What follows belongs to an exercise in optimizing a design on an open flow for small area; a production flow would make more cautious choices. Where RTL was checked, it was by simulation tests only, not by an equivalence proof against the original. The series may have gaps, and a smaller design here may also do less where the tests do not look. Only the layout flow was run in runs 2 to 6; the RTL was not checked for function there.

`config.mk`:
```
export PLATFORM = sky130hd
export DESIGN_NAME = dino_game_top
export DESIGN_NICKNAME = dino_game_top
export VERILOG_FILES = /design/flow/design.v
export SDC_FILE = /design/flow/constraint.sdc
export NUM_CORES = 4
export LEC_CHECK = 0
export CAP_MARGIN = 20
export CORE_MARGIN = 2
export CORE_UTILIZATION = 40
export SLEW_MARGIN = 20
```
`constraint.sdc`:
```
create_clock -name core_clock -period 10.0 [get_ports {clk}]
set_input_delay 2.0000 -clock core_clock [delete_from_list [all_inputs] [get_ports {clk}]]
set_output_delay 2.0000 -clock core_clock [all_outputs]
set_load 0.01 [all_outputs]
```
`design.v`:
```
module dino_game_top(
    input clk, rst,
    input jump, crouch,
    output [7:0] dinor,
    output [15:0] outc,
    output [6:0] HEX0, HEX1, HEX2, HEX3, HEX4, HEX5
);
    wire clkdiv, clkdis;
    wire endiv, endis;
    wire [2:0] dinonow;
    wire [4:0] xcoor;
    wire state, shape;
    wire [1:0] game_state;
    freqdiv_gen f1(.clk(clk), .rst(rst), .exp(32'd31), .out(clkdiv), .rise(endiv));
    freqdiv_gen f2(.clk(clk), .rst(rst), .exp(32'd3), .out(clkdis), .rise(endis));
    dinologic_core d1(.clk(clk), .en(endiv), .rst(rst), .jump(jump), .crouch(crouch), .sprite_id(dinonow));
    random_gen r1(.clk(clk), .en(endiv), .rst(rst), .out(state));
    obstacle_move m1(.clk(clk), .en(endiv), .rst(rst), .state(state), .game_state(game_state), .xcoor(xcoor), .shape(shape));
    display_combined display_unit(
        .clk(clk), .en(endis), .rst(rst),
        .crouch(crouch), .jump(jump),
        .dinonow(dinonow),
        .shape(shape),
        .xcoor(xcoor),
        .dinor(dinor),
        .outc(outc),
        .game_state(game_state)
    );
    score_counter my_score(
        .clk(clk),
        .rst(rst),
        .game_state(game_state),
        .jump(jump), .crouch(crouch),
        .hex0(HEX0), .hex1(HEX1), .hex2(HEX2), .hex3(HEX3), .hex4(HEX4), .hex5(HEX5)
    );
endmodule
module display_combined(
    input clk, en, rst, shape,
    input jump,
    input crouch,
    input [2:0] dinonow,
    input [4:0] xcoor,
    output reg [7:0] dinor,
    output reg [15:0] outc,
    output reg [1:0] game_state
);
    reg [2:0] row_idx;
    reg [15:0] dino_row_data;
    reg [15:0] obs_raw_data;
    reg [31:0] obs_shifted;
    wire [2:0] next_row = row_idx + 1;
    reg [23:0] blink_counter;
    reg blink_state;
    function [15:0] start_pattern;
        input [2:0] r;
        begin
            case (r)
                3'd1: start_pattern = 16'b0000000010000000;
                3'd2: start_pattern = 16'b0000000011000000;
                3'd3: start_pattern = 16'b0000000011100000;
                3'd4: start_pattern = 16'b0000000011000000;
                3'd5: start_pattern = 16'b0000000010000000;
                default: start_pattern = 16'b0000000000000000;
            endcase
        end
    endfunction
    function [15:0] end_pattern;
        input [2:0] r;
        begin
            case (r)
                3'd2: end_pattern = 16'b1110100010110000;
                3'd3: end_pattern = 16'b1000100110101000;
                3'd4: end_pattern = 16'b1110101010100100;
                3'd5: end_pattern = 16'b1000110010101000;
                3'd6: end_pattern = 16'b1110100010110000;
                default: end_pattern = 16'b0000000000000000;
            endcase
        end
    endfunction
    always @(*) begin
        case (dinonow)
            3'd0: case(next_row)
                3'd5: dino_row_data=16'b0001100000000000;
                3'd4: dino_row_data=16'b0001010000000000;
                3'd3: dino_row_data=16'b0101100000000000;
                3'd2: dino_row_data=16'b0111100000000000;
                3'd1: dino_row_data=16'b0011000000000000;
                3'd0: dino_row_data=16'b0010100000000000;
                default: dino_row_data=0; endcase
            3'd1: case(next_row)
                3'd5: dino_row_data=16'b0001100000000000;
                3'd4: dino_row_data=16'b0001010000000000;
                3'd3: dino_row_data=16'b0101100000000000;
                3'd2: dino_row_data=16'b0111100000000000;
                3'd1: dino_row_data=16'b0011000000000000;
                3'd0: dino_row_data=16'b0101000000000000;
                default: dino_row_data=0; endcase
            3'd2: case(next_row)
                3'd7: dino_row_data=16'b0100000000000000;
                3'd6: dino_row_data=16'b0010011000000000;
                3'd5: dino_row_data=16'b0011110100000000;
                3'd4: dino_row_data=16'b0001111000000000;
                3'd3: dino_row_data=16'b0001010000000000;
                default: dino_row_data=0; endcase
            3'd3: case(next_row)
                3'd7: dino_row_data=16'b0100000000000000;
                3'd6: dino_row_data=16'b0010011000000000;
                3'd5: dino_row_data=16'b0011110100000000;
                3'd4: dino_row_data=16'b0001111000000000;
                3'd3: dino_row_data=16'b0010001000000000;
                default: dino_row_data=0; endcase
            3'd4: case(next_row)
                3'd3: dino_row_data=16'b0100110000000000;
                3'd2: dino_row_data=16'b0111111000000000;
                3'd1: dino_row_data=16'b0011100000000000;
                3'd0: dino_row_data=16'b0010010000000000;
                default: dino_row_data=0; endcase
            3'd5: case(next_row)
                3'd3: dino_row_data=16'b0100110000000000;
                3'd2: dino_row_data=16'b0111111000000000;
                3'd1: dino_row_data=16'b0011100000000000;
                3'd0: dino_row_data=16'b0100100000000000;
                default: dino_row_data=0; endcase
            default: dino_row_data = 0;
        endcase
    end
    always @(*) begin
        if (shape == 0) begin  
            case (next_row)
                3'd2: obs_raw_data=16'b0000000000000101;
                3'd1: obs_raw_data=16'b0000000000001011;
                3'd0: obs_raw_data=16'b0000000000001001;
                default: obs_raw_data=0; endcase
        end else begin  
            case (next_row)
                3'd7: obs_raw_data=16'b0000000000000010;
                3'd6: obs_raw_data=16'b0000000000000110;
                3'd5: obs_raw_data=16'b0000000000010111;
                3'd4: obs_raw_data=16'b0000000000001110;
                default: obs_raw_data=0; endcase
        end
        obs_shifted = {16'b0, obs_raw_data} << xcoor;
    end
    always @(posedge clk or negedge rst) begin
        if (!rst) begin
            row_idx <= 0;
            dinor <= 8'hFE;
            outc <= 0;
            game_state <= 0;
            blink_counter <= 0;
            blink_state <= 0;
        end
        else if (en) begin
            row_idx <= next_row;
            dinor <= ~(8'b00000001 << next_row);
            if (blink_counter >= 40) begin
                blink_counter <= 0;
                blink_state <= ~blink_state;
            end
            else begin
                blink_counter <= blink_counter + 1;
            end
            case (game_state)
                2'd0: begin  
                    outc <= 16'b0;
                    if (!jump||!crouch) begin   
                        game_state <= 1;
                    end
                    else begin
                        if (blink_state) begin
                            outc <= start_pattern(row_idx);
                        end
                        else begin
                            outc <= 16'b0;
                        end
                    end
                end
                2'd1: begin  
                    if (dino_row_data & obs_shifted[31:16]) begin
                        game_state <= 2;  
                        outc <= dino_row_data | obs_shifted[31:16];
                    end else begin
                        outc <= dino_row_data | obs_shifted[31:16];
                    end
                end
                2'd2: begin  
                    outc <= 16'b0;
                    if (!jump||!crouch) begin   
                        game_state <= 0;
                    end
                    else begin
                        if (blink_state) begin
                            outc <= end_pattern(row_idx);
                        end
                        else begin
                            outc <= 16'b0;
                        end
                    end
                end
                default: begin
                    game_state <= 0;
                    outc <= 0;
                end
            endcase
        end
    end
endmodule
module freqdiv_gen(input clk, rst, input [31:0] exp, output reg out, output rise);
    reg [31:0] count;
    assign rise = (count == exp) && !out;
    always @(posedge clk or negedge rst) begin
        if (!rst)
            {count, out} <= 0;
        else if (count == exp) begin
            count <= 0; out <= ~out;
        end else
            count <= count + 1;
    end
endmodule
module dinologic_core(input clk, en, rst, jump, crouch, output reg [2:0] sprite_id);
    parameter RUN = 2'b00, JUMP = 2'b01, CROUCH = 2'b10;
    reg [1:0] state;
    reg anim_toggle;
    reg [6:0] holdt;
    reg [3:0] anim_cnt;
    always @(posedge clk or negedge rst) begin
        if (!rst) begin
            state <= RUN; anim_toggle <= 0; holdt <= 0; anim_cnt <= 0;
        end else if (en) begin
            if (anim_cnt < 4'd10) begin  
                anim_cnt <= anim_cnt + 1;
            end else begin
                anim_cnt <= 0;
                anim_toggle <= ~anim_toggle;
            end
            case (state)
                RUN: if (!jump)
                        state <= JUMP;
                    else if (!crouch)
                        state <= CROUCH;
                JUMP: if (holdt < 60)
                        holdt <= holdt + 1;
                    else begin
                        holdt <= 0; state <= RUN;
                    end
                CROUCH: if (crouch)
                        state <= RUN;
            endcase
        end
    end
    always @(*) begin
        case (state)
            RUN:    sprite_id = anim_toggle ? 3'd1 : 3'd0;
            JUMP:   sprite_id = anim_toggle ? 3'd3 : 3'd2;
            CROUCH: sprite_id = anim_toggle ? 3'd5 : 3'd4;
            default: sprite_id = 3'd0;
        endcase
    end
endmodule
module random_gen(input clk, en, rst, output reg out);
    reg [15:0] lfsr;
    wire feedback = lfsr[15] ^ lfsr[13] ^ lfsr[12] ^ lfsr[10];
    always @(posedge clk or negedge rst) begin
        if (!rst) begin
            lfsr <= 16'hACE1; out <= 0;
        end else if (en) begin
            lfsr <= {lfsr[14:0], feedback}; out <= lfsr[15];
        end
    end
endmodule
module obstacle_move(
    input clk, en, rst,
    input [1:0] game_state,
    input state,
    output reg [4:0] xcoor,
    output reg shape
);
    reg [2:0] delay;
    reg [31:0] start_delay_counter;
    reg delay_complete;
    always @(posedge clk or negedge rst) begin
        if (!rst) begin
            xcoor <= 0;
            shape <= 0;
            delay <= 0;
            start_delay_counter <= 0;
            delay_complete <= 0;
        end
        else if (en) begin
            case (game_state)
                2'd0: begin  
                    xcoor <= 0;
                    shape <= 0;
                    delay <= 0;
                    start_delay_counter <= 0;
                    delay_complete <= 0;
                end
                2'd1: begin  
                    if (!delay_complete) begin
                        if (start_delay_counter < 32'd120) begin
                            start_delay_counter <= start_delay_counter + 1;
                        end
                        else begin
                            delay_complete <= 1;
                            start_delay_counter <= 0;
                        end
                    end
                    else begin
                        if (delay < 3'd5)
                            delay <= delay + 1;
                        else begin
                            delay <= 0;
                            if (xcoor == 31) begin
                                xcoor <= 0;
                                shape <= state;
                            end else xcoor <= xcoor + 1;
                        end
                    end
                end
                2'd2: begin  
                    xcoor <= 0;
                end
                default: begin
                    xcoor <= 0;
                    shape <= 0;
                    delay <= 0;
                    start_delay_counter <= 0;
                    delay_complete <= 0;
                end
            endcase
        end
    end
endmodule
module score_counter(
    input clk,
    input rst, jump, crouch,
    input [1:0] game_state,  
    output [6:0] hex0,
    output [6:0] hex1,
    output [6:0] hex2,
    output [6:0] hex3,
    output [6:0] hex4,
    output [6:0] hex5
);
    parameter SCORE_SPEED = 9;
    reg [31:0] time_cnt;
    wire tick_score;
    always @(posedge clk or negedge rst) begin
        if(!rst) begin
            time_cnt <= 0;
        end
        else if (game_state == 2'd1) begin
            if(time_cnt >= SCORE_SPEED)
                time_cnt <= 0;
            else
                time_cnt <= time_cnt + 1;
        end
        else begin
            time_cnt <= 0;
        end
    end
    assign tick_score = (time_cnt == SCORE_SPEED);
    reg [3:0] digit0, digit1, digit2, digit3, digit4, digit5;
    always @(posedge clk or negedge rst) begin
        if(!rst) begin
            digit0 <= 0; digit1 <= 0; digit2 <= 0;
            digit3 <= 0; digit4 <= 0; digit5 <= 0;
        end
        else if (tick_score && (game_state == 2'd1)) begin
            if(digit0 == 4'd9) begin
                digit0 <= 0;
                if(digit1 == 4'd9) begin
                    digit1 <= 0;
                    if(digit2 == 4'd9) begin
                        digit2 <= 0;
                        if(digit3 == 4'd9) begin
                            digit3 <= 0;
                            if(digit4 == 4'd9) begin
                                digit4 <= 0;
                                if(digit5 == 4'd9) digit5 <= 0;
                                else digit5 <= digit5 + 1;
                            end else digit4 <= digit4 + 1;
                        end else digit3 <= digit3 + 1;
                    end else digit2 <= digit2 + 1;
                end else digit1 <= digit1 + 1;
            end else digit0 <= digit0 + 1;
        end
        else if ((game_state == 2'd0)||(game_state == 2'd2)) begin
            if(!jump||!crouch) begin
                digit0 <= 0; digit1 <= 0; digit2 <= 0;
                digit3 <= 0; digit4 <= 0; digit5 <= 0;
            end
        end
    end
    function [6:0] seg7_decoder;
        input [3:0] num;
        begin
            case(num)
                4'h0: seg7_decoder = 7'b1000000;
                4'h1: seg7_decoder = 7'b1111001;
                4'h2: seg7_decoder = 7'b0100100;
                4'h3: seg7_decoder = 7'b0110000;
                4'h4: seg7_decoder = 7'b0011001;
                4'h5: seg7_decoder = 7'b0010010;
                4'h6: seg7_decoder = 7'b0000010;
                4'h7: seg7_decoder = 7'b1111000;
                4'h8: seg7_decoder = 7'b0000000;
                4'h9: seg7_decoder = 7'b0010000;
                default: seg7_decoder = 7'b1111111;
            endcase
        end
    endfunction
    assign hex0 = seg7_decoder(digit0);
    assign hex1 = seg7_decoder(digit1);
    assign hex2 = seg7_decoder(digit2);
    assign hex3 = seg7_decoder(digit3);
    assign hex4 = seg7_decoder(digit4);
    assign hex5 = seg7_decoder(digit5);
endmodule
```
`run.sh`:
```
#!/bin/bash
# synth_recipe.tcl (not shown) runs the flow's synth.tcl, then flattens the netlist and writes it again
# the make line also repeats each setting of config.mk as NAME=value (left out here)
make -C /OpenROAD-flow-scripts/flow DESIGN_CONFIG=/design/flow/config.mk WORK_HOME=/design/flow/orfs CLKGATE_MAP_FILE= SYNTH_SCRIPT=/design/flow/synth_recipe.tcl finish
```
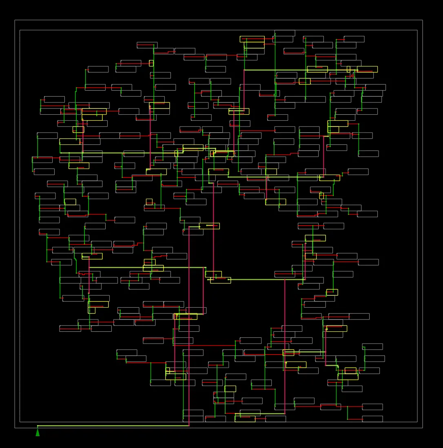
Run 1: the clock network
worst-skew pair later-pin latency: 550 ps
CTS sink cnt: 249

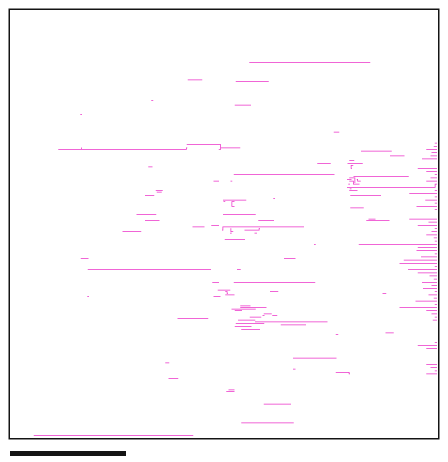
Run 1: met3 routing
Scale bar: 50 um.
112 nets have wire on it. The layer holds 4.2% of the routed length. The wires run mostly horizontal.
total number of vias: 10.24k
DRT Wirelength: 27260 um
GRT met3 Usage: 2.001%

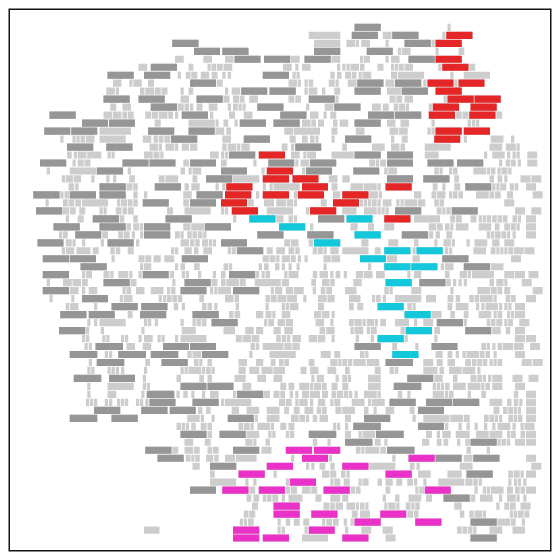
Run 1: where the registers sit
Other sequential cells in the stronger gray, the rest of the logic in the fainter gray.
Key: cyan = `display_unit.outc` [placed flops 16]; magenta = `display_unit.blink_counter` [placed flops 24, where south]; red = `my_score.time_cnt` [placed flops 32]
Another 177 sequential cells are not colored.
area occupied by registers: 0.006250 mm^2
Layout Utilization: 47.55%

==> impl_metrics.csv, run 1 <==
group,metric,value,unit
status,status,"no timing/DRC/antenna violations",
clock_network,cts_tree,"yes",
clock_network,root_buffer,"clkbuf_16",
final_layout,nets,1563,
clock_network,cts_hold_buf,0,
sta,setup_tns,0,ps
route,viasPerCell,5.319,
yosys,synth_seq_area_share,48.18,%
clock_network,cts_resized,0,
sta,rsz0062_at_grt,"false",
global_route,grt.overflow.total,0,
yosys,synth-edff-count,0,
floorplan,dieArea,0.03388,mm^2
worst_setup_path,max_stage_delay,490,ps
global_route,grt_pass1_vias,9561,
placement,port-buffer-count,69,
yosys,syn_avg_cell_area,9.115,um^2
worst_setup_path,cpMaxStageDelayCell,"clkdlybuf4s50_1",
sta,fin_skew,15.21,ps
worst_setup_path,cp_max_fo,7,
final_layout,antenna_cells,0,
sta,hold_slack,450.5,ps
yosys,syn_inst,1423,
placement,place_congestion,0.8480,
clock_network,cts_setup_buffers,0,
route,wl_per_cell,14.16,um
min_path,hold_depth,2,
yosys,synth_top_area_cell,"dfrtp_1",
yosys,async_reset_ff_share,100.0,%
clock_network,clock_path_buffers,3,
final_layout,drive_gt1_share,6.172,%
placement,dp_hpwl,18870,um
floorplan,die_h,184.1,um
clock_network,htreeDepth,1,
yosys,synth.distinct_cells,73,
flow_run,maxCapViolCount,0,
worst_setup_path,critPathLaunchType,"flop",
sta,slew_headroom,36.53,%
final_layout,syn_to_final_growth,16.28,%
sta,fin_crit_sh,43.77,%
sta,setup_viol,0,
yosys,dominantRegCellSynth,"dfrtp_1",
sta,final-hold-violation-count,0,
global_route,grt_max_degree,171,
floorplan,fp.coreArea,0.03172,mm^2
global_route,grt_pass1_wl,46700,um
worst_setup_path,critPathBufInv,2,
worst_setup_path,crit_cells,6,
route,drc,0,
worst_setup_path,path_cells,"inv_1, ha_1, or2_2, a21oi_1, a31oi_1, clkdlybuf4s50_1",
sta,maxSlewViolCount,0,
global_route,antenna_found_initial,0,
final_layout,nFillCells,3036,
worst_setup_path,cp_top_family,"buffers and inverters",
yosys,synth_warnings,6,
worst_setup_path,cp-end-kind,"output pin",
worst_setup_path,worstSetupPathType,"flop to output pin",
route,drtIter0Drc,668,
final_layout,multi_input_area,0.006410,mm^2
clock_network,path_clk_slew,60,ps
worst_setup_path,critPathArrivalTime,2380,ps
floorplan,initial_utilization,40.90,%
route,drt_pass1_iterations,5,
yosys,ys_ff_latch,249,
route,ant_nets,0,
global_route,track_usage,16.35,%
worst_setup_path,critical_path_required,8000,ps
yosys,synth_most_common_cell,"dfrtp_1",
floorplan,ioPinCount,70,
clock_network,cts-buffers-inserted,27,
min_path,hold_class,"flop to flop",
floorplan,die_w,184.1,um
yosys,syn-cell-area,0.01297,mm^2
floorplan,std_cell_rows,65,
yosys,yosys-top-cells-area,"dfrtp_1, nand2_1, ha_1",
sta,fin_crit,4377,ps
sta,clock.fmax,228.5,MHz
yosys,ys_top_cells_by_count,"dfrtp_1, nand2_1, nor2_1",
sta,worst_pin_slew,952.1,ps
yosys,post-synth-top-area-fraction,45.14,%
worst_setup_path,ff2ff_path_depth,9,
[run 1: through the flow]
stage                     setup WS [ps]  instances  util, %  area [um^2]
after floorplan                    6398       1450        -        13070
after global placement             5851       1875    44.55        14130
after detailed placement           5807       1875    44.55        14130
after CTS                          5603       1925    47.55        15080
after global routing               5461       1925    47.55        15080
final                              5623       1925    47.55        15080
[run 1: path summary, 6_finish.rpt]
check,startpoint,endpoint,slack (ps)
max in group asynchronous,rst,f1.count[11],7240
worst max-delay path,my_score.digit4[1],HEX4[3],5620
worst min-delay path,r1.lfsr[5],r1.lfsr[6],450
min in group asynchronous,rst,display_unit.blink_counter[8],1420
worst min register to register,r1.lfsr[5],r1.lfsr[6],450
worst max register to register,display_unit.row_idx[0],display_unit.outc[15],6410
[run 1: logic make-up after synthesis]
kind of cell	after synthesis	synth area share, %
DFF	249	48.18
and+or+nand+nor	626	22.93
buffers and inverters	107	3.308
muxes	8	0.6366
xor gates and xnor gates	76	5.132
AOI/OAI and AO/OA	299	14.29
other	1	0.02891
adders and majority gates	57	5.498
[run 1: cell usage in the layout, fill, tap and decap left out, types with 5 or more instances in the layout]
| cell | count |
|---|---|
| nand3_1 | 54 |
| a21o_1 | 6 |
| nor4_1 | 37 |
| nor2_1 | 173 |
| mux2i_1 | 6 |
| o31ai_1 | 12 |
| nor3_1 | 28 |
| nor2b_1 | 14 |
| o211ai_1 | 8 |
| or3_1 | 5 |
| buf_4 | 7 |
| xnor2_1 | 46 |
| clkbuf_16 | 27 |
| clkbuf_8 | 11 |
| and4_1 | 7 |
| nand4_1 | 26 |
| conb_1 | 28 |
| or2_2 | 9 |
| o21a_1 | 5 |
| or4_1 | 6 |
| ha_1 | 57 |
| o21ai_1 | 13 |
| nand2_1 | 193 |
| and2_1 | 13 |
| inv_1 | 53 |
| dfrtp_1 | 234 |
| and3_1 | 20 |
| nand2b_1 | 16 |
| a211oi_1 | 5 |
| clkdlybuf4s50_1 | 68 |
| o21ai_0 | 83 |
| a22oi_1 | 7 |
| xor2_1 | 30 |
| dfstp_2 | 15 |
| a21oi_1 | 76 |
| a31oi_1 | 34 |
| a41oi_1 | 8 |
[run 1: flip-flops by register name (all words and copies together) (netlist names), 7 cells and up]
register,count
display_unit.outc,16
f2.count,32
my_score.time_cnt,32
d1.holdt,7
m1.start_delay_counter,32
display_unit.blink_counter,24
display_unit.dinor,8
f1.count,32
r1.lfsr,16
[run 1: layout make-up]
cell class,instances,share of cell area [%]
inverters,53,1.319
clock inverters,8,0.7383
well taps,402,3.335
repair buffers,77,5.093
clock buffers,42,5.583
flip-flops and latches,249,41.44
multi-input cells,1094,42.50
[run 1: layer usage]
layer / global-route usage (%) / vias up / share of wire (%)
met2: 26.13 / 217 / 45
met3: 2.001 / 46 / 4.2
met1: 23.67 / 4839 / 49
li1: - / 5137 / -
met5: 0 / - / 0
met4: 3.936 / 0 / 1.9
[run 1: worst min-delay path: cells and delay by family (launching register included)]
kind	cells	cell delay (ps)
DFF	1	360
and+or+nand+nor	2	100
==> run 2: a larger rewrite; changed files in full <==
==> design.v <==
module dino_game_top(
    input clk, rst,
    input jump, crouch,
    output [7:0] dinor,
    output [15:0] outc,
    output [6:0] HEX0, HEX1, HEX2, HEX3, HEX4, HEX5
);
    reg [5:0] u;
    wire [2:0] row = u[5:3];
    wire scan  = (u[2:0] == 3'd7);      
    wire gsamp = (u == 6'd35);          
    wire gtick = (u == 6'd39);          
    always @(posedge clk or negedge rst)
        if (!rst) u <= 6'd4;
        else u <= u + 6'd1;
    assign dinor = ~(8'b00000001 << row);
    wire button = !jump || !crouch;
    reg [5:0] blink_cnt;
    reg blink;
    always @(posedge clk or negedge rst) begin
        if (!rst) begin
            blink_cnt <= 0; blink <= 0;
        end else if (scan) begin
            if (blink_cnt == 6'd40) begin
                blink_cnt <= 0; blink <= ~blink;
            end else
                blink_cnt <= blink_cnt + 6'd1;
        end
    end
    reg [5:0] h;
    reg [3:0] anim_cnt;
    reg anim;
    reg jp, cp;             
    wire notjump = &h[5:1];
    wire crouching = notjump & h[0];
    wire running = notjump & ~h[0];
    always @(posedge clk or negedge rst) begin
        if (!rst) begin
            jp <= 0; cp <= 0;
        end else if (gsamp) begin
            jp <= !jump; cp <= !crouch;
        end
    end
    always @(posedge clk or negedge rst) begin
        if (!rst) begin
            h <= 6'd62; anim_cnt <= 0; anim <= 0;
        end else if (gtick) begin
            if (anim_cnt == 4'd10) begin
                anim_cnt <= 0; anim <= ~anim;
            end else
                anim_cnt <= anim_cnt + 4'd1;
            if (running) begin
                if (jp) h <= 6'd0;
                else if (cp) h <= 6'd63;
            end else if (crouching) begin
                if (!cp) h <= 6'd62;
            end else begin
                if (h == 6'd60) h <= 6'd62;
                else h <= h + 6'd1;
            end
        end
    end
    reg [15:0] p;
    always @(posedge clk or negedge rst)
        if (!rst) p <= 16'h62B5;
        else p <= {p[14:0], p[15] ^ p[13] ^ p[12] ^ p[10]};
    reg [1:0] gsr;
    reg pat;
    reg [4:0] x;
    reg [2:0] d;
    reg f;
    reg shape;
    reg [15:0] dino_row;
    always @(*) begin
        case ({crouching, ~notjump, anim})
            3'b000: case (row)
                3'd5: dino_row=16'b0001100000000000;
                3'd4: dino_row=16'b0001010000000000;
                3'd3: dino_row=16'b0101100000000000;
                3'd2: dino_row=16'b0111100000000000;
                3'd1: dino_row=16'b0011000000000000;
                3'd0: dino_row=16'b0010100000000000;
                default: dino_row=0; endcase
            3'b001: case (row)
                3'd5: dino_row=16'b0001100000000000;
                3'd4: dino_row=16'b0001010000000000;
                3'd3: dino_row=16'b0101100000000000;
                3'd2: dino_row=16'b0111100000000000;
                3'd1: dino_row=16'b0011000000000000;
                3'd0: dino_row=16'b0101000000000000;
                default: dino_row=0; endcase
            3'b010: case (row)
                3'd7: dino_row=16'b0100000000000000;
                3'd6: dino_row=16'b0010011000000000;
                3'd5: dino_row=16'b0011110100000000;
                3'd4: dino_row=16'b0001111000000000;
                3'd3: dino_row=16'b0001010000000000;
                default: dino_row=0; endcase
            3'b011: case (row)
                3'd7: dino_row=16'b0100000000000000;
                3'd6: dino_row=16'b0010011000000000;
                3'd5: dino_row=16'b0011110100000000;
                3'd4: dino_row=16'b0001111000000000;
                3'd3: dino_row=16'b0010001000000000;
                default: dino_row=0; endcase
            3'b100: case (row)
                3'd3: dino_row=16'b0100110000000000;
                3'd2: dino_row=16'b0111111000000000;
                3'd1: dino_row=16'b0011100000000000;
                3'd0: dino_row=16'b0010010000000000;
                default: dino_row=0; endcase
            default: case (row)
                3'd3: dino_row=16'b0100110000000000;
                3'd2: dino_row=16'b0111111000000000;
                3'd1: dino_row=16'b0011100000000000;
                3'd0: dino_row=16'b0100100000000000;
                default: dino_row=0; endcase
        endcase
    end
    reg [4:0] obs_raw;
    always @(*) begin
        if (!f) obs_raw = 0;
        else if (shape == 0) begin  
            case (row)
                3'd2: obs_raw=5'b00101;
                3'd1: obs_raw=5'b01011;
                3'd0: obs_raw=5'b01001;
                default: obs_raw=0; endcase
        end else begin  
            case (row)
                3'd7: obs_raw=5'b00010;
                3'd6: obs_raw=5'b00110;
                3'd5: obs_raw=5'b10111;
                3'd4: obs_raw=5'b01110;
                default: obs_raw=0; endcase
        end
    end
    wire [31:0] obs_wide = {27'b0, obs_raw} << x;
    wire [15:0] obs_row = obs_wide[31:16];
    wire [15:0] game_row = dino_row | obs_row;
    wire coll = |(dino_row & obs_row);
    reg [15:0] start_row, end_row;
    always @(*) begin
        case (row)
            3'd2: start_row = 16'b0000000010000000;
            3'd3: start_row = 16'b0000000011000000;
            3'd4: start_row = 16'b0000000011100000;
            3'd5: start_row = 16'b0000000011000000;
            3'd6: start_row = 16'b0000000010000000;
            default: start_row = 16'b0000000000000000;
        endcase
        case (row)
            3'd3: end_row = 16'b1110100010110000;
            3'd4: end_row = 16'b1000100110101000;
            3'd5: end_row = 16'b1110101010100100;
            3'd6: end_row = 16'b1000110010101000;
            3'd7: end_row = 16'b1110100010110000;
            default: end_row = 16'b0000000000000000;
        endcase
    end
    assign outc = !pat ? 16'b0 :
                  gsr[1] ? end_row :
                  gsr[0] ? game_row : start_row;
    wire [1:0] gs = (gsr == 2'd1 && pat && coll) ? 2'd2 : gsr;
    wire gs_run = (gs == 2'd1);
    always @(posedge clk or negedge rst) begin
        if (!rst) begin
            gsr <= 0; pat <= 0;
        end else if (scan) begin
            case (gs)
                2'd1: begin gsr <= 2'd1; pat <= 1'b1; end
                2'd0: if (button) begin gsr <= 2'd1; pat <= 1'b0; end
                      else begin gsr <= 2'd0; pat <= blink; end
                default: if (button) begin gsr <= 2'd0; pat <= 1'b0; end
                      else begin gsr <= 2'd2; pat <= blink; end
            endcase
        end
    end
    always @(posedge clk or negedge rst) begin
        if (!rst) begin
            x <= 5'd11; d <= 3'd5; f <= 0; shape <= 0;
        end else if (gtick) begin
            case (gs)
                2'd0: begin
                    x <= 5'd11; d <= 3'd5; f <= 0; shape <= 0;
                end
                2'd1: begin
                    if (d != 3'd5)
                        d <= d + 3'd1;
                    else begin
                        d <= 0;
                        x <= x + 5'd1;
                        if (x == 5'd31) begin
                            f <= 1'b1;
                            if (f) shape <= p[15];
                        end
                    end
                end
                default: x <= 0;
            endcase
        end
    end
    reg [3:0] tc;
    always @(posedge clk or negedge rst) begin
        if (!rst) tc <= 0;
        else if (gs_run && tc != 4'd9) tc <= tc + 4'd1;
        else tc <= 0;
    end
    reg [3:0] digit0, digit1, digit2, digit3, digit4, digit5;
    always @(posedge clk or negedge rst) begin
        if (!rst) begin
            digit0 <= 0; digit1 <= 0; digit2 <= 0;
            digit3 <= 0; digit4 <= 0; digit5 <= 0;
        end else if (gs_run) begin
            if (tc == 4'd9) begin
                if (digit0 == 4'd9) begin
                    digit0 <= 0;
                    if (digit1 == 4'd9) begin
                        digit1 <= 0;
                        if (digit2 == 4'd9) begin
                            digit2 <= 0;
                            if (digit3 == 4'd9) begin
                                digit3 <= 0;
                                if (digit4 == 4'd9) begin
                                    digit4 <= 0;
                                    if (digit5 == 4'd9) digit5 <= 0;
                                    else digit5 <= digit5 + 4'd1;
                                end else digit4 <= digit4 + 4'd1;
                            end else digit3 <= digit3 + 4'd1;
                        end else digit2 <= digit2 + 4'd1;
                    end else digit1 <= digit1 + 4'd1;
                end else digit0 <= digit0 + 4'd1;
            end
        end else if (button) begin
            digit0 <= 0; digit1 <= 0; digit2 <= 0;
            digit3 <= 0; digit4 <= 0; digit5 <= 0;
        end
    end
    function [6:0] seg7;
        input [3:0] n;
        begin
            case (n)
                4'h0: seg7 = 7'b1000000;
                4'h1: seg7 = 7'b1111001;
                4'h2: seg7 = 7'b0100100;
                4'h3: seg7 = 7'b0110000;
                4'h4: seg7 = 7'b0011001;
                4'h5: seg7 = 7'b0010010;
                4'h6: seg7 = 7'b0000010;
                4'h7: seg7 = 7'b1111000;
                4'h8: seg7 = 7'b0000000;
                4'h9: seg7 = 7'b0010000;
                default: seg7 = 7'b1111111;
            endcase
        end
    endfunction
    assign HEX0 = seg7(digit0);
    assign HEX1 = seg7(digit1);
    assign HEX2 = seg7(digit2);
    assign HEX3 = seg7(digit3);
    assign HEX4 = seg7(digit4);
    assign HEX5 = seg7(digit5);
endmodule
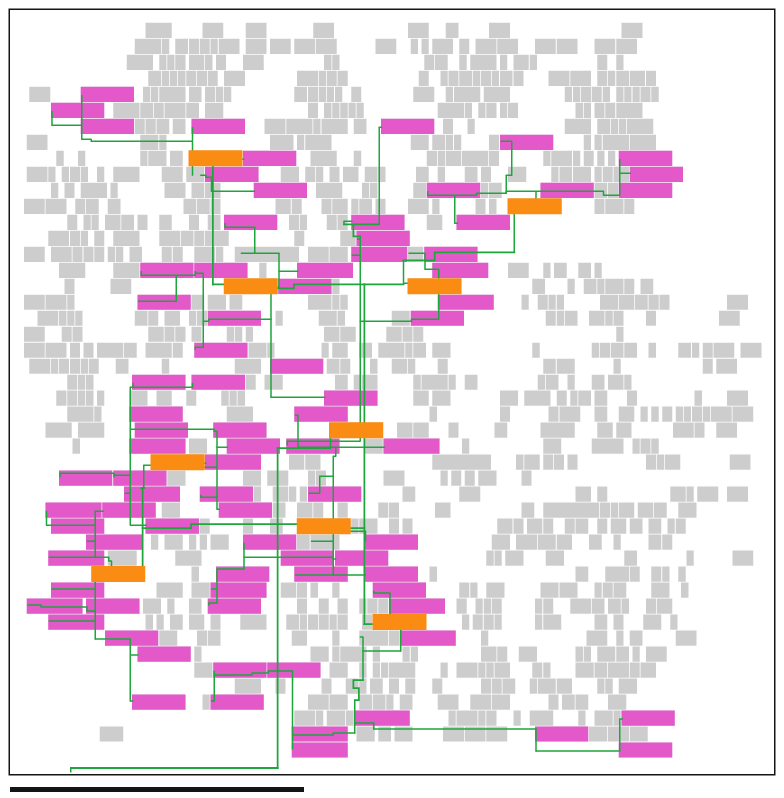
Run 2: clock wires, drivers and flops
Scale bar: 50 um.
Key: orange = clock-net drivers [count 9]; magenta = flip-flops [count 83]; green = clock wires [length 1100 um]
There are 10 routed clock nets.
worst-skew pair later-pin latency: 350 ps
Worst Skew: 13.01 ps

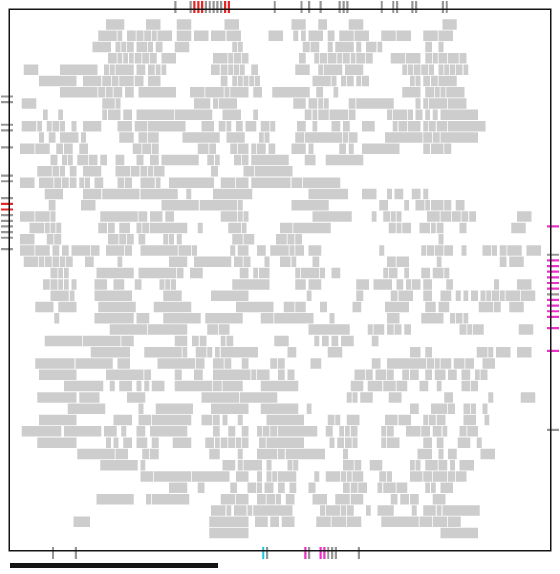
Run 2: I/O pins on the die edge
Scale bar: 50 um. Pins as bars across the die edge, other pins in gray.
Key: red = `HEX3` [pins 7, direction output, edge 5 north, 2 west]; magenta = `outc` [pins 16, direction output, edge 13 east, 3 south]; cyan = `jump` [pins 1, direction input, edge south]
IO Port Bufs: 69
Die Width: 130.0 um
DIE HEIGHT: 130.0 um

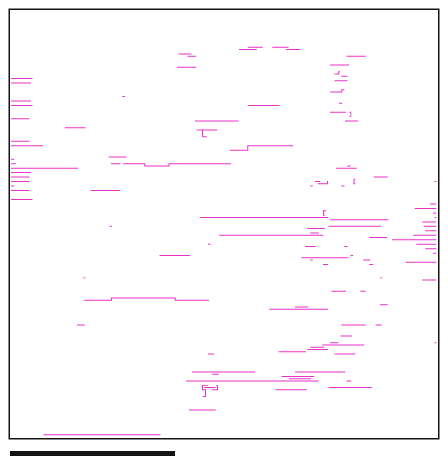
Run 2: met3 routing
Scale bar: 50 um.
The longest straight run is 40.0 um. The wires run mostly horizontal. 92 nets have wire on it.
total number of vias: 5916
GRT met3 Usage: 3.116%

==> impl_metrics.csv, run 2 <==
group,metric,value,unit
yosys,syn_inst,796,
yosys,post-synth-top-area-fraction,25.24,%
final_layout,nets,879,
sta,slew_headroom,32.57,%
worst_setup_path,critPathArrivalTime,3500,ps
yosys,synth.distinct_cells,82,
yosys,synth_compound_area_share,24.35,%
final_layout,drive_gt1_share,7.738,%
global_route,grt_max_degree,84,
floorplan,fp.coreArea,0.01571,mm^2
clock_network,cts_tree,"yes",
sta,fin_crit,5498,ps
placement,dp_hpwl,12580,um
placement,place_inst,1040,
sta,final-hold-violation-count,0,
yosys,dominantRegCellSynth,"dfrtp_1",
sta,rsz0062_at_grt,"false",
yosys,synth-simple-area-share,25.26,%
global_route,antenna_found_initial,0,
final_layout,final_common_cell,"nor2_1",
clock_network,cts-buffers-inserted,9,
yosys,syn_avg_cell_area,7.972,um^2
yosys,synth_top_family_by_area,"simple AND/OR/NAND/NOR gates",
final_layout,final_util,47.26,%
route,drt_pass1_iterations,5,
sta,worst_pin_slew,1011,ps
worst_setup_path,critPathLaunchType,"flop",
clock_network,root_buffer,"clkbuf_16",
global_route,track_usage,20.48,%
yosys,synth_most_common_cell,"nor2_1",
yosys,synth_seq_area_share,33.10,%
final_layout,largest_reg_flops,16,
global_route,grt_pass1_wl,27540,um
placement,place_congestion,0.9375,
final_layout,top_register,"p",
sta,setup_tns,0,ps
clock_network,cts_sinks,83,
clock_network,path_clk_slew,70,ps
worst_setup_path,cp-end-kind,"output pin",
min_path,hold_path_startpoint,"p[8]",
worst_setup_path,rrSetupSlack,5940,ps
worst_setup_path,worstSetupPathType,"flop to output pin",
global_route,grt_util_met1,28.19,%
min_path,whs_endpoint,"p[9]",
global_route,gr-usage-met2,32.40,%
final_layout,nFillCells,1499,
yosys,synth-edff-count,0,
yosys,ys_top_cells_by_count,"nor2_1, nand2_1, a21oi_1",
route,drc,0,
route,wl_per_cell,16.08,um
worst_setup_path,max_stage_delay,900,ps
floorplan,ioPinCount,70,
clock_network,htreeDepth,3,
final_layout,multi_input_area,0.003869,mm^2
route,ant_nets,0,
clock_network,cts_setup_buffers,0,
final_layout,antenna_cells,0,
yosys,synthMuxAreaShare,0.9858,%
final_layout,register_area,0.002101,mm^2
floorplan,initial_utilization,40.39,%
worst_setup_path,path_cells,"nor2b_1, a21oi_1, o22ai_1, o211ai_1, o22ai_1, and2_1, nand3_1, a21oi_1, clkdlybuf4s50_1",
worst_setup_path,cpMaxStageDelayCell,"dfrtp_1",
route,wirelength,16980,um
floorplan,std_cell_rows,46,
yosys,yosys-top-cells-area,"dfrtp_1, ha_1, dfstp_2",
final_layout,mostFrequentLayoutCells,"nor2_1, nand2_1, clkdlybuf4s50_1",
worst_setup_path,cp_max_fo,31,
global_route,grt.overflow.total,0,
clock_network,cts_hold_buf,0,
yosys,async_reset_ff_share,100.0,%
global_route,grt-busiest-layer,"met2",
final_layout,syn_to_final_growth,17.01,%
yosys,syn-cell-area,0.006346,mm^2
worst_setup_path,timing.rr.start,"u[5]",
sta,clock.fmax,181.9,MHz
route,drtIter0Drc,475,
sta,maxSlewViolCount,0,
worst_setup_path,ff2ff_path_depth,10,
worst_setup_path,rr_endpoint,"digit5[3]",
worst_setup_path,crit_start,"u[4]",
yosys,synthXorXnorAreaFrac,2.484,%
yosys,ys_ff_latch,83,
clock_network,clock_path_buffers,2,
min_path,hold_depth,0,
final_layout,final_cell_count_no_fill,1056,
global_route,grt_pass1_vias,5512,
clock_network,cts_resized,0,
sta,fin_crit_sh,54.98,%
yosys,synth_top_area_cell,"dfrtp_1",
floorplan,dieArea,0.01689,mm^2
min_path,hold_class,"flop to flop",
status,status,"no timing/DRC/antenna violations",
yosys,synth_warnings,1,
sta,setup_viol,0,
worst_setup_path,critical_path_required,8000,ps
flow_run,maxCapViolCount,0,
yosys,synthAdderAreaFrac,7.886,%
route,viasPerCell,5.602,
## run 2: cell types whose count changed after synthesis, moves of 17 or more
cell,delta
dfrtp_1,-170
nor3_1,-17
o21ai_0,-25
xor2_1,-21
nor2_1,-75
clkbuf_1,-18
nand3_1,-27
ha_1,-17
a31oi_1,-22
xnor2_1,-37
nand4_1,-19
nand2_1,-110
nor4_1,-34
## run 2: layout make-up
class,instances,area share [%]
sequential,83,28.29
inverter,44,2.224
multi-input combinational,627,52.10
timing repair buffer,70,9.419
clock inverter,4,0.7414
clock buffer,12,3.589
tap,216,3.639
## run 2: stage by stage
| step | worst slack, ps | instance area [um^2] | hold slack, ps |
|---|---|---|---|
| after floorplan | 5806 | 6346 | 331.2 |
| after global placement | 4978 | 7101 | 337.4 |
| after detailed placement | 4940 | 7101 | 341.0 |
| after CTS | 4549 | 7422 | 356.4 |
| after global routing | 4208 | 7426 | 362.3 |
| final | 4502 | 7426 | 354.5 |
## run 2: per-layer routing
layer,routed length (um),share of wire [%],vias to the layer above
met5,0,0,-
met4,452,2.7,0
met3,788,4.6,33
met2,7911,47,186
met1,7826,46,2791
li1,-,-,2906
## run 2: kinds of logic (layout without fill, tap and decap cells)
logic type	after synthesis	count (layout)
compound gates	237	237
flops	83	83
fa+ha+maj	40	40
mux	6	6
simple gates	326	326
buf+inv	86	130
xor+xnor	18	18
## run 2: worst max-delay path, delay by kind of cell, from the launching register on
family / cells / cell delay (ps)
AOI/OAI and AO/OA: 5 / 1040
buffers and inverters: 1 / 550
DFF: 1 / 900
and+or+nand+nor: 3 / 650
## run 2: worst max-delay path by stage
stage	to	slack, ps	cells after the start
after detailed placement	outc[15]	4940	9
final	outc[15]	4500	9
after floorplan	outc[6]	5810	7
after CTS	outc[6]	4550	7
after global placement	outc[7]	4980	8
after global routing	outc[8]	4210	8
## Run 3: what changed since run 2
--- a/config.mk
+++ b/config.mk
@@ -5,6 +5,7 @@
 export SDC_FILE = /design/flow/constraint.sdc
 export NUM_CORES = 4
 export LEC_CHECK = 0
+export ABC_AREA = 1
 export CAP_MARGIN = 20
 export CORE_MARGIN = 2
 export CORE_UTILIZATION = 40
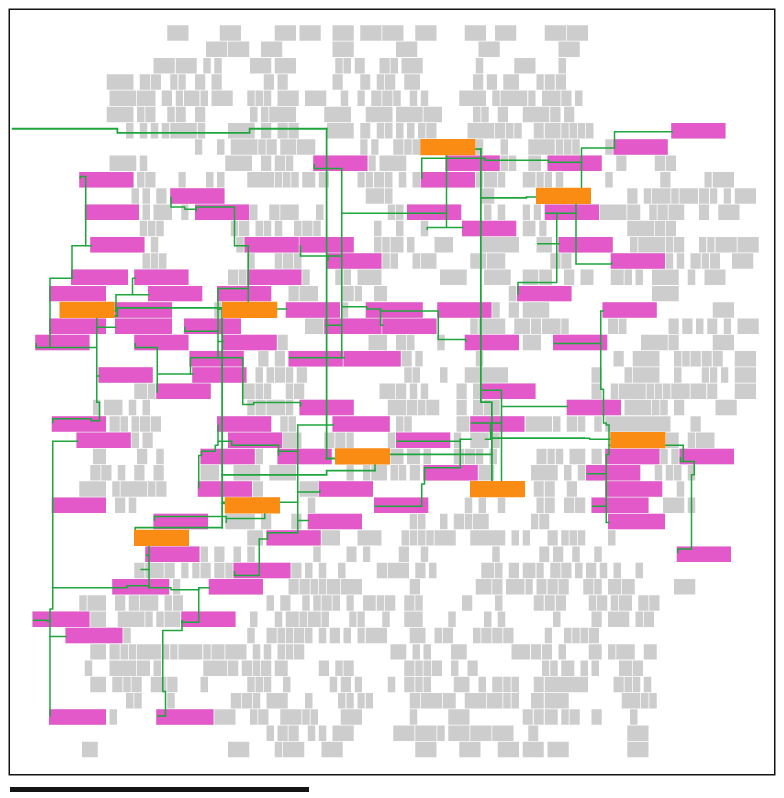
Run 3: clock wires, drivers and flops
Scale bar: 50 um.
worst-skew pair later-pin latency: 340 ps
Worst Skew: 6.889 ps

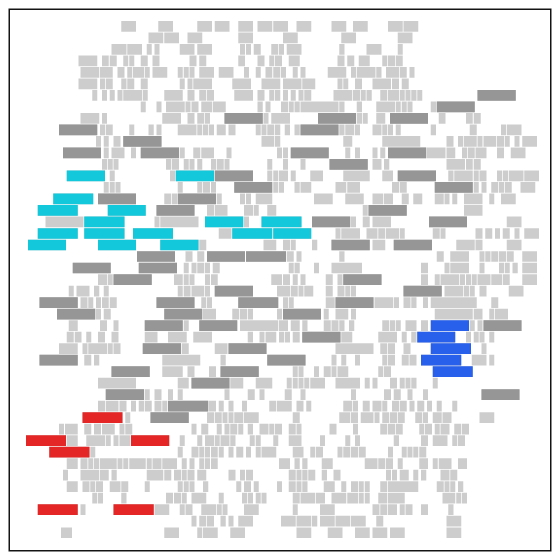
Run 3: where the registers sit
Other sequential cells in the stronger gray, the rest of the logic in the fainter gray.
Key: blue = `x` [placed flops 5]; red = `h` [placed flops 6, where south-west]; cyan = `p` [placed flops 16, where west]
Another 56 sequential cells are not colored.
Layout Utilization: 47.91%
sequential portion of the cell area: 29.06%
area occupied by registers: 0.002101 mm^2

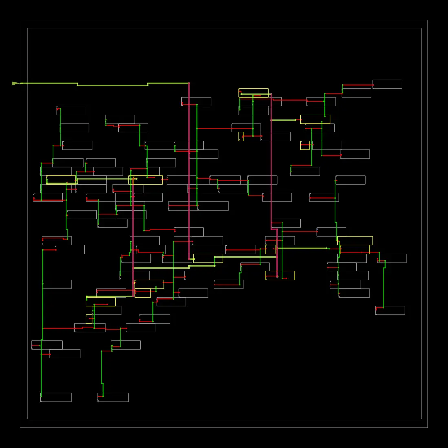
Run 3: the clock network
TritonCTS Buffers: 9
CLK BUF: 12
Seq cells: 83

==> impl_metrics.csv, run 3 <==
group,metric,value,unit
status,status,"no timing/DRC/antenna violations",
placement,place_congestion,0.9238,
clock_network,cts_sinks,83,
yosys,synth.distinct_cells,49,
worst_setup_path,critPathLaunchType,"flop",
route,drtIter0Drc,444,
worst_setup_path,critical_path_required,8000,ps
final_layout,nFillCells,1511,
global_route,grt.overflow.total,0,
yosys,synth_warnings,1,
final_layout,final_common_cell,"nand2_1",
sta,worst_pin_slew,738.0,ps
worst_setup_path,worstSetupPathType,"flop to output pin",
final_layout,nets,948,
placement,placed_cell_area,0.006932,mm^2
clock_network,root_buffer,"clkbuf_16",
final_layout,syn_to_final_growth,18.28,%
worst_setup_path,cp_max_fo,5,
route,wl_met3,649,um
clock_network,clock_path_buffers,2,
sta,hold_slack,347.1,ps
yosys,ys_top_cells_by_count,"nand2_1, inv_1, nor2_1",
final_layout,drive_gt1_share,8.911,%
clock_network,cts_tree,"yes",
floorplan,die_w,127.6,um
flow_run,maxCapViolCount,0,
yosys,ys_ff_latch,83,
route,drt_pass1_iterations,6,
floorplan,dieArea,0.01629,mm^2
yosys,syn_avg_cell_area,7.225,um^2
floorplan,initial_utilization,40.51,%
clock_network,htreeDepth,3,
final_layout,multi_input_area,0.003506,mm^2
yosys,yosys-top-cells-area,"dfrtp_1, nand2_1, ha_1",
sta,slew_headroom,50.80,%
route,detailroute.wirelength.met2,6888,um
global_route,grt_pass1_wl,24720,um
sta,maxSlewViolCount,0,
yosys,syn_inst,846,
route,wl_per_cell,13.54,um
worst_setup_path,cp-end-kind,"output pin",
route,ant_nets,0,
route,m1WireLength,7164,um
floorplan,std_cell_rows,45,
global_route,grt_max_degree,58,
yosys,synth-edff-count,0,
sta,setup_viol,0,
placement,dp_hpwl,11200,um
yosys,dominantRegCellSynth,"dfrtp_1",
route,wirelength,14860,um
yosys,async_reset_ff_share,100.0,%
final_layout,final_area,0.007229,mm^2
clock_network,cts_resized,0,
sta,clock.fmax,208.8,MHz
min_path,hold_path_startpoint,"p[8]",
floorplan,fp.coreArea,0.01509,mm^2
final_layout,mostFrequentLayoutCells,"nand2_1, inv_1, nor2_1",
worst_setup_path,crit_start,"gsr[0]",
sta,fin_crit_sh,47.88,%
yosys,synth_most_common_cell,"nand2_1",
sta,rsz0062_at_grt,"false",
floorplan,ioPinCount,70,
clock_network,cts_hold_buf,0,
yosys,post-synth-top-area-fraction,26.20,%
floorplan,die_h,127.6,um
worst_setup_path,critPathArrivalTime,2790,ps
placement,port-buffer-count,69,
route,drc,0,
final_layout,antenna_cells,0,
yosys,synth_top_area_cell,"dfrtp_1",
route,vias,5750,
min_path,hold_class,"flop to flop",
clock_network,path_clk_slew,60,ps
global_route,antenna_found_initial,0,
final_layout,largest_reg_flops,16,
route,viasPerCell,5.242,
global_route,grt_pass1_vias,5105,
route,top_layer,"met4",
final_layout,top_register,"p",
clock_network,cts_setup_buffers,0,
yosys,syn-cell-area,0.006112,mm^2
yosys,synth_seq_area_share,34.37,%
sta,fin_crit,4788,ps
sta,setup_tns,0,ps
worst_setup_path,timing.rr.start,"u[4]",
sta,final-hold-violation-count,0,
global_route,track_usage,18.52,%
[run 3: critical path, stage by stage (launching register included)]
cell and delay (ps):
dfrtp_1 440, inv_1 130, nor2_1 130, inv_1 110, nor2_1 510, inv_1 130, a2111oi_0 390, clkdlybuf4s50_1 610
[run 3: logic make-up after synthesis]
| group | share of synthesized area [%] |
|---|---|
| buf+inv | 8.270 |
| flops | 34.37 |
| xor+xnor | 2.723 |
| simple gates | 30.62 |
| compound gates | 15.82 |
| fa+ha+maj | 8.188 |
[run 3: cell type report]
cell class                      instances  area share, %
Tap cell                              188          3.254
Inverter                              103          5.348
Timing Repair Buffer                   71          9.727
Clock buffer                           12          3.409
Sequential cell                        83          29.06
Multi-Input combinational cell        636          48.49
Clock inverter                          4         0.7096
[run 3: path summary, 6_finish.rpt]
kind	to	slack, ps	cells after the start
worst min register to register	p[9]	350	0
worst max register to register	digit2[3]	6870	17
max in group asynchronous	digit5[2]	7390	2
min in group asynchronous	h[0]	1560	1
worst max-delay path	outc[0]	5210	7
worst min-delay path	p[9]	350	0
[run 3: stage by stage]
stage / std cells / setup WS, ps
CTS: 1097 / 5185
finish: 1097 / 5212
global placement: 1081 / 5624
global route: 1097 / 4999
detailed placement: 1081 / 5556
floorplan: 846 / 5779
[run 3: routing by layer]
| layer | vias up | track usage (%) |
|---|---|---|
| met2 | 139 | 29.66 |
| li1 | 2926 | - |
| met1 | 2670 | 26.18 |
| met4 | 0 | 4.460 |
| met5 | - | 0 |
| met3 | 15 | 3.183 |
## Run 4: what changed since run 3
--- a/config.mk
+++ b/config.mk
@@ -6,7 +6,8 @@
 export NUM_CORES = 4
 export LEC_CHECK = 0
 export ABC_AREA = 1
+export ABC_CLOCK_PERIOD_IN_PS = 10000
 export CAP_MARGIN = 20
 export CORE_MARGIN = 2
-export CORE_UTILIZATION = 40
+export CORE_UTILIZATION = 50
 export SLEW_MARGIN = 20
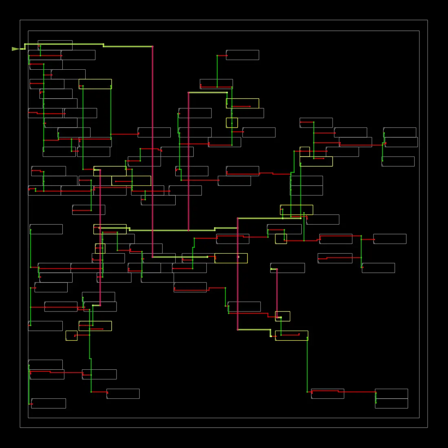
Run 4: the clock network
CLK BUF: 9
CTS sink cnt: 83
worst-skew pair later-pin latency: 350 ps
Worst Skew: 5.506 ps

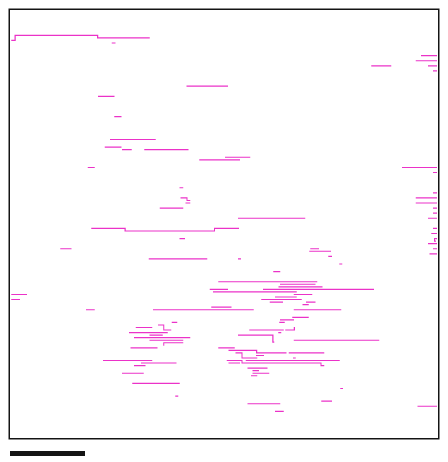
Run 4: met3 routing
Scale bar: 20 um.
82 nets have wire on it. The layer carries 716 um of wire.
total number of vias: 5877
DRT Wirelength: 14950 um

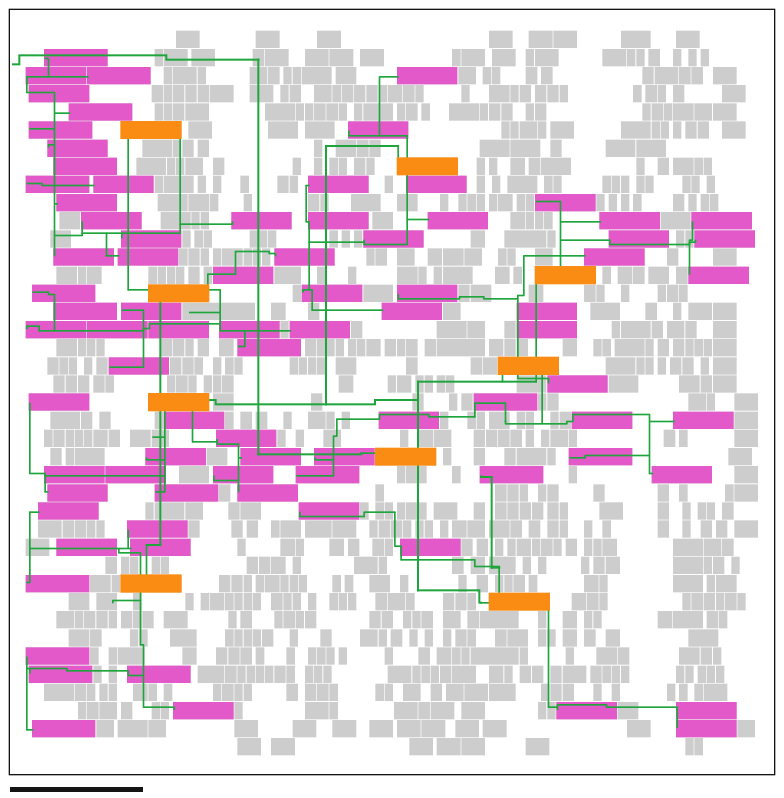
Run 4: clock wires, drivers and flops
Scale bar: 20 um.
Key: orange = clock-net drivers [count 9]; magenta = flip-flops [count 83]; green = clock wires [length 1170 um]
There are 10 routed clock nets.

==> impl_metrics.csv, run 4 <==
group,metric,value,unit
yosys,ys_ff_latch,83,
global_route,grt.overflow.total,0,
min_path,hold_class,"flop to flop",
min_path,whs_endpoint,"p[4]",
worst_setup_path,rrSetupSlack,6800,ps
sta,slew_headroom,29.00,%
yosys,dominantRegCellSynth,"dfrtp_1",
floorplan,ioPinCount,70,
yosys,synth_seq_area_share,34.37,%
sta,fin_crit,5575,ps
worst_setup_path,critPathBufInv,4,
route,drc,0,
clock_network,cts-buffers-inserted,9,
final_layout,mostFrequentLayoutCells,"nand2_1, inv_1, nor2_1",
route,wl_per_cell,14.17,um
final_layout,drive_gt1_share,9.031,%
sta,maxSlewViolCount,0,
clock_network,clock_path_buffers,2,
worst_setup_path,critical_path_required,8000,ps
placement,port-buffer-count,69,
worst_setup_path,cpMaxStageDelayCell,"nor2_1",
floorplan,die_h,114.6,um
route,ant_nets,0,
yosys,synth_most_common_cell,"nand2_1",
sta,setup_viol,0,
global_route,grt_pass1_wl,24870,um
floorplan,fp.coreArea,0.01196,mm^2
global_route,grt_pass1_vias,5302,
clock_network,path_clk_slew,70,ps
final_layout,final_cell_count_no_fill,1055,
yosys,synth_top_area_cell,"dfrtp_1",
global_route,antenna_found_initial,0,
sta,rsz0062_at_grt,"false",
worst_setup_path,worstSetupPathType,"flop to output pin",
final_layout,nets,947,
final_layout,final_area,0.007181,mm^2
route,drt_pass1_iterations,5,
yosys,syn_avg_cell_area,7.225,um^2
yosys,yosys-top-cells-area,"dfrtp_1, nand2_1, ha_1",
placement,dp_hpwl,11310,um
final_layout,antenna_cells,0,
floorplan,std_cell_rows,40,
clock_network,htreeDepth,3,
worst_setup_path,timing.rr.start,"u[5]",
worst_setup_path,critPathLaunchType,"flop",
final_layout,largest_reg_flops,16,
yosys,synth-edff-count,0,
placement,place_congestion,0.9875,
worst_setup_path,cp_max_fo,12,
floorplan,die_w,114.6,um
yosys,ys_top_cells_by_count,"nand2_1, inv_1, nor2_1",
worst_setup_path,max_stage_delay,810,ps
placement,place_inst,1039,
yosys,syn_inst,846,
min_path,hold_path_startpoint,"p[3]",
sta,worst_pin_slew,1061,ps
final_layout,syn_to_final_growth,17.48,%
floorplan,initial_utilization,51.10,%
worst_setup_path,rr_endpoint,"digit2[2]",
worst_setup_path,critPathArrivalTime,3580,ps
clock_network,cts_resized,0,
sta,hold_slack,357.7,ps
global_route,grt_max_degree,53,
flow_run,maxCapViolCount,0,
sta,final-hold-violation-count,0,
min_path,hold_depth,0,
yosys,async_reset_ff_share,100.0,%
route,drtIter0Drc,476,
placement,placed_cell_area,0.006873,mm^2
clock_network,cts_setup_buffers,0,
floorplan,dieArea,0.01313,mm^2
route,viasPerCell,5.571,
global_route,track_usage,23.52,%
worst_setup_path,cp-end-kind,"output pin",
yosys,post-synth-top-area-fraction,26.20,%
sta,fin_crit_sh,55.75,%
worst_setup_path,crit_top_cell,"inv_1",
clock_network,cts_tree,"yes",
yosys,synth.distinct_cells,49,
worst_setup_path,path_cells,"inv_1, nor2_1, inv_1, nor2_1, inv_1, a2111oi_0, clkdlybuf4s50_1",
yosys,synth_warnings,1,
status,status,"no timing/DRC/antenna violations",
worst_setup_path,cp_top_family,"simple AND/OR/NAND/NOR gates",
sta,setup_tns,0,ps
sta,clock.fmax,179.4,MHz
yosys,syn-cell-area,0.006112,mm^2
clock_network,root_buffer,"clkbuf_16",
worst_setup_path,ff2ff_path_depth,17,
final_layout,final_common_cell,"nand2_1",
clock_network,cts_hold_buf,0,
final_layout,top_register,"p",
[run 4: worst max-delay path by stage]
stage | from | endpoint | slack [ps] | cells past startpoint
final | gsr[0] | outc[0] | 4420 | 7
after detailed placement | gsr[1] | outc[0] | 4820 | 6
after global placement | gsr[1] | outc[0] | 4850 | 6
after global routing | gsr[0] | outc[0] | 4210 | 7
after CTS | gsr[1] | outc[0] | 4440 | 6
after floorplan | gsr[1] | outc[0] | 5780 | 6
[run 4: routing by layer]
metal  up-vias  track usage (%)  part of all wire [%]
met2       169            38.19                    47
met3        31            4.923                   4.8
met4         0            8.862                   2.5
li1       2905                -                     -
met5         -                0                     0
met1      2772            30.92                    45
[run 4: cells by family after synthesis]
logic type	after synthesis	synth area share, %
buf+inv	127	8.270
flops	83	34.37
fa+ha+maj	40	8.188
compound gates	165	15.82
simple gates	412	30.62
xor+xnor	19	2.723
[run 4: cell type report]
cell class | instances | area, um^2
timing repair buffer | 70 | 695.7
fill | 1058 | 4781
clock buffer | 9 | 225.2
tap | 147 | 183.9
inverter | 103 | 386.6
sequential | 83 | 2101
clock inverter | 7 | 82.58
multi-input combinational | 636 | 3506
[run 4: metrics by stage]
stage	setup WS, ps	util, %
floorplan	5779	-
global placement	4854	57.46
detailed placement	4819	57.46
CTS	4435	60.03
global route	4205	60.03
finish	4425	60.03
[run 4: worst reg2reg max path: cells and delay by family (launching register included)]
kind	cells	cell delay, ps
DFF	1	590
buffers and inverters	2	270
AOI/OAI and AO/OA	2	740
and+or+nand+nor	13	1500
## Run 5: what changed since run 4
==> flow/run.sh (new file) <==
#!/bin/bash
# Own flow: the standard ORFS layout (standard.sh), with these changes:
#  - no half/full-adder cell mapping in synthesis (abc maps the adders as gates);
#  - the port buffers are buf_1 cells;
#  - CTS uses clkbuf_8 buffers, larger sink clusters and no dummy loads.
set -euo pipefail
export ADDER_MAP_FILE=
export BUFFER_PORTS_ARGS="-buffer_cell sky130_fd_sc_hd__buf_1"
export CTS_ARGS="-sink_clustering_enable -repair_clock_nets -buf_list sky130_fd_sc_hd__clkbuf_8 -sink_clustering_size 25 -sink_clustering_max_diameter 60 -dont_use_dummy_load"
bash standard.sh > standard_flow.log 2>&1
==> standard.sh (new file) <==
#!/bin/bash
# synth_recipe.tcl (not shown) runs the flow's synth.tcl, then flattens the netlist and writes it again
# the make line also repeats each setting of config.mk as NAME=value (left out here)
make -C /OpenROAD-flow-scripts/flow DESIGN_CONFIG=/design/flow/config.mk WORK_HOME=/design/flow/orfs CLKGATE_MAP_FILE= SYNTH_SCRIPT=/design/flow/synth_recipe.tcl "${@:-finish}"
--- a/config.mk
+++ b/config.mk
@@ -6,7 +6,6 @@
 export NUM_CORES = 4
 export LEC_CHECK = 0
 export ABC_AREA = 1
-export ABC_CLOCK_PERIOD_IN_PS = 10000
 export CAP_MARGIN = 20
 export CORE_MARGIN = 2
 export CORE_UTILIZATION = 50
removed: run.sh
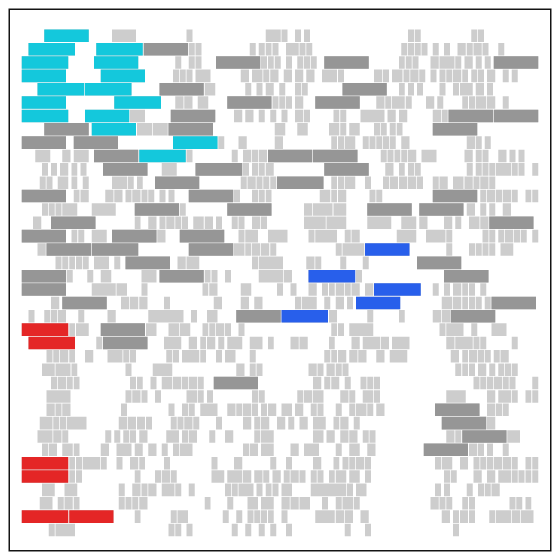
Run 5: where the registers sit
Other sequential cells in the stronger gray, the rest of the logic in the fainter gray.
Key: red = `h` [placed flops 6, where south-west]; blue = `x` [placed flops 5]; cyan = `p` [placed flops 16, where north-west]
Another 56 sequential cells are not colored.
Layout Utilization: 55.72%
sequential portion of the cell area: 34.63%

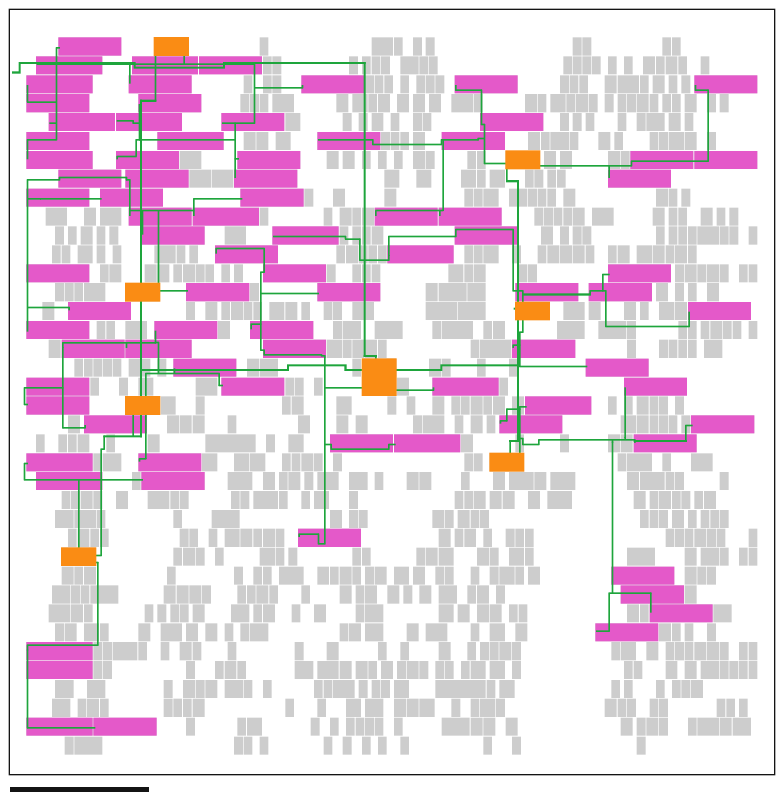
Run 5: clock wires, drivers and flops
Scale bar: 20 um.
Key: magenta = flip-flops [count 83]; green = clock wires [length 1090 um]; orange = clock-net drivers [count 9]
There are 10 routed clock nets.
worst-skew pair later-pin latency: 370 ps
Worst Skew: 31.60 ps

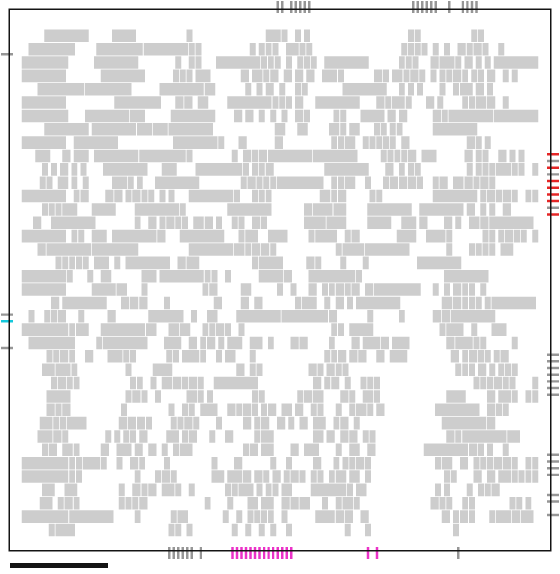
Run 5: I/O pins on the die edge
Scale bar: 20 um. Pins as bars across the die edge, other pins in gray.
Key: red = `HEX3` [pins 7, direction output, edge east]; cyan = `jump` [pins 1, direction input, edge west]; magenta = `outc` [pins 16, direction output, edge south]
All pins by edge: 24 east, 24 south, 18 north, 4 west.
Die Width: 110.0 um
DIE HEIGHT: 110.0 um

==> impl_metrics.csv, run 5 <==
group,metric,value,unit
sta,final-hold-violation-count,0,
yosys,synth_most_common_cell,"nand2_1",
worst_setup_path,crit_start,"gsr[0]",
worst_setup_path,worstSetupPathType,"flop to output pin",
sta,fin_crit,4900,ps
yosys,synth_top_area_cell,"dfrtp_1",
sta,worst_pin_slew,947.5,ps
final_layout,drive_gt1_share,9.281,%
yosys,synth_seq_area_share,37.41,%
placement,place_congestion,0.9083,
route,wl_met3,599,um
clock_network,cts_hold_buf,0,
route,drtIter0Drc,428,
clock_network,cts_setup_buffers,0,
status,status,"no timing/DRC/antenna violations",
clock_network,path_clk_slew,100,ps
yosys,synth_warnings,1,
route,m1WireLength,6146,um
global_route,grt.overflow.total,0,
yosys,dominantRegCellSynth,"dfrtp_1",
global_route,grt_pass1_wl,22710,um
global_route,antenna_found_initial,0,
yosys,yosys-top-cells-area,"dfrtp_1, nand2_1, dfstp_2",
yosys,async_reset_ff_share,100.0,%
yosys,syn_inst,801,
min_path,hold_path_startpoint,"p[1]",
worst_setup_path,timing.rr.start,"u[4]",
yosys,ys_top_cells_by_count,"nand2_1, inv_1, nor2_1",
clock_network,cts_tree,"yes",
sta,slew_headroom,36.83,%
sta,setup_tns,0,ps
final_layout,mostFrequentLayoutCells,"nand2_1, inv_1, nor2_1",
yosys,post-synth-top-area-fraction,28.52,%
clock_network,htreeDepth,3,
final_layout,syn_to_final_growth,8.044,%
route,viasPerCell,5.438,
worst_setup_path,critical_path_required,8000,ps
final_layout,antenna_cells,0,
clock_network,cts-buffers-inserted,9,
route,detailroute.wirelength.met2,6958,um
route,ant_nets,0,
sta,fin_crit_sh,49.00,%
placement,port-buffer-count,69,
global_route,grt_max_degree,75,
final_layout,final_common_cell,"nand2_1",
flow_run,maxCapViolCount,0,
global_route,grt_pass1_vias,4912,
route,wirelength,14000,um
route,drc,0,
placement,place_ws,5518,ps
worst_setup_path,critPathLaunchType,"flop",
floorplan,dieArea,0.01209,mm^2
sta,clock.fmax,204.1,MHz
yosys,synth.distinct_cells,45,
route,top_layer,"met4",
final_layout,largest_reg_flops,16,
sta,rsz0062_at_grt,"false",
clock_network,cts_sinks,83,
sta,finalWorstSetupSlack,5100,ps
yosys,synth-edff-count,0,
yosys,ys_ff_latch,83,
min_path,hold_class,"flop to flop",
global_route,track_usage,23.87,%
placement,dp_hpwl,10670,um
worst_setup_path,cp_max_fo,11,
sta,setup_viol,0,
clock_network,cts_resized,0,
route,wl_per_cell,13.98,um
floorplan,fp.coreArea,0.01089,mm^2
floorplan,std_cell_rows,38,
final_layout,top_register,"p",
sta,maxSlewViolCount,0,
run 5: changes by cell type after synthesis, moves of 9 or more:
| cell | change |
|---|---|
| ha_1 | -40 |
| nor2_1 | +9 |
| o21ai_1 | +14 |
| a21oi_1 | -11 |
| o21ai_0 | -12 |
| inv_1 | +11 |
run 5: layer usage:
metal,global-route usage (%),vias to the layer above
met5,0,-
met4,9.222,0
met3,3.527,27
met2,41.10,142
met1,30.23,2530
li1,-,2750
run 5: final timing paths:
kind	endpoint	slack (ps)	depth (start not counted)
worst max-delay path	outc[0]	5100	9
worst min-delay path	p[2]	360	0
worst max register to register	digit5[1]	6710	18
worst min register to register	p[2]	360	0
max in group asynchronous	h[0]	7340	2
min in group asynchronous	digit3[1]	1490	1
run 5: cell type report:
class,instances,area (um^2)
clock buffers,9,123.9
flip-flops and latches,83,2101
repair buffers,70,270.3
inverters,114,430.4
fillers,1089,4821
well taps,140,175.2
multi-input cells,586,2967
run 5: cells by family (layout without fill, tap and decap cells):
kind of cell           after synthesis  count (layout)  share of synthesized area (%)
AO/OA/AOI/OAI                      148             148                          15.06
XOR/XNOR                            20              20                          3.119
flip-flops                          83              83                          37.41
AND/OR/NAND/NOR                    418             418                          34.65
buffers and inverters              132             193                          9.759
run 5: through the flow:
stage                     cell area [um^2]  util, %  cells  hold WS, ps
after floorplan                       5615        -    801        331.2
after global placement                5943    54.59    993        336.6
after detailed placement              5943    54.59    993        340.2
after CTS                             6067    55.72   1002        365.6
after global routing                  6067    55.72   1002        370.1
final                                 6067    55.72   1002        361.9
run 5: critical path, stage by stage, from the launching register on:
cell and delay [ps]:
dfrtp_1 480, inv_1 90, nor2_1 690, inv_1 230, nor2_1 410, inv_1 120, nor2_1 140, o21ai_0 100
a21oi_1 110, buf_1 160
## Run 6: what changed since run 5
==> flow/run.sh (replaced) <==
#!/bin/bash
# Own flow: the standard ORFS layout (standard.sh), with these changes:
#  - synthesis: no half/full-adder cells (abc maps adders as plain gates), and
#    the final abc mapping uses flow/area.abc (area-oriented dch + map -a);
#    everything else, registers included, is the standard flow's synthesis script;
#  - the port buffers are buf_1 cells;
#  - CTS uses clkbuf_8 buffers, larger sink clusters and no dummy loads.
# Every tool's output goes to standard_flow.log here, and ORFS's own logs to orfs/logs.
set -euo pipefail
work=$PWD
export ADDER_MAP_FILE=
export BUFFER_PORTS_ARGS="-buffer_cell sky130_fd_sc_hd__buf_1"
export CTS_ARGS="-sink_clustering_enable -repair_clock_nets -buf_list sky130_fd_sc_hd__clkbuf_8 -sink_clustering_size 25 -sink_clustering_max_diameter 60 -dont_use_dummy_load"
export MY_ABC_SCRIPT=$work/flow/area.abc
cat > $work/own_synth.tcl <<EOT
# The standard flow's synthesis script, with abc's -script replaced by \$::env(MY_ABC_SCRIPT)
proc abc {args} {
  set i [lsearch -exact \$args -script]
  if { \$i >= 0 } {
    set args [lreplace \$args [expr {\$i + 1}] [expr {\$i + 1}] \$::env(MY_ABC_SCRIPT)]
  }
  yosys abc {*}\$args
}
source $work/synth_recipe.tcl
EOT
sed "s|SYNTH_SCRIPT=[^ ]*|SYNTH_SCRIPT=$work/own_synth.tcl|" standard.sh > own_standard.sh
grep -q "SYNTH_SCRIPT=$work/own_synth.tcl" own_standard.sh
bash own_standard.sh > standard_flow.log 2>&1
==> flow/area.abc (new file) <==
strash
dc2
dch -f
map -a
strash
dc2
dch -f
map -a
topo
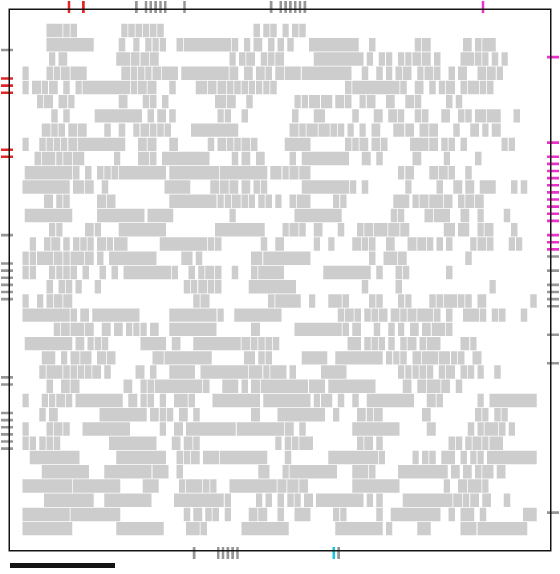
Run 6: I/O pins on the die edge
Scale bar: 20 um. Pins as bars across the die edge, other pins in gray.
DIE HEIGHT: 103.2 um
Die Width: 103.2 um

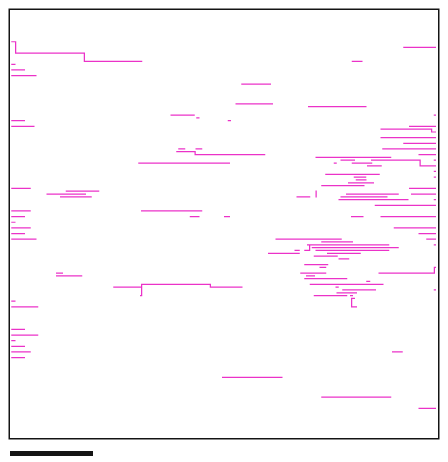
Run 6: met3 routing
Scale bar: 20 um.
The layer carries 749 um of wire. The wires run mostly horizontal. The layer holds 6.1% of the routed length.
GRT met3 Usage: 3.629%
total number of vias: 4963
DRT Wirelength: 12240 um

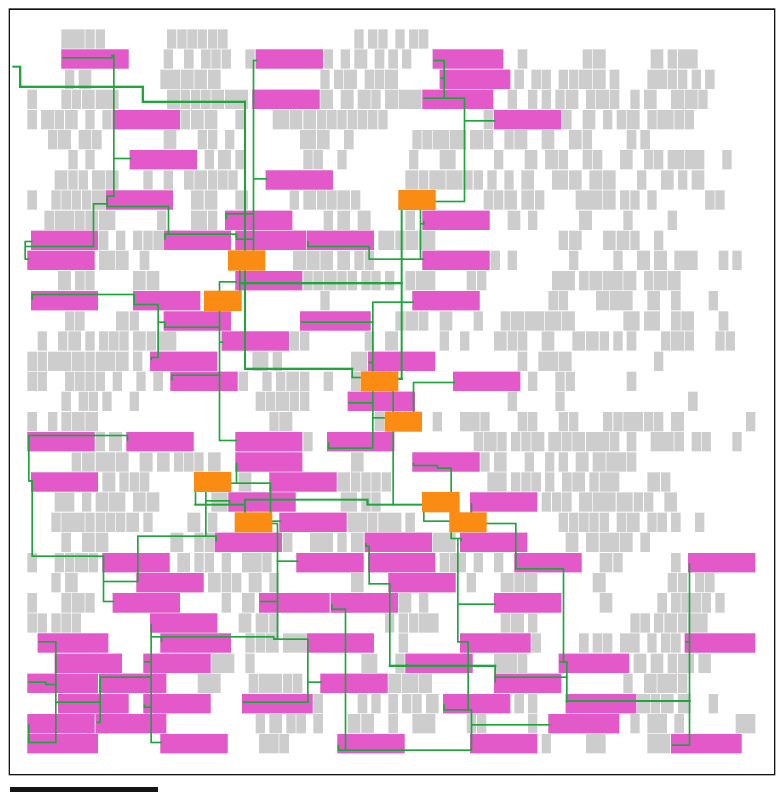
Run 6: clock wires, drivers and flops
Scale bar: 20 um.
Worst Skew: 42.56 ps
worst-skew pair later-pin latency: 350 ps

==> impl_metrics.csv, run 6 <==
group,metric,value,unit
status,status,"no timing/DRC/antenna violations",
yosys,synth.distinct_cells,30,
worst_setup_path,critPathLaunchType,"flop",
final_layout,antenna_cells,0,
sta,fin_crit,6249,ps
final_layout,final_area,0.005480,mm^2
global_route,grt_max_degree,78,
yosys,syn-cell-area,0.004920,mm^2
worst_setup_path,timing.rr.start,"h[2]",
clock_network,root_buffer,"clkbuf_8",
worst_setup_path,rrSetupSlack,3750,ps
worst_setup_path,cp_max_fo,14,
worst_setup_path,cpMaxStageDelayCell,"dfstp_2",
route,drt_pass1_iterations,5,
placement,place_inst,900,
route,drc,0,
yosys,synth_warnings,1,
route,drtIter0Drc,264,
worst_setup_path,ff2ff_path_depth,30,
clock_network,cts_setup_buffers,0,
yosys,syn_inst,697,
worst_setup_path,cp-end-kind,"flop",
sta,setup_tns,0,ps
final_layout,drive_gt1_share,4.510,%
yosys,syn_avg_cell_area,7.058,um^2
worst_setup_path,max_stage_delay,540,ps
final_layout,nFillCells,976,
final_layout,final_common_cell,"nor2_1",
global_route,grt_pass1_vias,4457,
clock_network,cts_tree,"yes",
min_path,hold_path_startpoint,"p[1]",
placement,port-buffer-count,69,
sta,fin_crit_sh,62.49,%
final_layout,multi_input_area,0.002391,mm^2
min_path,hold_depth,0,
clock_network,cts_resized,0,
worst_setup_path,critical_path_required,10240,ps
floorplan,std_cell_rows,36,
global_route,antenna_found_initial,0,
sta,maxSlewViolCount,0,
floorplan,dieArea,0.01065,mm^2
yosys,synth_top_area_cell,"dfrtp_1",
floorplan,fp.coreArea,0.009639,mm^2
placement,placed_cell_area,0.005356,mm^2
clock_network,cts_sinks,83,
final_layout,final_cell_count_no_fill,909,
final_layout,register_area,0.002101,mm^2
yosys,synth_seq_area_share,42.70,%
floorplan,initial_utilization,51.04,%
final_layout,mostFrequentLayoutCells,"nor2_1, clkinv_1, nand2_1",
clock_network,clock_path_buffers,2,
final_layout,largest_reg_flops,16,
placement,place_congestion,0.9734,
flow_run,maxCapViolCount,0,
yosys,ys_top_cells_by_count,"nor2_1, clkinv_1, nand2_1",
clock_network,cts-buffers-inserted,9,
clock_network,path_clk_slew,100,ps
worst_setup_path,critPathArrivalTime,6490,ps
yosys,synth-edff-count,0,
placement,dp_hpwl,9334,um
sta,rsz0062_at_grt,"false",
sta,finalWorstSetupSlack,3751,ps
clock_network,htreeDepth,3,
final_layout,syn_to_final_growth,11.39,%
final_layout,top_register,"p",
route,wl_per_cell,13.47,um
yosys,dominantRegCellSynth,"dfrtp_1",
sta,worst_pin_slew,944.9,ps
clock_network,cts_hold_buf,0,
yosys,post-synth-top-area-fraction,32.55,%
route,ant_nets,0,
global_route,grt_pass1_wl,20200,um
sta,clock.fmax,160.0,MHz
final_layout,nets,782,
floorplan,ioPinCount,70,
sta,hold_slack,349.2,ps
min_path,whs_endpoint,"p[2]",
min_path,hold_class,"flop to flop",
worst_setup_path,worstSetupPathType,"flop to flop",
sta,final-hold-violation-count,0,
yosys,async_reset_ff_share,100.0,%
sta,slew_headroom,37.01,%
global_route,grt.overflow.total,0,
global_route,track_usage,23.68,%
placement,place_ws,3832,ps
route,viasPerCell,5.460,
yosys,synth_most_common_cell,"nor2_1",
yosys,ys_ff_latch,83,
sta,setup_viol,0,
worst_setup_path,rr_endpoint,"digit5[2]",
worst_setup_path,crit_top_cell,"clkinv_1",
yosys,yosys-top-cells-area,"dfrtp_1, nor2_1, dfstp_2",
-- run 6: cell count changes in the layout (fill, tap and decap cells not counted), sizes merged, moves of 5 or more --
cell    previous run  this run
nor3              14        31
clkinv             3       114
o21ai             87        77
nor2             108       142
o211ai            13         8
nand2            198       101
a31oi              1         6
a21oi             27        54
o22ai              2        12
nand3             71        16
nand4             23         3
inv              111         0
-- run 6: worst max-delay path: cells and delay by family (launching register included) --
| kind | cells | cell delay (ps) |
|---|---|---|
| simple gates | 16 | 3160 |
| buf+inv | 9 | 1480 |
| compound gates | 5 | 970 |
| flops | 1 | 540 |
-- run 6: cell type report --
type,instances,share of cell area [%]
multi-input combinational,500,43.63
tap,133,3.037
sequential,83,38.33
inverter,114,7.808
timing repair buffer,70,4.931
clock buffer,9,2.260
-- run 6: stage by stage --
stage	util [%]
2_1_floorplan	-
3_3_place_gp	55.57
3_5_place_dp	55.57
4_1_cts	56.85
5_1_grt	56.85
6_report	56.85
-- run 6: layer usage --
layer	global-route usage, %	vias to the layer above	routed length [um]	part of all wire [%]
met5	0	-	0	0
met4	7.085	0	181	1.5
met3	3.629	17	749	6.1
met2	40.11	162	5944	49
met1	31.62	2300	5365	44
li1	-	2484	-	-
-- run 6: kinds of logic (layout without fill, tap and decap cells) --
| kind of cell | Yosys count | count (layout) | share of synthesized area (%) |
|---|---|---|---|
| and+or+nand+nor | 305 | 305 | 25.36 |
| AOI/OAI and AO/OA | 179 | 179 | 20.40 |
| buffers and inverters | 114 | 193 | 8.698 |
| DFF | 83 | 83 | 42.70 |
| xor gates and xnor gates | 16 | 16 | 2.849 |
-- run 6: how the worst max path moves through the flow --
stage / startpoint / end / slack [ps]
5_1_grt: u[3] / digit5[2] / 2820
6_report: h[2] / digit5[2] / 3750
3_5_place_dp: h[3] / digit5[2] / 3830
2_1_floorplan: h[3] / digit5[2] / 4980
4_1_cts: h[3] / digit5[2] / 3770
3_3_place_gp: h[3] / digit5[2] / 4100
## Run 7: what changed since run 6
--- a/design.v
+++ b/design.v
@@ -21,7 +21,7 @@
         if (!rst) begin
             blink_cnt <= 0; blink <= 0;
         end else if (scan) begin
-            if (blink_cnt == 6'd40) begin
+            if (blink_cnt[5] & blink_cnt[3]) begin    
                 blink_cnt <= 0; blink <= ~blink;
             end else
                 blink_cnt <= blink_cnt + 6'd1;
@@ -34,18 +34,15 @@
     wire notjump = &h[5:1];
     wire crouching = notjump & h[0];
     wire running = notjump & ~h[0];
-    always @(posedge clk or negedge rst) begin
-        if (!rst) begin
-            jp <= 0; cp <= 0;
-        end else if (gsamp) begin
+    always @(posedge clk)
+        if (gsamp) begin
             jp <= !jump; cp <= !crouch;
         end
-    end
     always @(posedge clk or negedge rst) begin
         if (!rst) begin
             h <= 6'd62; anim_cnt <= 0; anim <= 0;
         end else if (gtick) begin
-            if (anim_cnt == 4'd10) begin
+            if (anim_cnt[3] & anim_cnt[1]) begin    
                 anim_cnt <= 0; anim <= ~anim;
             end else
                 anim_cnt <= anim_cnt + 4'd1;
@@ -55,7 +52,7 @@
             end else if (crouching) begin
                 if (!cp) h <= 6'd62;
             end else begin
-                if (h == 6'd60) h <= 6'd62;
+                if (&h[5:2]) h <= 6'd62;    
                 else h <= h + 6'd1;
             end
         end
@@ -185,7 +182,7 @@
                     x <= 5'd11; d <= 3'd5; f <= 0; shape <= 0;
                 end
                 2'd1: begin
-                    if (d != 3'd5)
+                    if (!(d[2] & d[0]))    
                         d <= d + 3'd1;
                     else begin
                         d <= 0;
@@ -201,29 +198,28 @@
         end
     end
     reg [3:0] tc;
-    always @(posedge clk or negedge rst) begin
-        if (!rst) tc <= 0;
-        else if (gs_run && tc != 4'd9) tc <= tc + 4'd1;
+    wire tc9 = tc[3] & tc[0];    
+    always @(posedge clk)
+        if (gs_run && !tc9) tc <= tc + 4'd1;
         else tc <= 0;
-    end
     reg [3:0] digit0, digit1, digit2, digit3, digit4, digit5;
     always @(posedge clk or negedge rst) begin
         if (!rst) begin
             digit0 <= 0; digit1 <= 0; digit2 <= 0;
             digit3 <= 0; digit4 <= 0; digit5 <= 0;
         end else if (gs_run) begin
-            if (tc == 4'd9) begin
-                if (digit0 == 4'd9) begin
+            if (tc9) begin
+                if (digit0[3] & digit0[0]) begin
                     digit0 <= 0;
-                    if (digit1 == 4'd9) begin
+                    if (digit1[3] & digit1[0]) begin
                         digit1 <= 0;
-                        if (digit2 == 4'd9) begin
+                        if (digit2[3] & digit2[0]) begin
                             digit2 <= 0;
-                            if (digit3 == 4'd9) begin
+                            if (digit3[3] & digit3[0]) begin
                                 digit3 <= 0;
-                                if (digit4 == 4'd9) begin
+                                if (digit4[3] & digit4[0]) begin
                                     digit4 <= 0;
-                                    if (digit5 == 4'd9) digit5 <= 0;
+                                    if (digit5[3] & digit5[0]) digit5 <= 0;
                                     else digit5 <= digit5 + 4'd1;
                                 end else digit4 <= digit4 + 4'd1;
                             end else digit3 <= digit3 + 4'd1;
@@ -250,7 +246,12 @@
                 4'h7: seg7 = 7'b1111000;
                 4'h8: seg7 = 7'b0000000;
                 4'h9: seg7 = 7'b0010000;
-                default: seg7 = 7'b1111111;
+                4'ha: seg7 = 7'b0000100;
+                4'hb: seg7 = 7'b0110000;
+                4'hc: seg7 = 7'b0010010;
+                4'hd: seg7 = 7'b0010010;
+                4'he: seg7 = 7'b0000010;
+                default: seg7 = 7'b1111000;
             endcase
         end
     endfunction
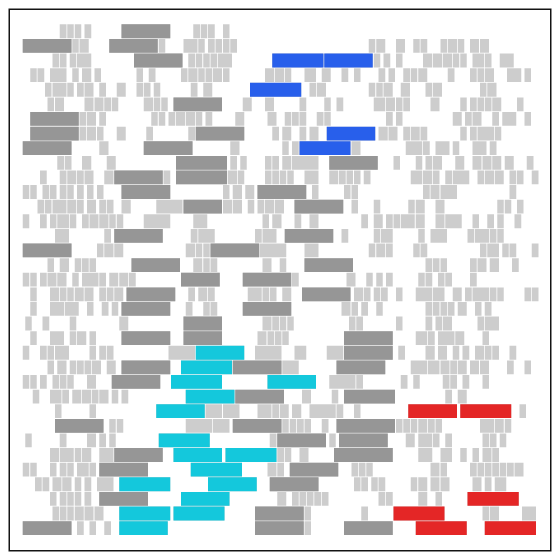
Run 7: where the registers sit
Other sequential cells in the stronger gray, the rest of the logic in the fainter gray.
Key: blue = `x` [placed flops 5, where north]; cyan = `p` [placed flops 16]; red = `h` [placed flops 6, where south-east]
Another 56 sequential cells are not colored.
sequential portion of the cell area: 40.33%
area occupied by registers: 0.002091 mm^2
Layout Utilization: 56.64%

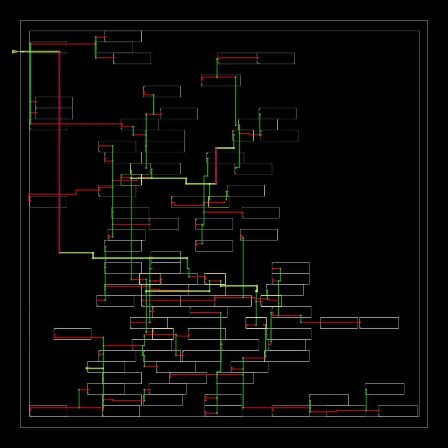
Run 7: the clock network
worst-skew pair later-pin latency: 340 ps
Worst Skew: 32.90 ps

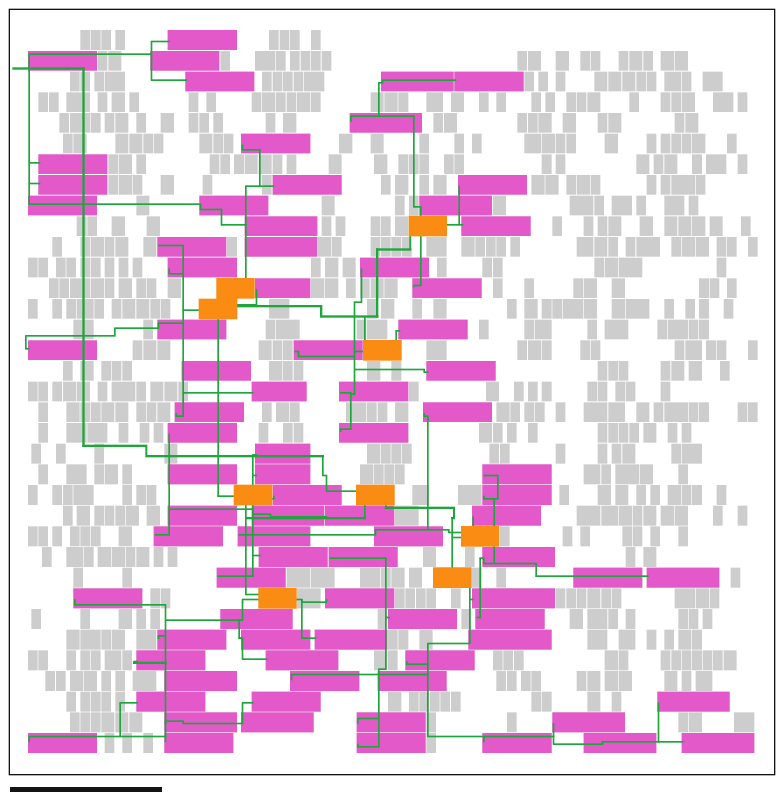
Run 7: clock wires, drivers and flops
Scale bar: 20 um.
Key: orange = clock-net drivers [count 9]; magenta = flip-flops [count 83]; green = clock wires [length 940 um]
There are 10 routed clock nets.

==> impl_metrics.csv, run 7 <==
group,metric,value,unit
clock_network,cts_sinks,83,
route,wl_per_cell,13.64,um
worst_setup_path,critical_path_required,10250,ps
route,drtIter0Drc,245,
final_layout,largest_reg_flops,16,
final_layout,syn_to_final_growth,11.28,%
final_layout,final_common_cell,"nor2_1",
placement,port-buffer-count,69,
worst_setup_path,cp_top_family,"simple AND/OR/NAND/NOR gates",
worst_setup_path,rrSetupSlack,2280,ps
sta,fin_crit_sh,77.20,%
sta,slew_headroom,35.05,%
final_layout,top_register,"p",
yosys,syn-cell-area,0.004658,mm^2
global_route,grt_max_degree,78,
sta,worst_pin_slew,965.4,ps
route,wirelength,11440,um
final_layout,antenna_cells,0,
floorplan,std_cell_rows,35,
yosys,ys_ff_latch,83,
worst_setup_path,critPathLaunchType,"flop",
global_route,grt_pass1_vias,4126,
placement,dp_hpwl,8660,um
yosys,async_reset_ff_share,92.77,%
worst_setup_path,cp_max_fo,11,
worst_setup_path,max_stage_delay,740,ps
flow_run,maxCapViolCount,0,
yosys,dominantRegCellSynth,"dfrtp_1",
yosys,syn_inst,650,
sta,fin_crit,7720,ps
min_path,hold_class,"flop to flop",
worst_setup_path,cp-end-kind,"flop",
global_route,grt.overflow.total,0,
worst_setup_path,worstSetupPathType,"flop to flop",
route,drc,0,
clock_network,path_clk_slew,90,ps
yosys,syn_avg_cell_area,7.166,um^2
clock_network,cts_tree,"yes",
status,status,"no timing/DRC/antenna violations",
floorplan,dieArea,0.01010,mm^2
final_layout,mostFrequentLayoutCells,"nor2_1, clkinv_1, nand2_1",
floorplan,die_w,100.5,um
floorplan,die_h,100.5,um
worst_setup_path,cpMaxStageDelayCell,"nor4_1",
clock_network,cts_hold_buf,0,
sta,clock.fmax,129.5,MHz
floorplan,initial_utilization,50.90,%
worst_setup_path,crit_start,"u[3]",
yosys,synth_top_area_cell,"dfrtp_1",
yosys,synth_warnings,1,
sta,finalWorstSetupSlack,2280,ps
global_route,track_usage,23.72,%
final_layout,nets,734,
yosys,ys_top_cells_by_count,"nor2_1, clkinv_1, nand2_1",
clock_network,htreeDepth,3,
route,viasPerCell,5.468,
route,ant_nets,0,
placement,place_ws,2465,ps
yosys,synth-edff-count,2,
worst_setup_path,timing.rr.start,"u[3]",
floorplan,fp.coreArea,0.009153,mm^2
yosys,synth_seq_area_share,44.88,%
sta,final-hold-violation-count,0,
placement,place_congestion,0.9344,
sta,setup_viol,0,
floorplan,ioPinCount,70,
worst_setup_path,critPathBufInv,11,
route,vias,4588,
yosys,synth.distinct_cells,29,
yosys,post-synth-top-area-fraction,31.16,%
worst_setup_path,crit_cells,34,
clock_network,clock_path_buffers,2,
worst_setup_path,ff2ff_path_depth,34,
==> run 7: worst register-to-register path: cells and delay by family, from the launching register on <==
family / cells / cell delay [ps]
simple gates: 12 / 3150
compound gates: 11 / 2200
buf+inv: 11 / 1810
flops: 1 / 470
==> run 7: layer usage <==
metal / global-route usage (%) / wire [um]
met3: 3.121 / 577
met5: 0 / 0
met1: 33.17 / 5349
met4: 8.325 / 189
met2: 38.26 / 5326
==> run 7: cell type report <==
| class | instances | area, um^2 |
|---|---|---|
| fillers | 885 | 3969 |
| multi-input cells | 450 | 2128 |
| flip-flops and latches | 83 | 2091 |
| inverters | 117 | 439.2 |
| repair buffers | 69 | 262.8 |
| well taps | 111 | 138.9 |
| clock buffers | 9 | 123.9 |
==> run 7: worst min path at each step <==
stage | from | to | slack (ps) | depth (start not counted)
2_1_floorplan | p[11] | p[12] | 330 | 0
5_1_grt | p[4] | p[5] | 370 | 0
6_report | p[4] | p[5] | 360 | 0
4_1_cts | p[4] | p[5] | 360 | 0
3_5_place_dp | p[1] | p[2] | 350 | 0
3_3_place_gp | p[11] | p[12] | 340 | 0
==> run 7: kinds of logic (layout without fill, tap and decap cells) <==
family | count (synthesis) | count (layout) | synth area share [%]
flops | 83 | 83 | 44.88
compound gates | 159 | 159 | 19.85
simple gates | 285 | 285 | 24.71
xor+xnor | 6 | 6 | 1.128
buf+inv | 117 | 195 | 9.428
==> run 7: stage by stage <==
step / utilization [%] / std cells / area, um^2 / hold slack, ps
detailed placement: 55.28 / 830 / 5060 / 346.1
global placement: 55.28 / 830 / 5060 / 335.8
finish: 56.64 / 839 / 5184 / 359.8
global route: 56.64 / 839 / 5184 / 366.8
floorplan: - / 650 / 4658 / 331.2
CTS: 56.64 / 839 / 5184 / 360.9
## Run 8: what changed since run 7
--- a/flow/run.sh
+++ b/flow/run.sh
@@ -1,7 +1,7 @@
 #!/bin/bash
 # Own flow: the standard ORFS layout (standard.sh), with these changes:
 #  - synthesis: no half/full-adder cells (abc maps adders as plain gates), and
-#    the final abc mapping uses flow/area.abc (area-oriented dch + map -a);
+#    the final abc mapping uses flow/area.abc (area-oriented dch + amap);
 #    everything else, registers included, is the standard flow's synthesis script;
 #  - the port buffers are buf_1 cells;
 #  - CTS uses clkbuf_8 buffers, larger sink clusters and no dummy loads.
@@ -10,7 +10,7 @@
 work=$PWD
 export ADDER_MAP_FILE=
 export BUFFER_PORTS_ARGS="-buffer_cell sky130_fd_sc_hd__buf_1"
-export CTS_ARGS="-sink_clustering_enable -repair_clock_nets -buf_list sky130_fd_sc_hd__clkbuf_8 -sink_clustering_size 25 -sink_clustering_max_diameter 60 -dont_use_dummy_load"
+export CTS_ARGS="-sink_clustering_enable -repair_clock_nets -buf_list sky130_fd_sc_hd__clkbuf_8 -sink_clustering_size 40 -sink_clustering_max_diameter 100 -dont_use_dummy_load"
 export MY_ABC_SCRIPT=$work/flow/area.abc
 cat > $work/own_synth.tcl <<EOT
 # The standard flow's synthesis script, with abc's -script replaced by \$::env(MY_ABC_SCRIPT)
==> flow/area.abc (replaced) <==
strash
dc2
dch -f
amap
mfs
strash
dc2
dch -f
amap
topo
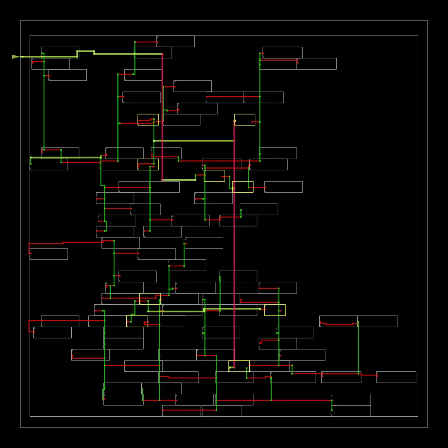
Run 8: the clock network
Worst Skew: 33.81 ps

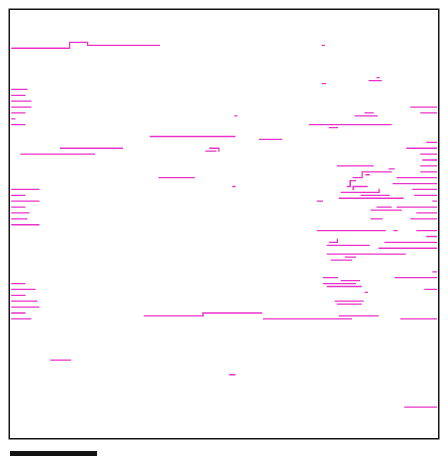
Run 8: met3 routing
Scale bar: 20 um.
84 nets have wire on it. The wires run mostly horizontal. The layer holds 5.5% of the routed length. The longest straight run is 20.2 um.
total number of vias: 4321
DRT Wirelength: 10590 um

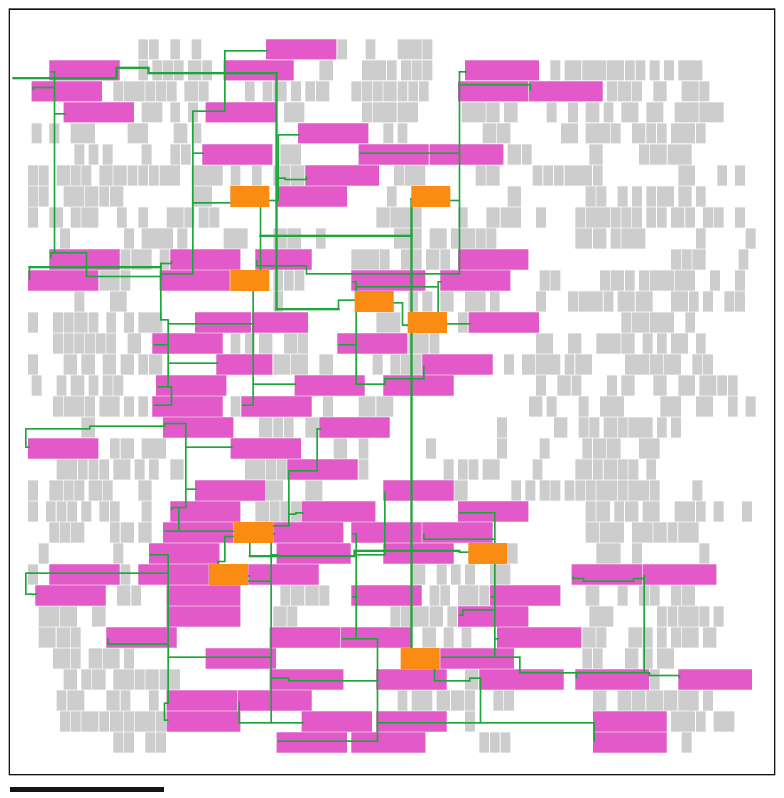
Run 8: clock wires, drivers and flops
Scale bar: 20 um.
Key: green = clock wires [length 966 um]; orange = clock-net drivers [count 9]; magenta = flip-flops [count 83]
There are 10 routed clock nets.

==> impl_metrics.csv, run 8 <==
group,metric,value,unit
status,status,"no timing/DRC/antenna violations",
yosys,synth.distinct_cells,37,
route,drc,0,
placement,dp_hpwl,8009,um
final_layout,final_cell_count_no_fill,760,
clock_network,cts_tree,"yes",
yosys,synth_seq_area_share,46.39,%
final_layout,mostFrequentLayoutCells,"nor2_1, clkinv_1, buf_1",
sta,rsz0062_at_grt,"false",
clock_network,root_buffer,"clkbuf_8",
final_layout,antenna_cells,0,
route,drt_pass1_iterations,5,
placement,port-buffer-count,69,
yosys,syn-cell-area,0.004507,mm^2
worst_setup_path,critical_path_required,10270,ps
yosys,ys_top_cells_by_count,"nor2_1, clkinv_1, dfrtp_1",
final_layout,nFillCells,848,
yosys,async_reset_ff_share,92.77,%
yosys,post-synth-top-area-fraction,32.20,%
clock_network,htreeDepth,3,
yosys,dominantRegCellSynth,"dfrtp_1",
floorplan,std_cell_rows,34,
final_layout,top_register,"p",
yosys,synth-edff-count,2,
floorplan,die_w,98.94,um
min_path,hold_class,"flop to flop",
sta,clock.fmax,148.1,MHz
yosys,synth_warnings,1,
clock_network,clk-insertion-delay-late,340,ps
yosys,syn_avg_cell_area,7.852,um^2
final_layout,syn_to_final_growth,11.58,%
clock_network,cts_resized,0,
floorplan,die_h,98.94,um
clock_network,path_clk_slew,90,ps
sta,fin_crit,6753,ps
yosys,ys_ff_latch,83,
global_route,grt_pass1_wl,18230,um
yosys,syn_inst,574,
route,drtIter0Drc,266,
floorplan,initial_utilization,51.68,%
sta,final-hold-violation-count,0,
final_layout,final_common_cell,"nor2_1",
worst_setup_path,cp-end-kind,"flop",
floorplan,ioPinCount,70,
route,ant_nets,0,
route,wl_per_cell,13.94,um
route,viasPerCell,5.686,
placement,place_inst,751,
global_route,grt.overflow.total,0,
sta,worst_pin_slew,946.4,ps
clock_network,cts_hold_buf,0,
worst_setup_path,critPathLaunchType,"flop",
yosys,synth_most_common_cell,"nor2_1",
global_route,grt_pass1_vias,3960,
clock_network,cts_setup_buffers,0,
global_route,track_usage,22.45,%
floorplan,fp.coreArea,0.008721,mm^2
floorplan,dieArea,0.009789,mm^2
sta,slew_headroom,36.90,%
yosys,synth_top_area_cell,"dfrtp_1",
sta,setup_tns,0,ps
sta,maxSlewViolCount,0,
global_route,grt_max_degree,78,
clock_network,clock_path_buffers,2,
placement,place_congestion,0.9741,
sta,fin_crit_sh,67.53,%
worst_setup_path,worstSetupPathType,"flop to flop",
clock_network,cts_sinks,83,
worst_setup_path,critPathArrivalTime,7020,ps
flow_run,maxCapViolCount,0,
final_layout,drive_gt1_share,4.448,%
global_route,antenna_found_initial,0,
final_layout,largest_reg_flops,16,
sta,setup_viol,0,
final_layout,nets,658,
yosys,yosys-top-cells-area,"dfrtp_1, nor2_1, dfstp_2",
worst_setup_path,cp_max_fo,13,
clock_network,cts-buffers-inserted,9,
## run 8: per-stage QoR
step / util [%] / setup WS, ps / cell area, um^2 / hold slack [ps]
after floorplan: - / 4718 / 4507 / 331.2
after global placement: 56.24 / 3521 / 4905 / 337.3
after detailed placement: 56.24 / 3300 / 4905 / 340.0
after CTS: 57.66 / 3239 / 5029 / 340.8
after global routing: 57.66 / 2448 / 5029 / 344.5
final: 57.66 / 3247 / 5029 / 335.0
## run 8: cell families after synthesis
| kind of cell | synth area share [%] |
|---|---|
| and+or+nand+nor | 22.96 |
| AOI/OAI and AO/OA | 23.90 |
| buffers and inverters | 6.746 |
| DFF | 46.39 |
## run 8: layer usage
metal,track usage [%],vias up,part of all wire (%)
met2,35.29,132,45
met4,7.482,0,2.1
li1,-,2174,-
met3,3.617,18,5.5
met5,0,-,0
met1,31.86,1997,47
## run 8: path summary, 6_finish.rpt
path / from / end / slack (ps) / cells after the start
max: h[3] / digit5[3] / 3250 / 21
max reg2reg: h[3] / digit5[3] / 3250 / 21
min: p[11] / p[12] / 340 / 0
min reg2reg: p[11] / p[12] / 340 / 0
max in group asynchronous: rst / gsr[0] / 7560 / 1
min in group asynchronous: rst / p[6] / 1810 / 1
## run 8: cell type report
class,instances,area [um^2],share of cell area [%]
Tap cell,108,135.1,2.687
Timing Repair Buffer,69,262.8,5.225
Inverter,81,304.0,6.046
Multi-Input combinational cell,410,2112,42.00
Sequential cell,83,2091,41.58
Clock buffer,9,123.9,2.463
## run 8: worst max-delay path, cell delays in order (launching register included)
cell and delay, ps:
dfstp_2 570, nand4_1 120, nor2_1 490, clkinv_1 250, nor2_1 340, clkinv_1 200
o31ai_1 330, o22ai_1 120, nor4_1 300, nor2_1 100, nor2_1 400, clkinv_1 460
nor3_1 350, and3_1 240, nor2_1 90, a211oi_1 630, o211ai_1 370, nor2_1 400
clkinv_1 220, nor3_1 310, o21ai_0 230, o22ai_1 160
## Run 9: what changed since run 8
--- a/flow/run.sh
+++ b/flow/run.sh
@@ -1,16 +1,16 @@
 #!/bin/bash
 # Own flow: the standard ORFS layout (standard.sh), with these changes:
 #  - synthesis: no half/full-adder cells (abc maps adders as plain gates), and
-#    the final abc mapping uses flow/area.abc (area-oriented dch + amap);
+#    the final abc mapping uses flow/area.abc (deepsyn for 60 s, then dch + amap);
 #    everything else, registers included, is the standard flow's synthesis script;
 #  - the port buffers are buf_1 cells;
-#  - CTS uses clkbuf_8 buffers, larger sink clusters and no dummy loads.
+#  - CTS uses a clkbuf_8 root, clkbuf_4 buffers, larger sink clusters and no dummy loads.
 # Every tool's output goes to standard_flow.log here, and ORFS's own logs to orfs/logs.
 set -euo pipefail
 work=$PWD
 export ADDER_MAP_FILE=
 export BUFFER_PORTS_ARGS="-buffer_cell sky130_fd_sc_hd__buf_1"
-export CTS_ARGS="-sink_clustering_enable -repair_clock_nets -buf_list sky130_fd_sc_hd__clkbuf_8 -sink_clustering_size 40 -sink_clustering_max_diameter 100 -dont_use_dummy_load"
+export CTS_ARGS="-sink_clustering_enable -repair_clock_nets -root_buf sky130_fd_sc_hd__clkbuf_8 -buf_list sky130_fd_sc_hd__clkbuf_4 -sink_clustering_size 40 -sink_clustering_max_diameter 100 -dont_use_dummy_load"
 export MY_ABC_SCRIPT=$work/flow/area.abc
 cat > $work/own_synth.tcl <<EOT
 # The standard flow's synthesis script, with abc's -script replaced by \$::env(MY_ABC_SCRIPT)
==> flow/area.abc (replaced) <==
strash
&get -n
&deepsyn -T 60
&put
dch -f
amap
strash
dch -f
amap
topo
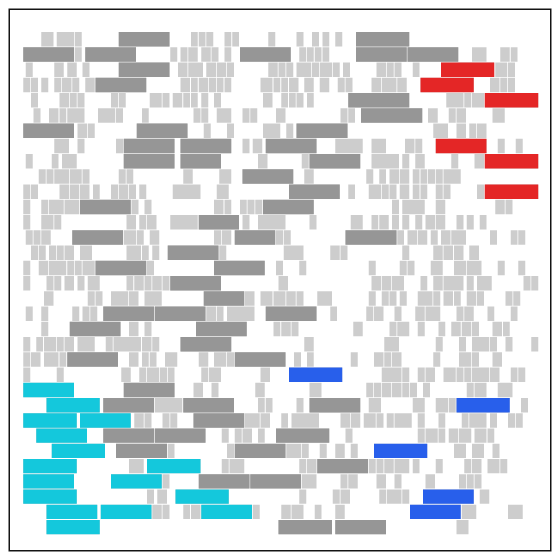
Run 9: where the registers sit
Other sequential cells in the stronger gray, the rest of the logic in the fainter gray.
Key: blue = `x` [placed flops 5, where south-east]; cyan = `p` [placed flops 16, where south-west]; red = `h` [placed flops 6, where north-east]
Another 56 sequential cells are not colored.
Layout Utilization: 57.98%
sequential portion of the cell area: 43.66%

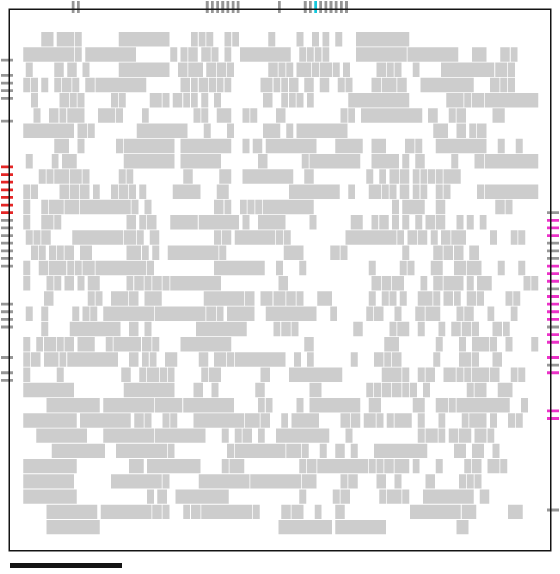
Run 9: I/O pins on the die edge
Scale bar: 20 um. Pins as bars across the die edge, other pins in gray.
Key: magenta = `outc` [pins 16, direction output, edge east]; cyan = `jump` [pins 1, direction input, edge north]; red = `HEX3` [pins 7, direction output, edge west]
All pins by edge: 27 west, 24 east, 19 north.
Die Width: 96.34 um
DIE HEIGHT: 96.34 um

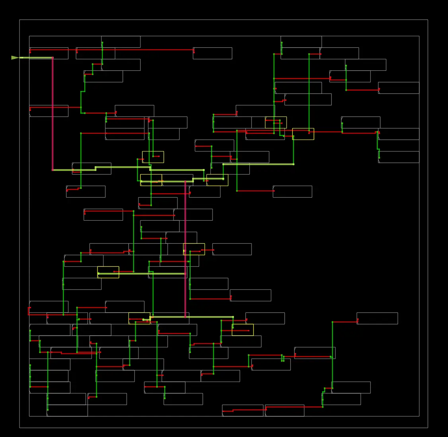
Run 9: the clock network
Worst Skew: 29.24 ps

==> impl_metrics.csv, run 9 <==
group,metric,value,unit
status,status,"no timing/DRC/antenna violations",
placement,dp_hpwl,7991,um
yosys,post-synth-top-area-fraction,34.05,%
worst_setup_path,rrSetupSlack,3600,ps
global_route,antenna_found_initial,0,
route,wl_per_cell,14.66,um
final_layout,syn_to_final_growth,12.33,%
clock_network,cts-buffers-inserted,9,
floorplan,ioPinCount,70,
global_route,grt_pass1_vias,3698,
worst_setup_path,timing.rr.start,"u[3]",
worst_setup_path,rr_endpoint,"digit5[2]",
yosys,synth_top_area_cell,"dfrtp_1",
global_route,grt.overflow.total,0,
clock_network,cts_sinks,83,
yosys,yosys-top-cells-area,"dfrtp_1, dfstp_2, nor2_1",
global_route,grt_max_degree,78,
sta,slew_headroom,35.15,%
final_layout,final_common_cell,"nor2_1",
clock_network,path_clk_slew,90,ps
placement,place_inst,711,
floorplan,initial_utilization,51.62,%
sta,fin_crit_sh,63.97,%
sta,setup_viol,0,
floorplan,fp.coreArea,0.008258,mm^2
route,drt_pass1_iterations,5,
yosys,async_reset_ff_share,92.77,%
worst_setup_path,max_stage_delay,510,ps
worst_setup_path,ff2ff_path_depth,36,
final_layout,top_register,"p",
worst_setup_path,cpMaxStageDelayCell,"dfrtp_1",
sta,fin_crit,6397,ps
clock_network,cts_setup_buffers,0,
route,drtIter0Drc,187,
route,drc,0,
final_layout,final_area,0.004788,mm^2
flow_run,maxCapViolCount,0,
yosys,syn-cell-area,0.004263,mm^2
route,wirelength,10560,um
global_route,track_usage,23.54,%
sta,worst_pin_slew,972.7,ps
yosys,synth_most_common_cell,"nor2_1",
final_layout,final_cell_count_no_fill,720,
yosys,syn_avg_cell_area,7.953,um^2
sta,final-hold-violation-count,0,
min_path,whs_endpoint,"p[12]",
floorplan,dieArea,0.009280,mm^2
yosys,synth_warnings,1,
final_layout,nets,621,
yosys,synth.distinct_cells,39,
worst_setup_path,cp_max_fo,10,
clock_network,clock_path_buffers,2,
sta,hold_slack,363.3,ps
worst_setup_path,critical_path_required,10200,ps
route,ant_nets,0,
yosys,syn_inst,536,
yosys,dominantRegCellSynth,"dfrtp_1",
sta,finalWorstSetupSlack,3603,ps
clock_network,clk-insertion-delay-late,340,ps
clock_network,root_buffer,"clkbuf_8",
worst_setup_path,critPathArrivalTime,6590,ps
route,vias,4088,
worst_setup_path,cp-end-kind,"flop",
sta,clock.fmax,156.3,MHz
clock_network,htreeDepth,3,
clock_network,cts_resized,0,
min_path,hold_depth,0,
clock_network,cts_tree,"yes",
yosys,ys_top_cells_by_count,"nor2_1, clkinv_1, dfrtp_1",
min_path,hold_class,"flop to flop",
final_layout,drive_gt1_share,4.878,%
yosys,synth-edff-count,2,
placement,place_congestion,0.9451,
yosys,synth_seq_area_share,49.05,%
clock_network,cts_hold_buf,0,
yosys,ys_ff_latch,83,
global_route,grt_pass1_wl,16930,um
placement,place_ws,3661,ps
worst_setup_path,crit_start,"u[3]",
sta,maxSlewViolCount,0,
final_layout,mostFrequentLayoutCells,"nor2_1, clkinv_1, buf_1",
worst_setup_path,crit_top_cell,"nor2_1",
placement,port-buffer-count,69,
final_layout,largest_reg_flops,16,
min_path,hold_path_startpoint,"p[11]",
route,viasPerCell,5.678,
sta,setup_tns,0,ps
floorplan,std_cell_rows,33,
-- run 9: how the worst max path moves through the flow --
stage | end | slack, ps | cells after the start
after global routing | digit5[2] | 2570 | 36
after detailed placement | digit5[1] | 3660 | 36
after CTS | digit5[2] | 3670 | 36
final | digit5[2] | 3600 | 36
after floorplan | digit5[1] | 4670 | 35
after global placement | digit5[1] | 3970 | 36
-- run 9: metrics by stage --
step	utilization (%)
after global placement	56.48
after global routing	57.98
after floorplan	-
after CTS	57.98
final	57.98
after detailed placement	56.48
-- run 9: routing by layer --
layer / track usage, % / vias to the layer above / routed length, um
met4: 7.864 / 0 / 248
met5: 0 / - / 0
li1: - / 2021 / -
met1: 29.46 / 1891 / 4721
met3: 5.403 / 23 / 617
met2: 40.22 / 153 / 4968
-- run 9: logic make-up (layout without fill, tap and decap cells) --
kind of cell / count (synthesis) / count (layout) / synth area share, %
and+or+nand+nor: 232 / 232 / 23.36
AOI/OAI and AO/OA: 142 / 142 / 20.63
DFF: 83 / 83 / 49.05
buffers and inverters: 79 / 158 / 6.956
-- run 9: critical path: cells and delay by family, from the launching register on --
family	cells	cell delay, ps
AND/OR/NAND/NOR	18	2900
buffers and inverters	8	1010
AO/OA/AOI/OAI	10	1810
flip-flops	1	510
-- run 9: cell type report --
class,instances,area [um^2]
fill,797,3470
multi-input combinational,374,1876
timing repair buffer,70,270.3
inverter,79,296.5
tap,105,131.4
sequential,83,2091
clock buffer,9,123.9

==> separate check: timing with driven ports <==
Ports are ideal in the flow. The routed layouts listed here were re-timed in OpenROAD.
Step 1: set_driving_cell puts a clkbuf_16 on clk and a buf_2 on each other input, an assumption about the parent block.
Step 2 moves the port delays by t, midway between the first and last clock arrival at a register: inputs arrive t later, outputs are due t later. That takes back most of the time a late clock gives input paths.
Three values: no drivers, after step 1, after step 2; two values: the first two.
run	t (ns)	slack for setup (ns)	slew at the worst register clock pin (ns)	worst slew at a driven data input, ns	cell pins on the clock port's net
run 1	0.585	5.623 / 5.577 / 5.780	0.06 / 0.06	0.06	1
run 2	0.376	4.502 / 4.466 / 4.841	0.07 / 0.07	0.04	1
run 3	0.380	5.212 / 5.172 / 5.552	0.06 / 0.06	0.03	1
run 4	0.387	4.425 / 4.385 / 4.772	0.07 / 0.07	0.03	1
run 5	0.388	5.100 / 5.066 / 5.454	0.10 / 0.10	0.03	1
run 6	0.359	3.751 / 3.751 / 3.751	0.10 / 0.10	0.03	1
run 7	0.360	2.280 / 2.280 / 2.280	0.09 / 0.09	0.03	1
run 8	0.358	3.247 / 3.247 / 3.247	0.09 / 0.09	0.03	1
run 9	0.360	3.603 / 3.603 / 3.603	0.09 / 0.09	0.03	1
After both steps every run listed still meets setup and hold.
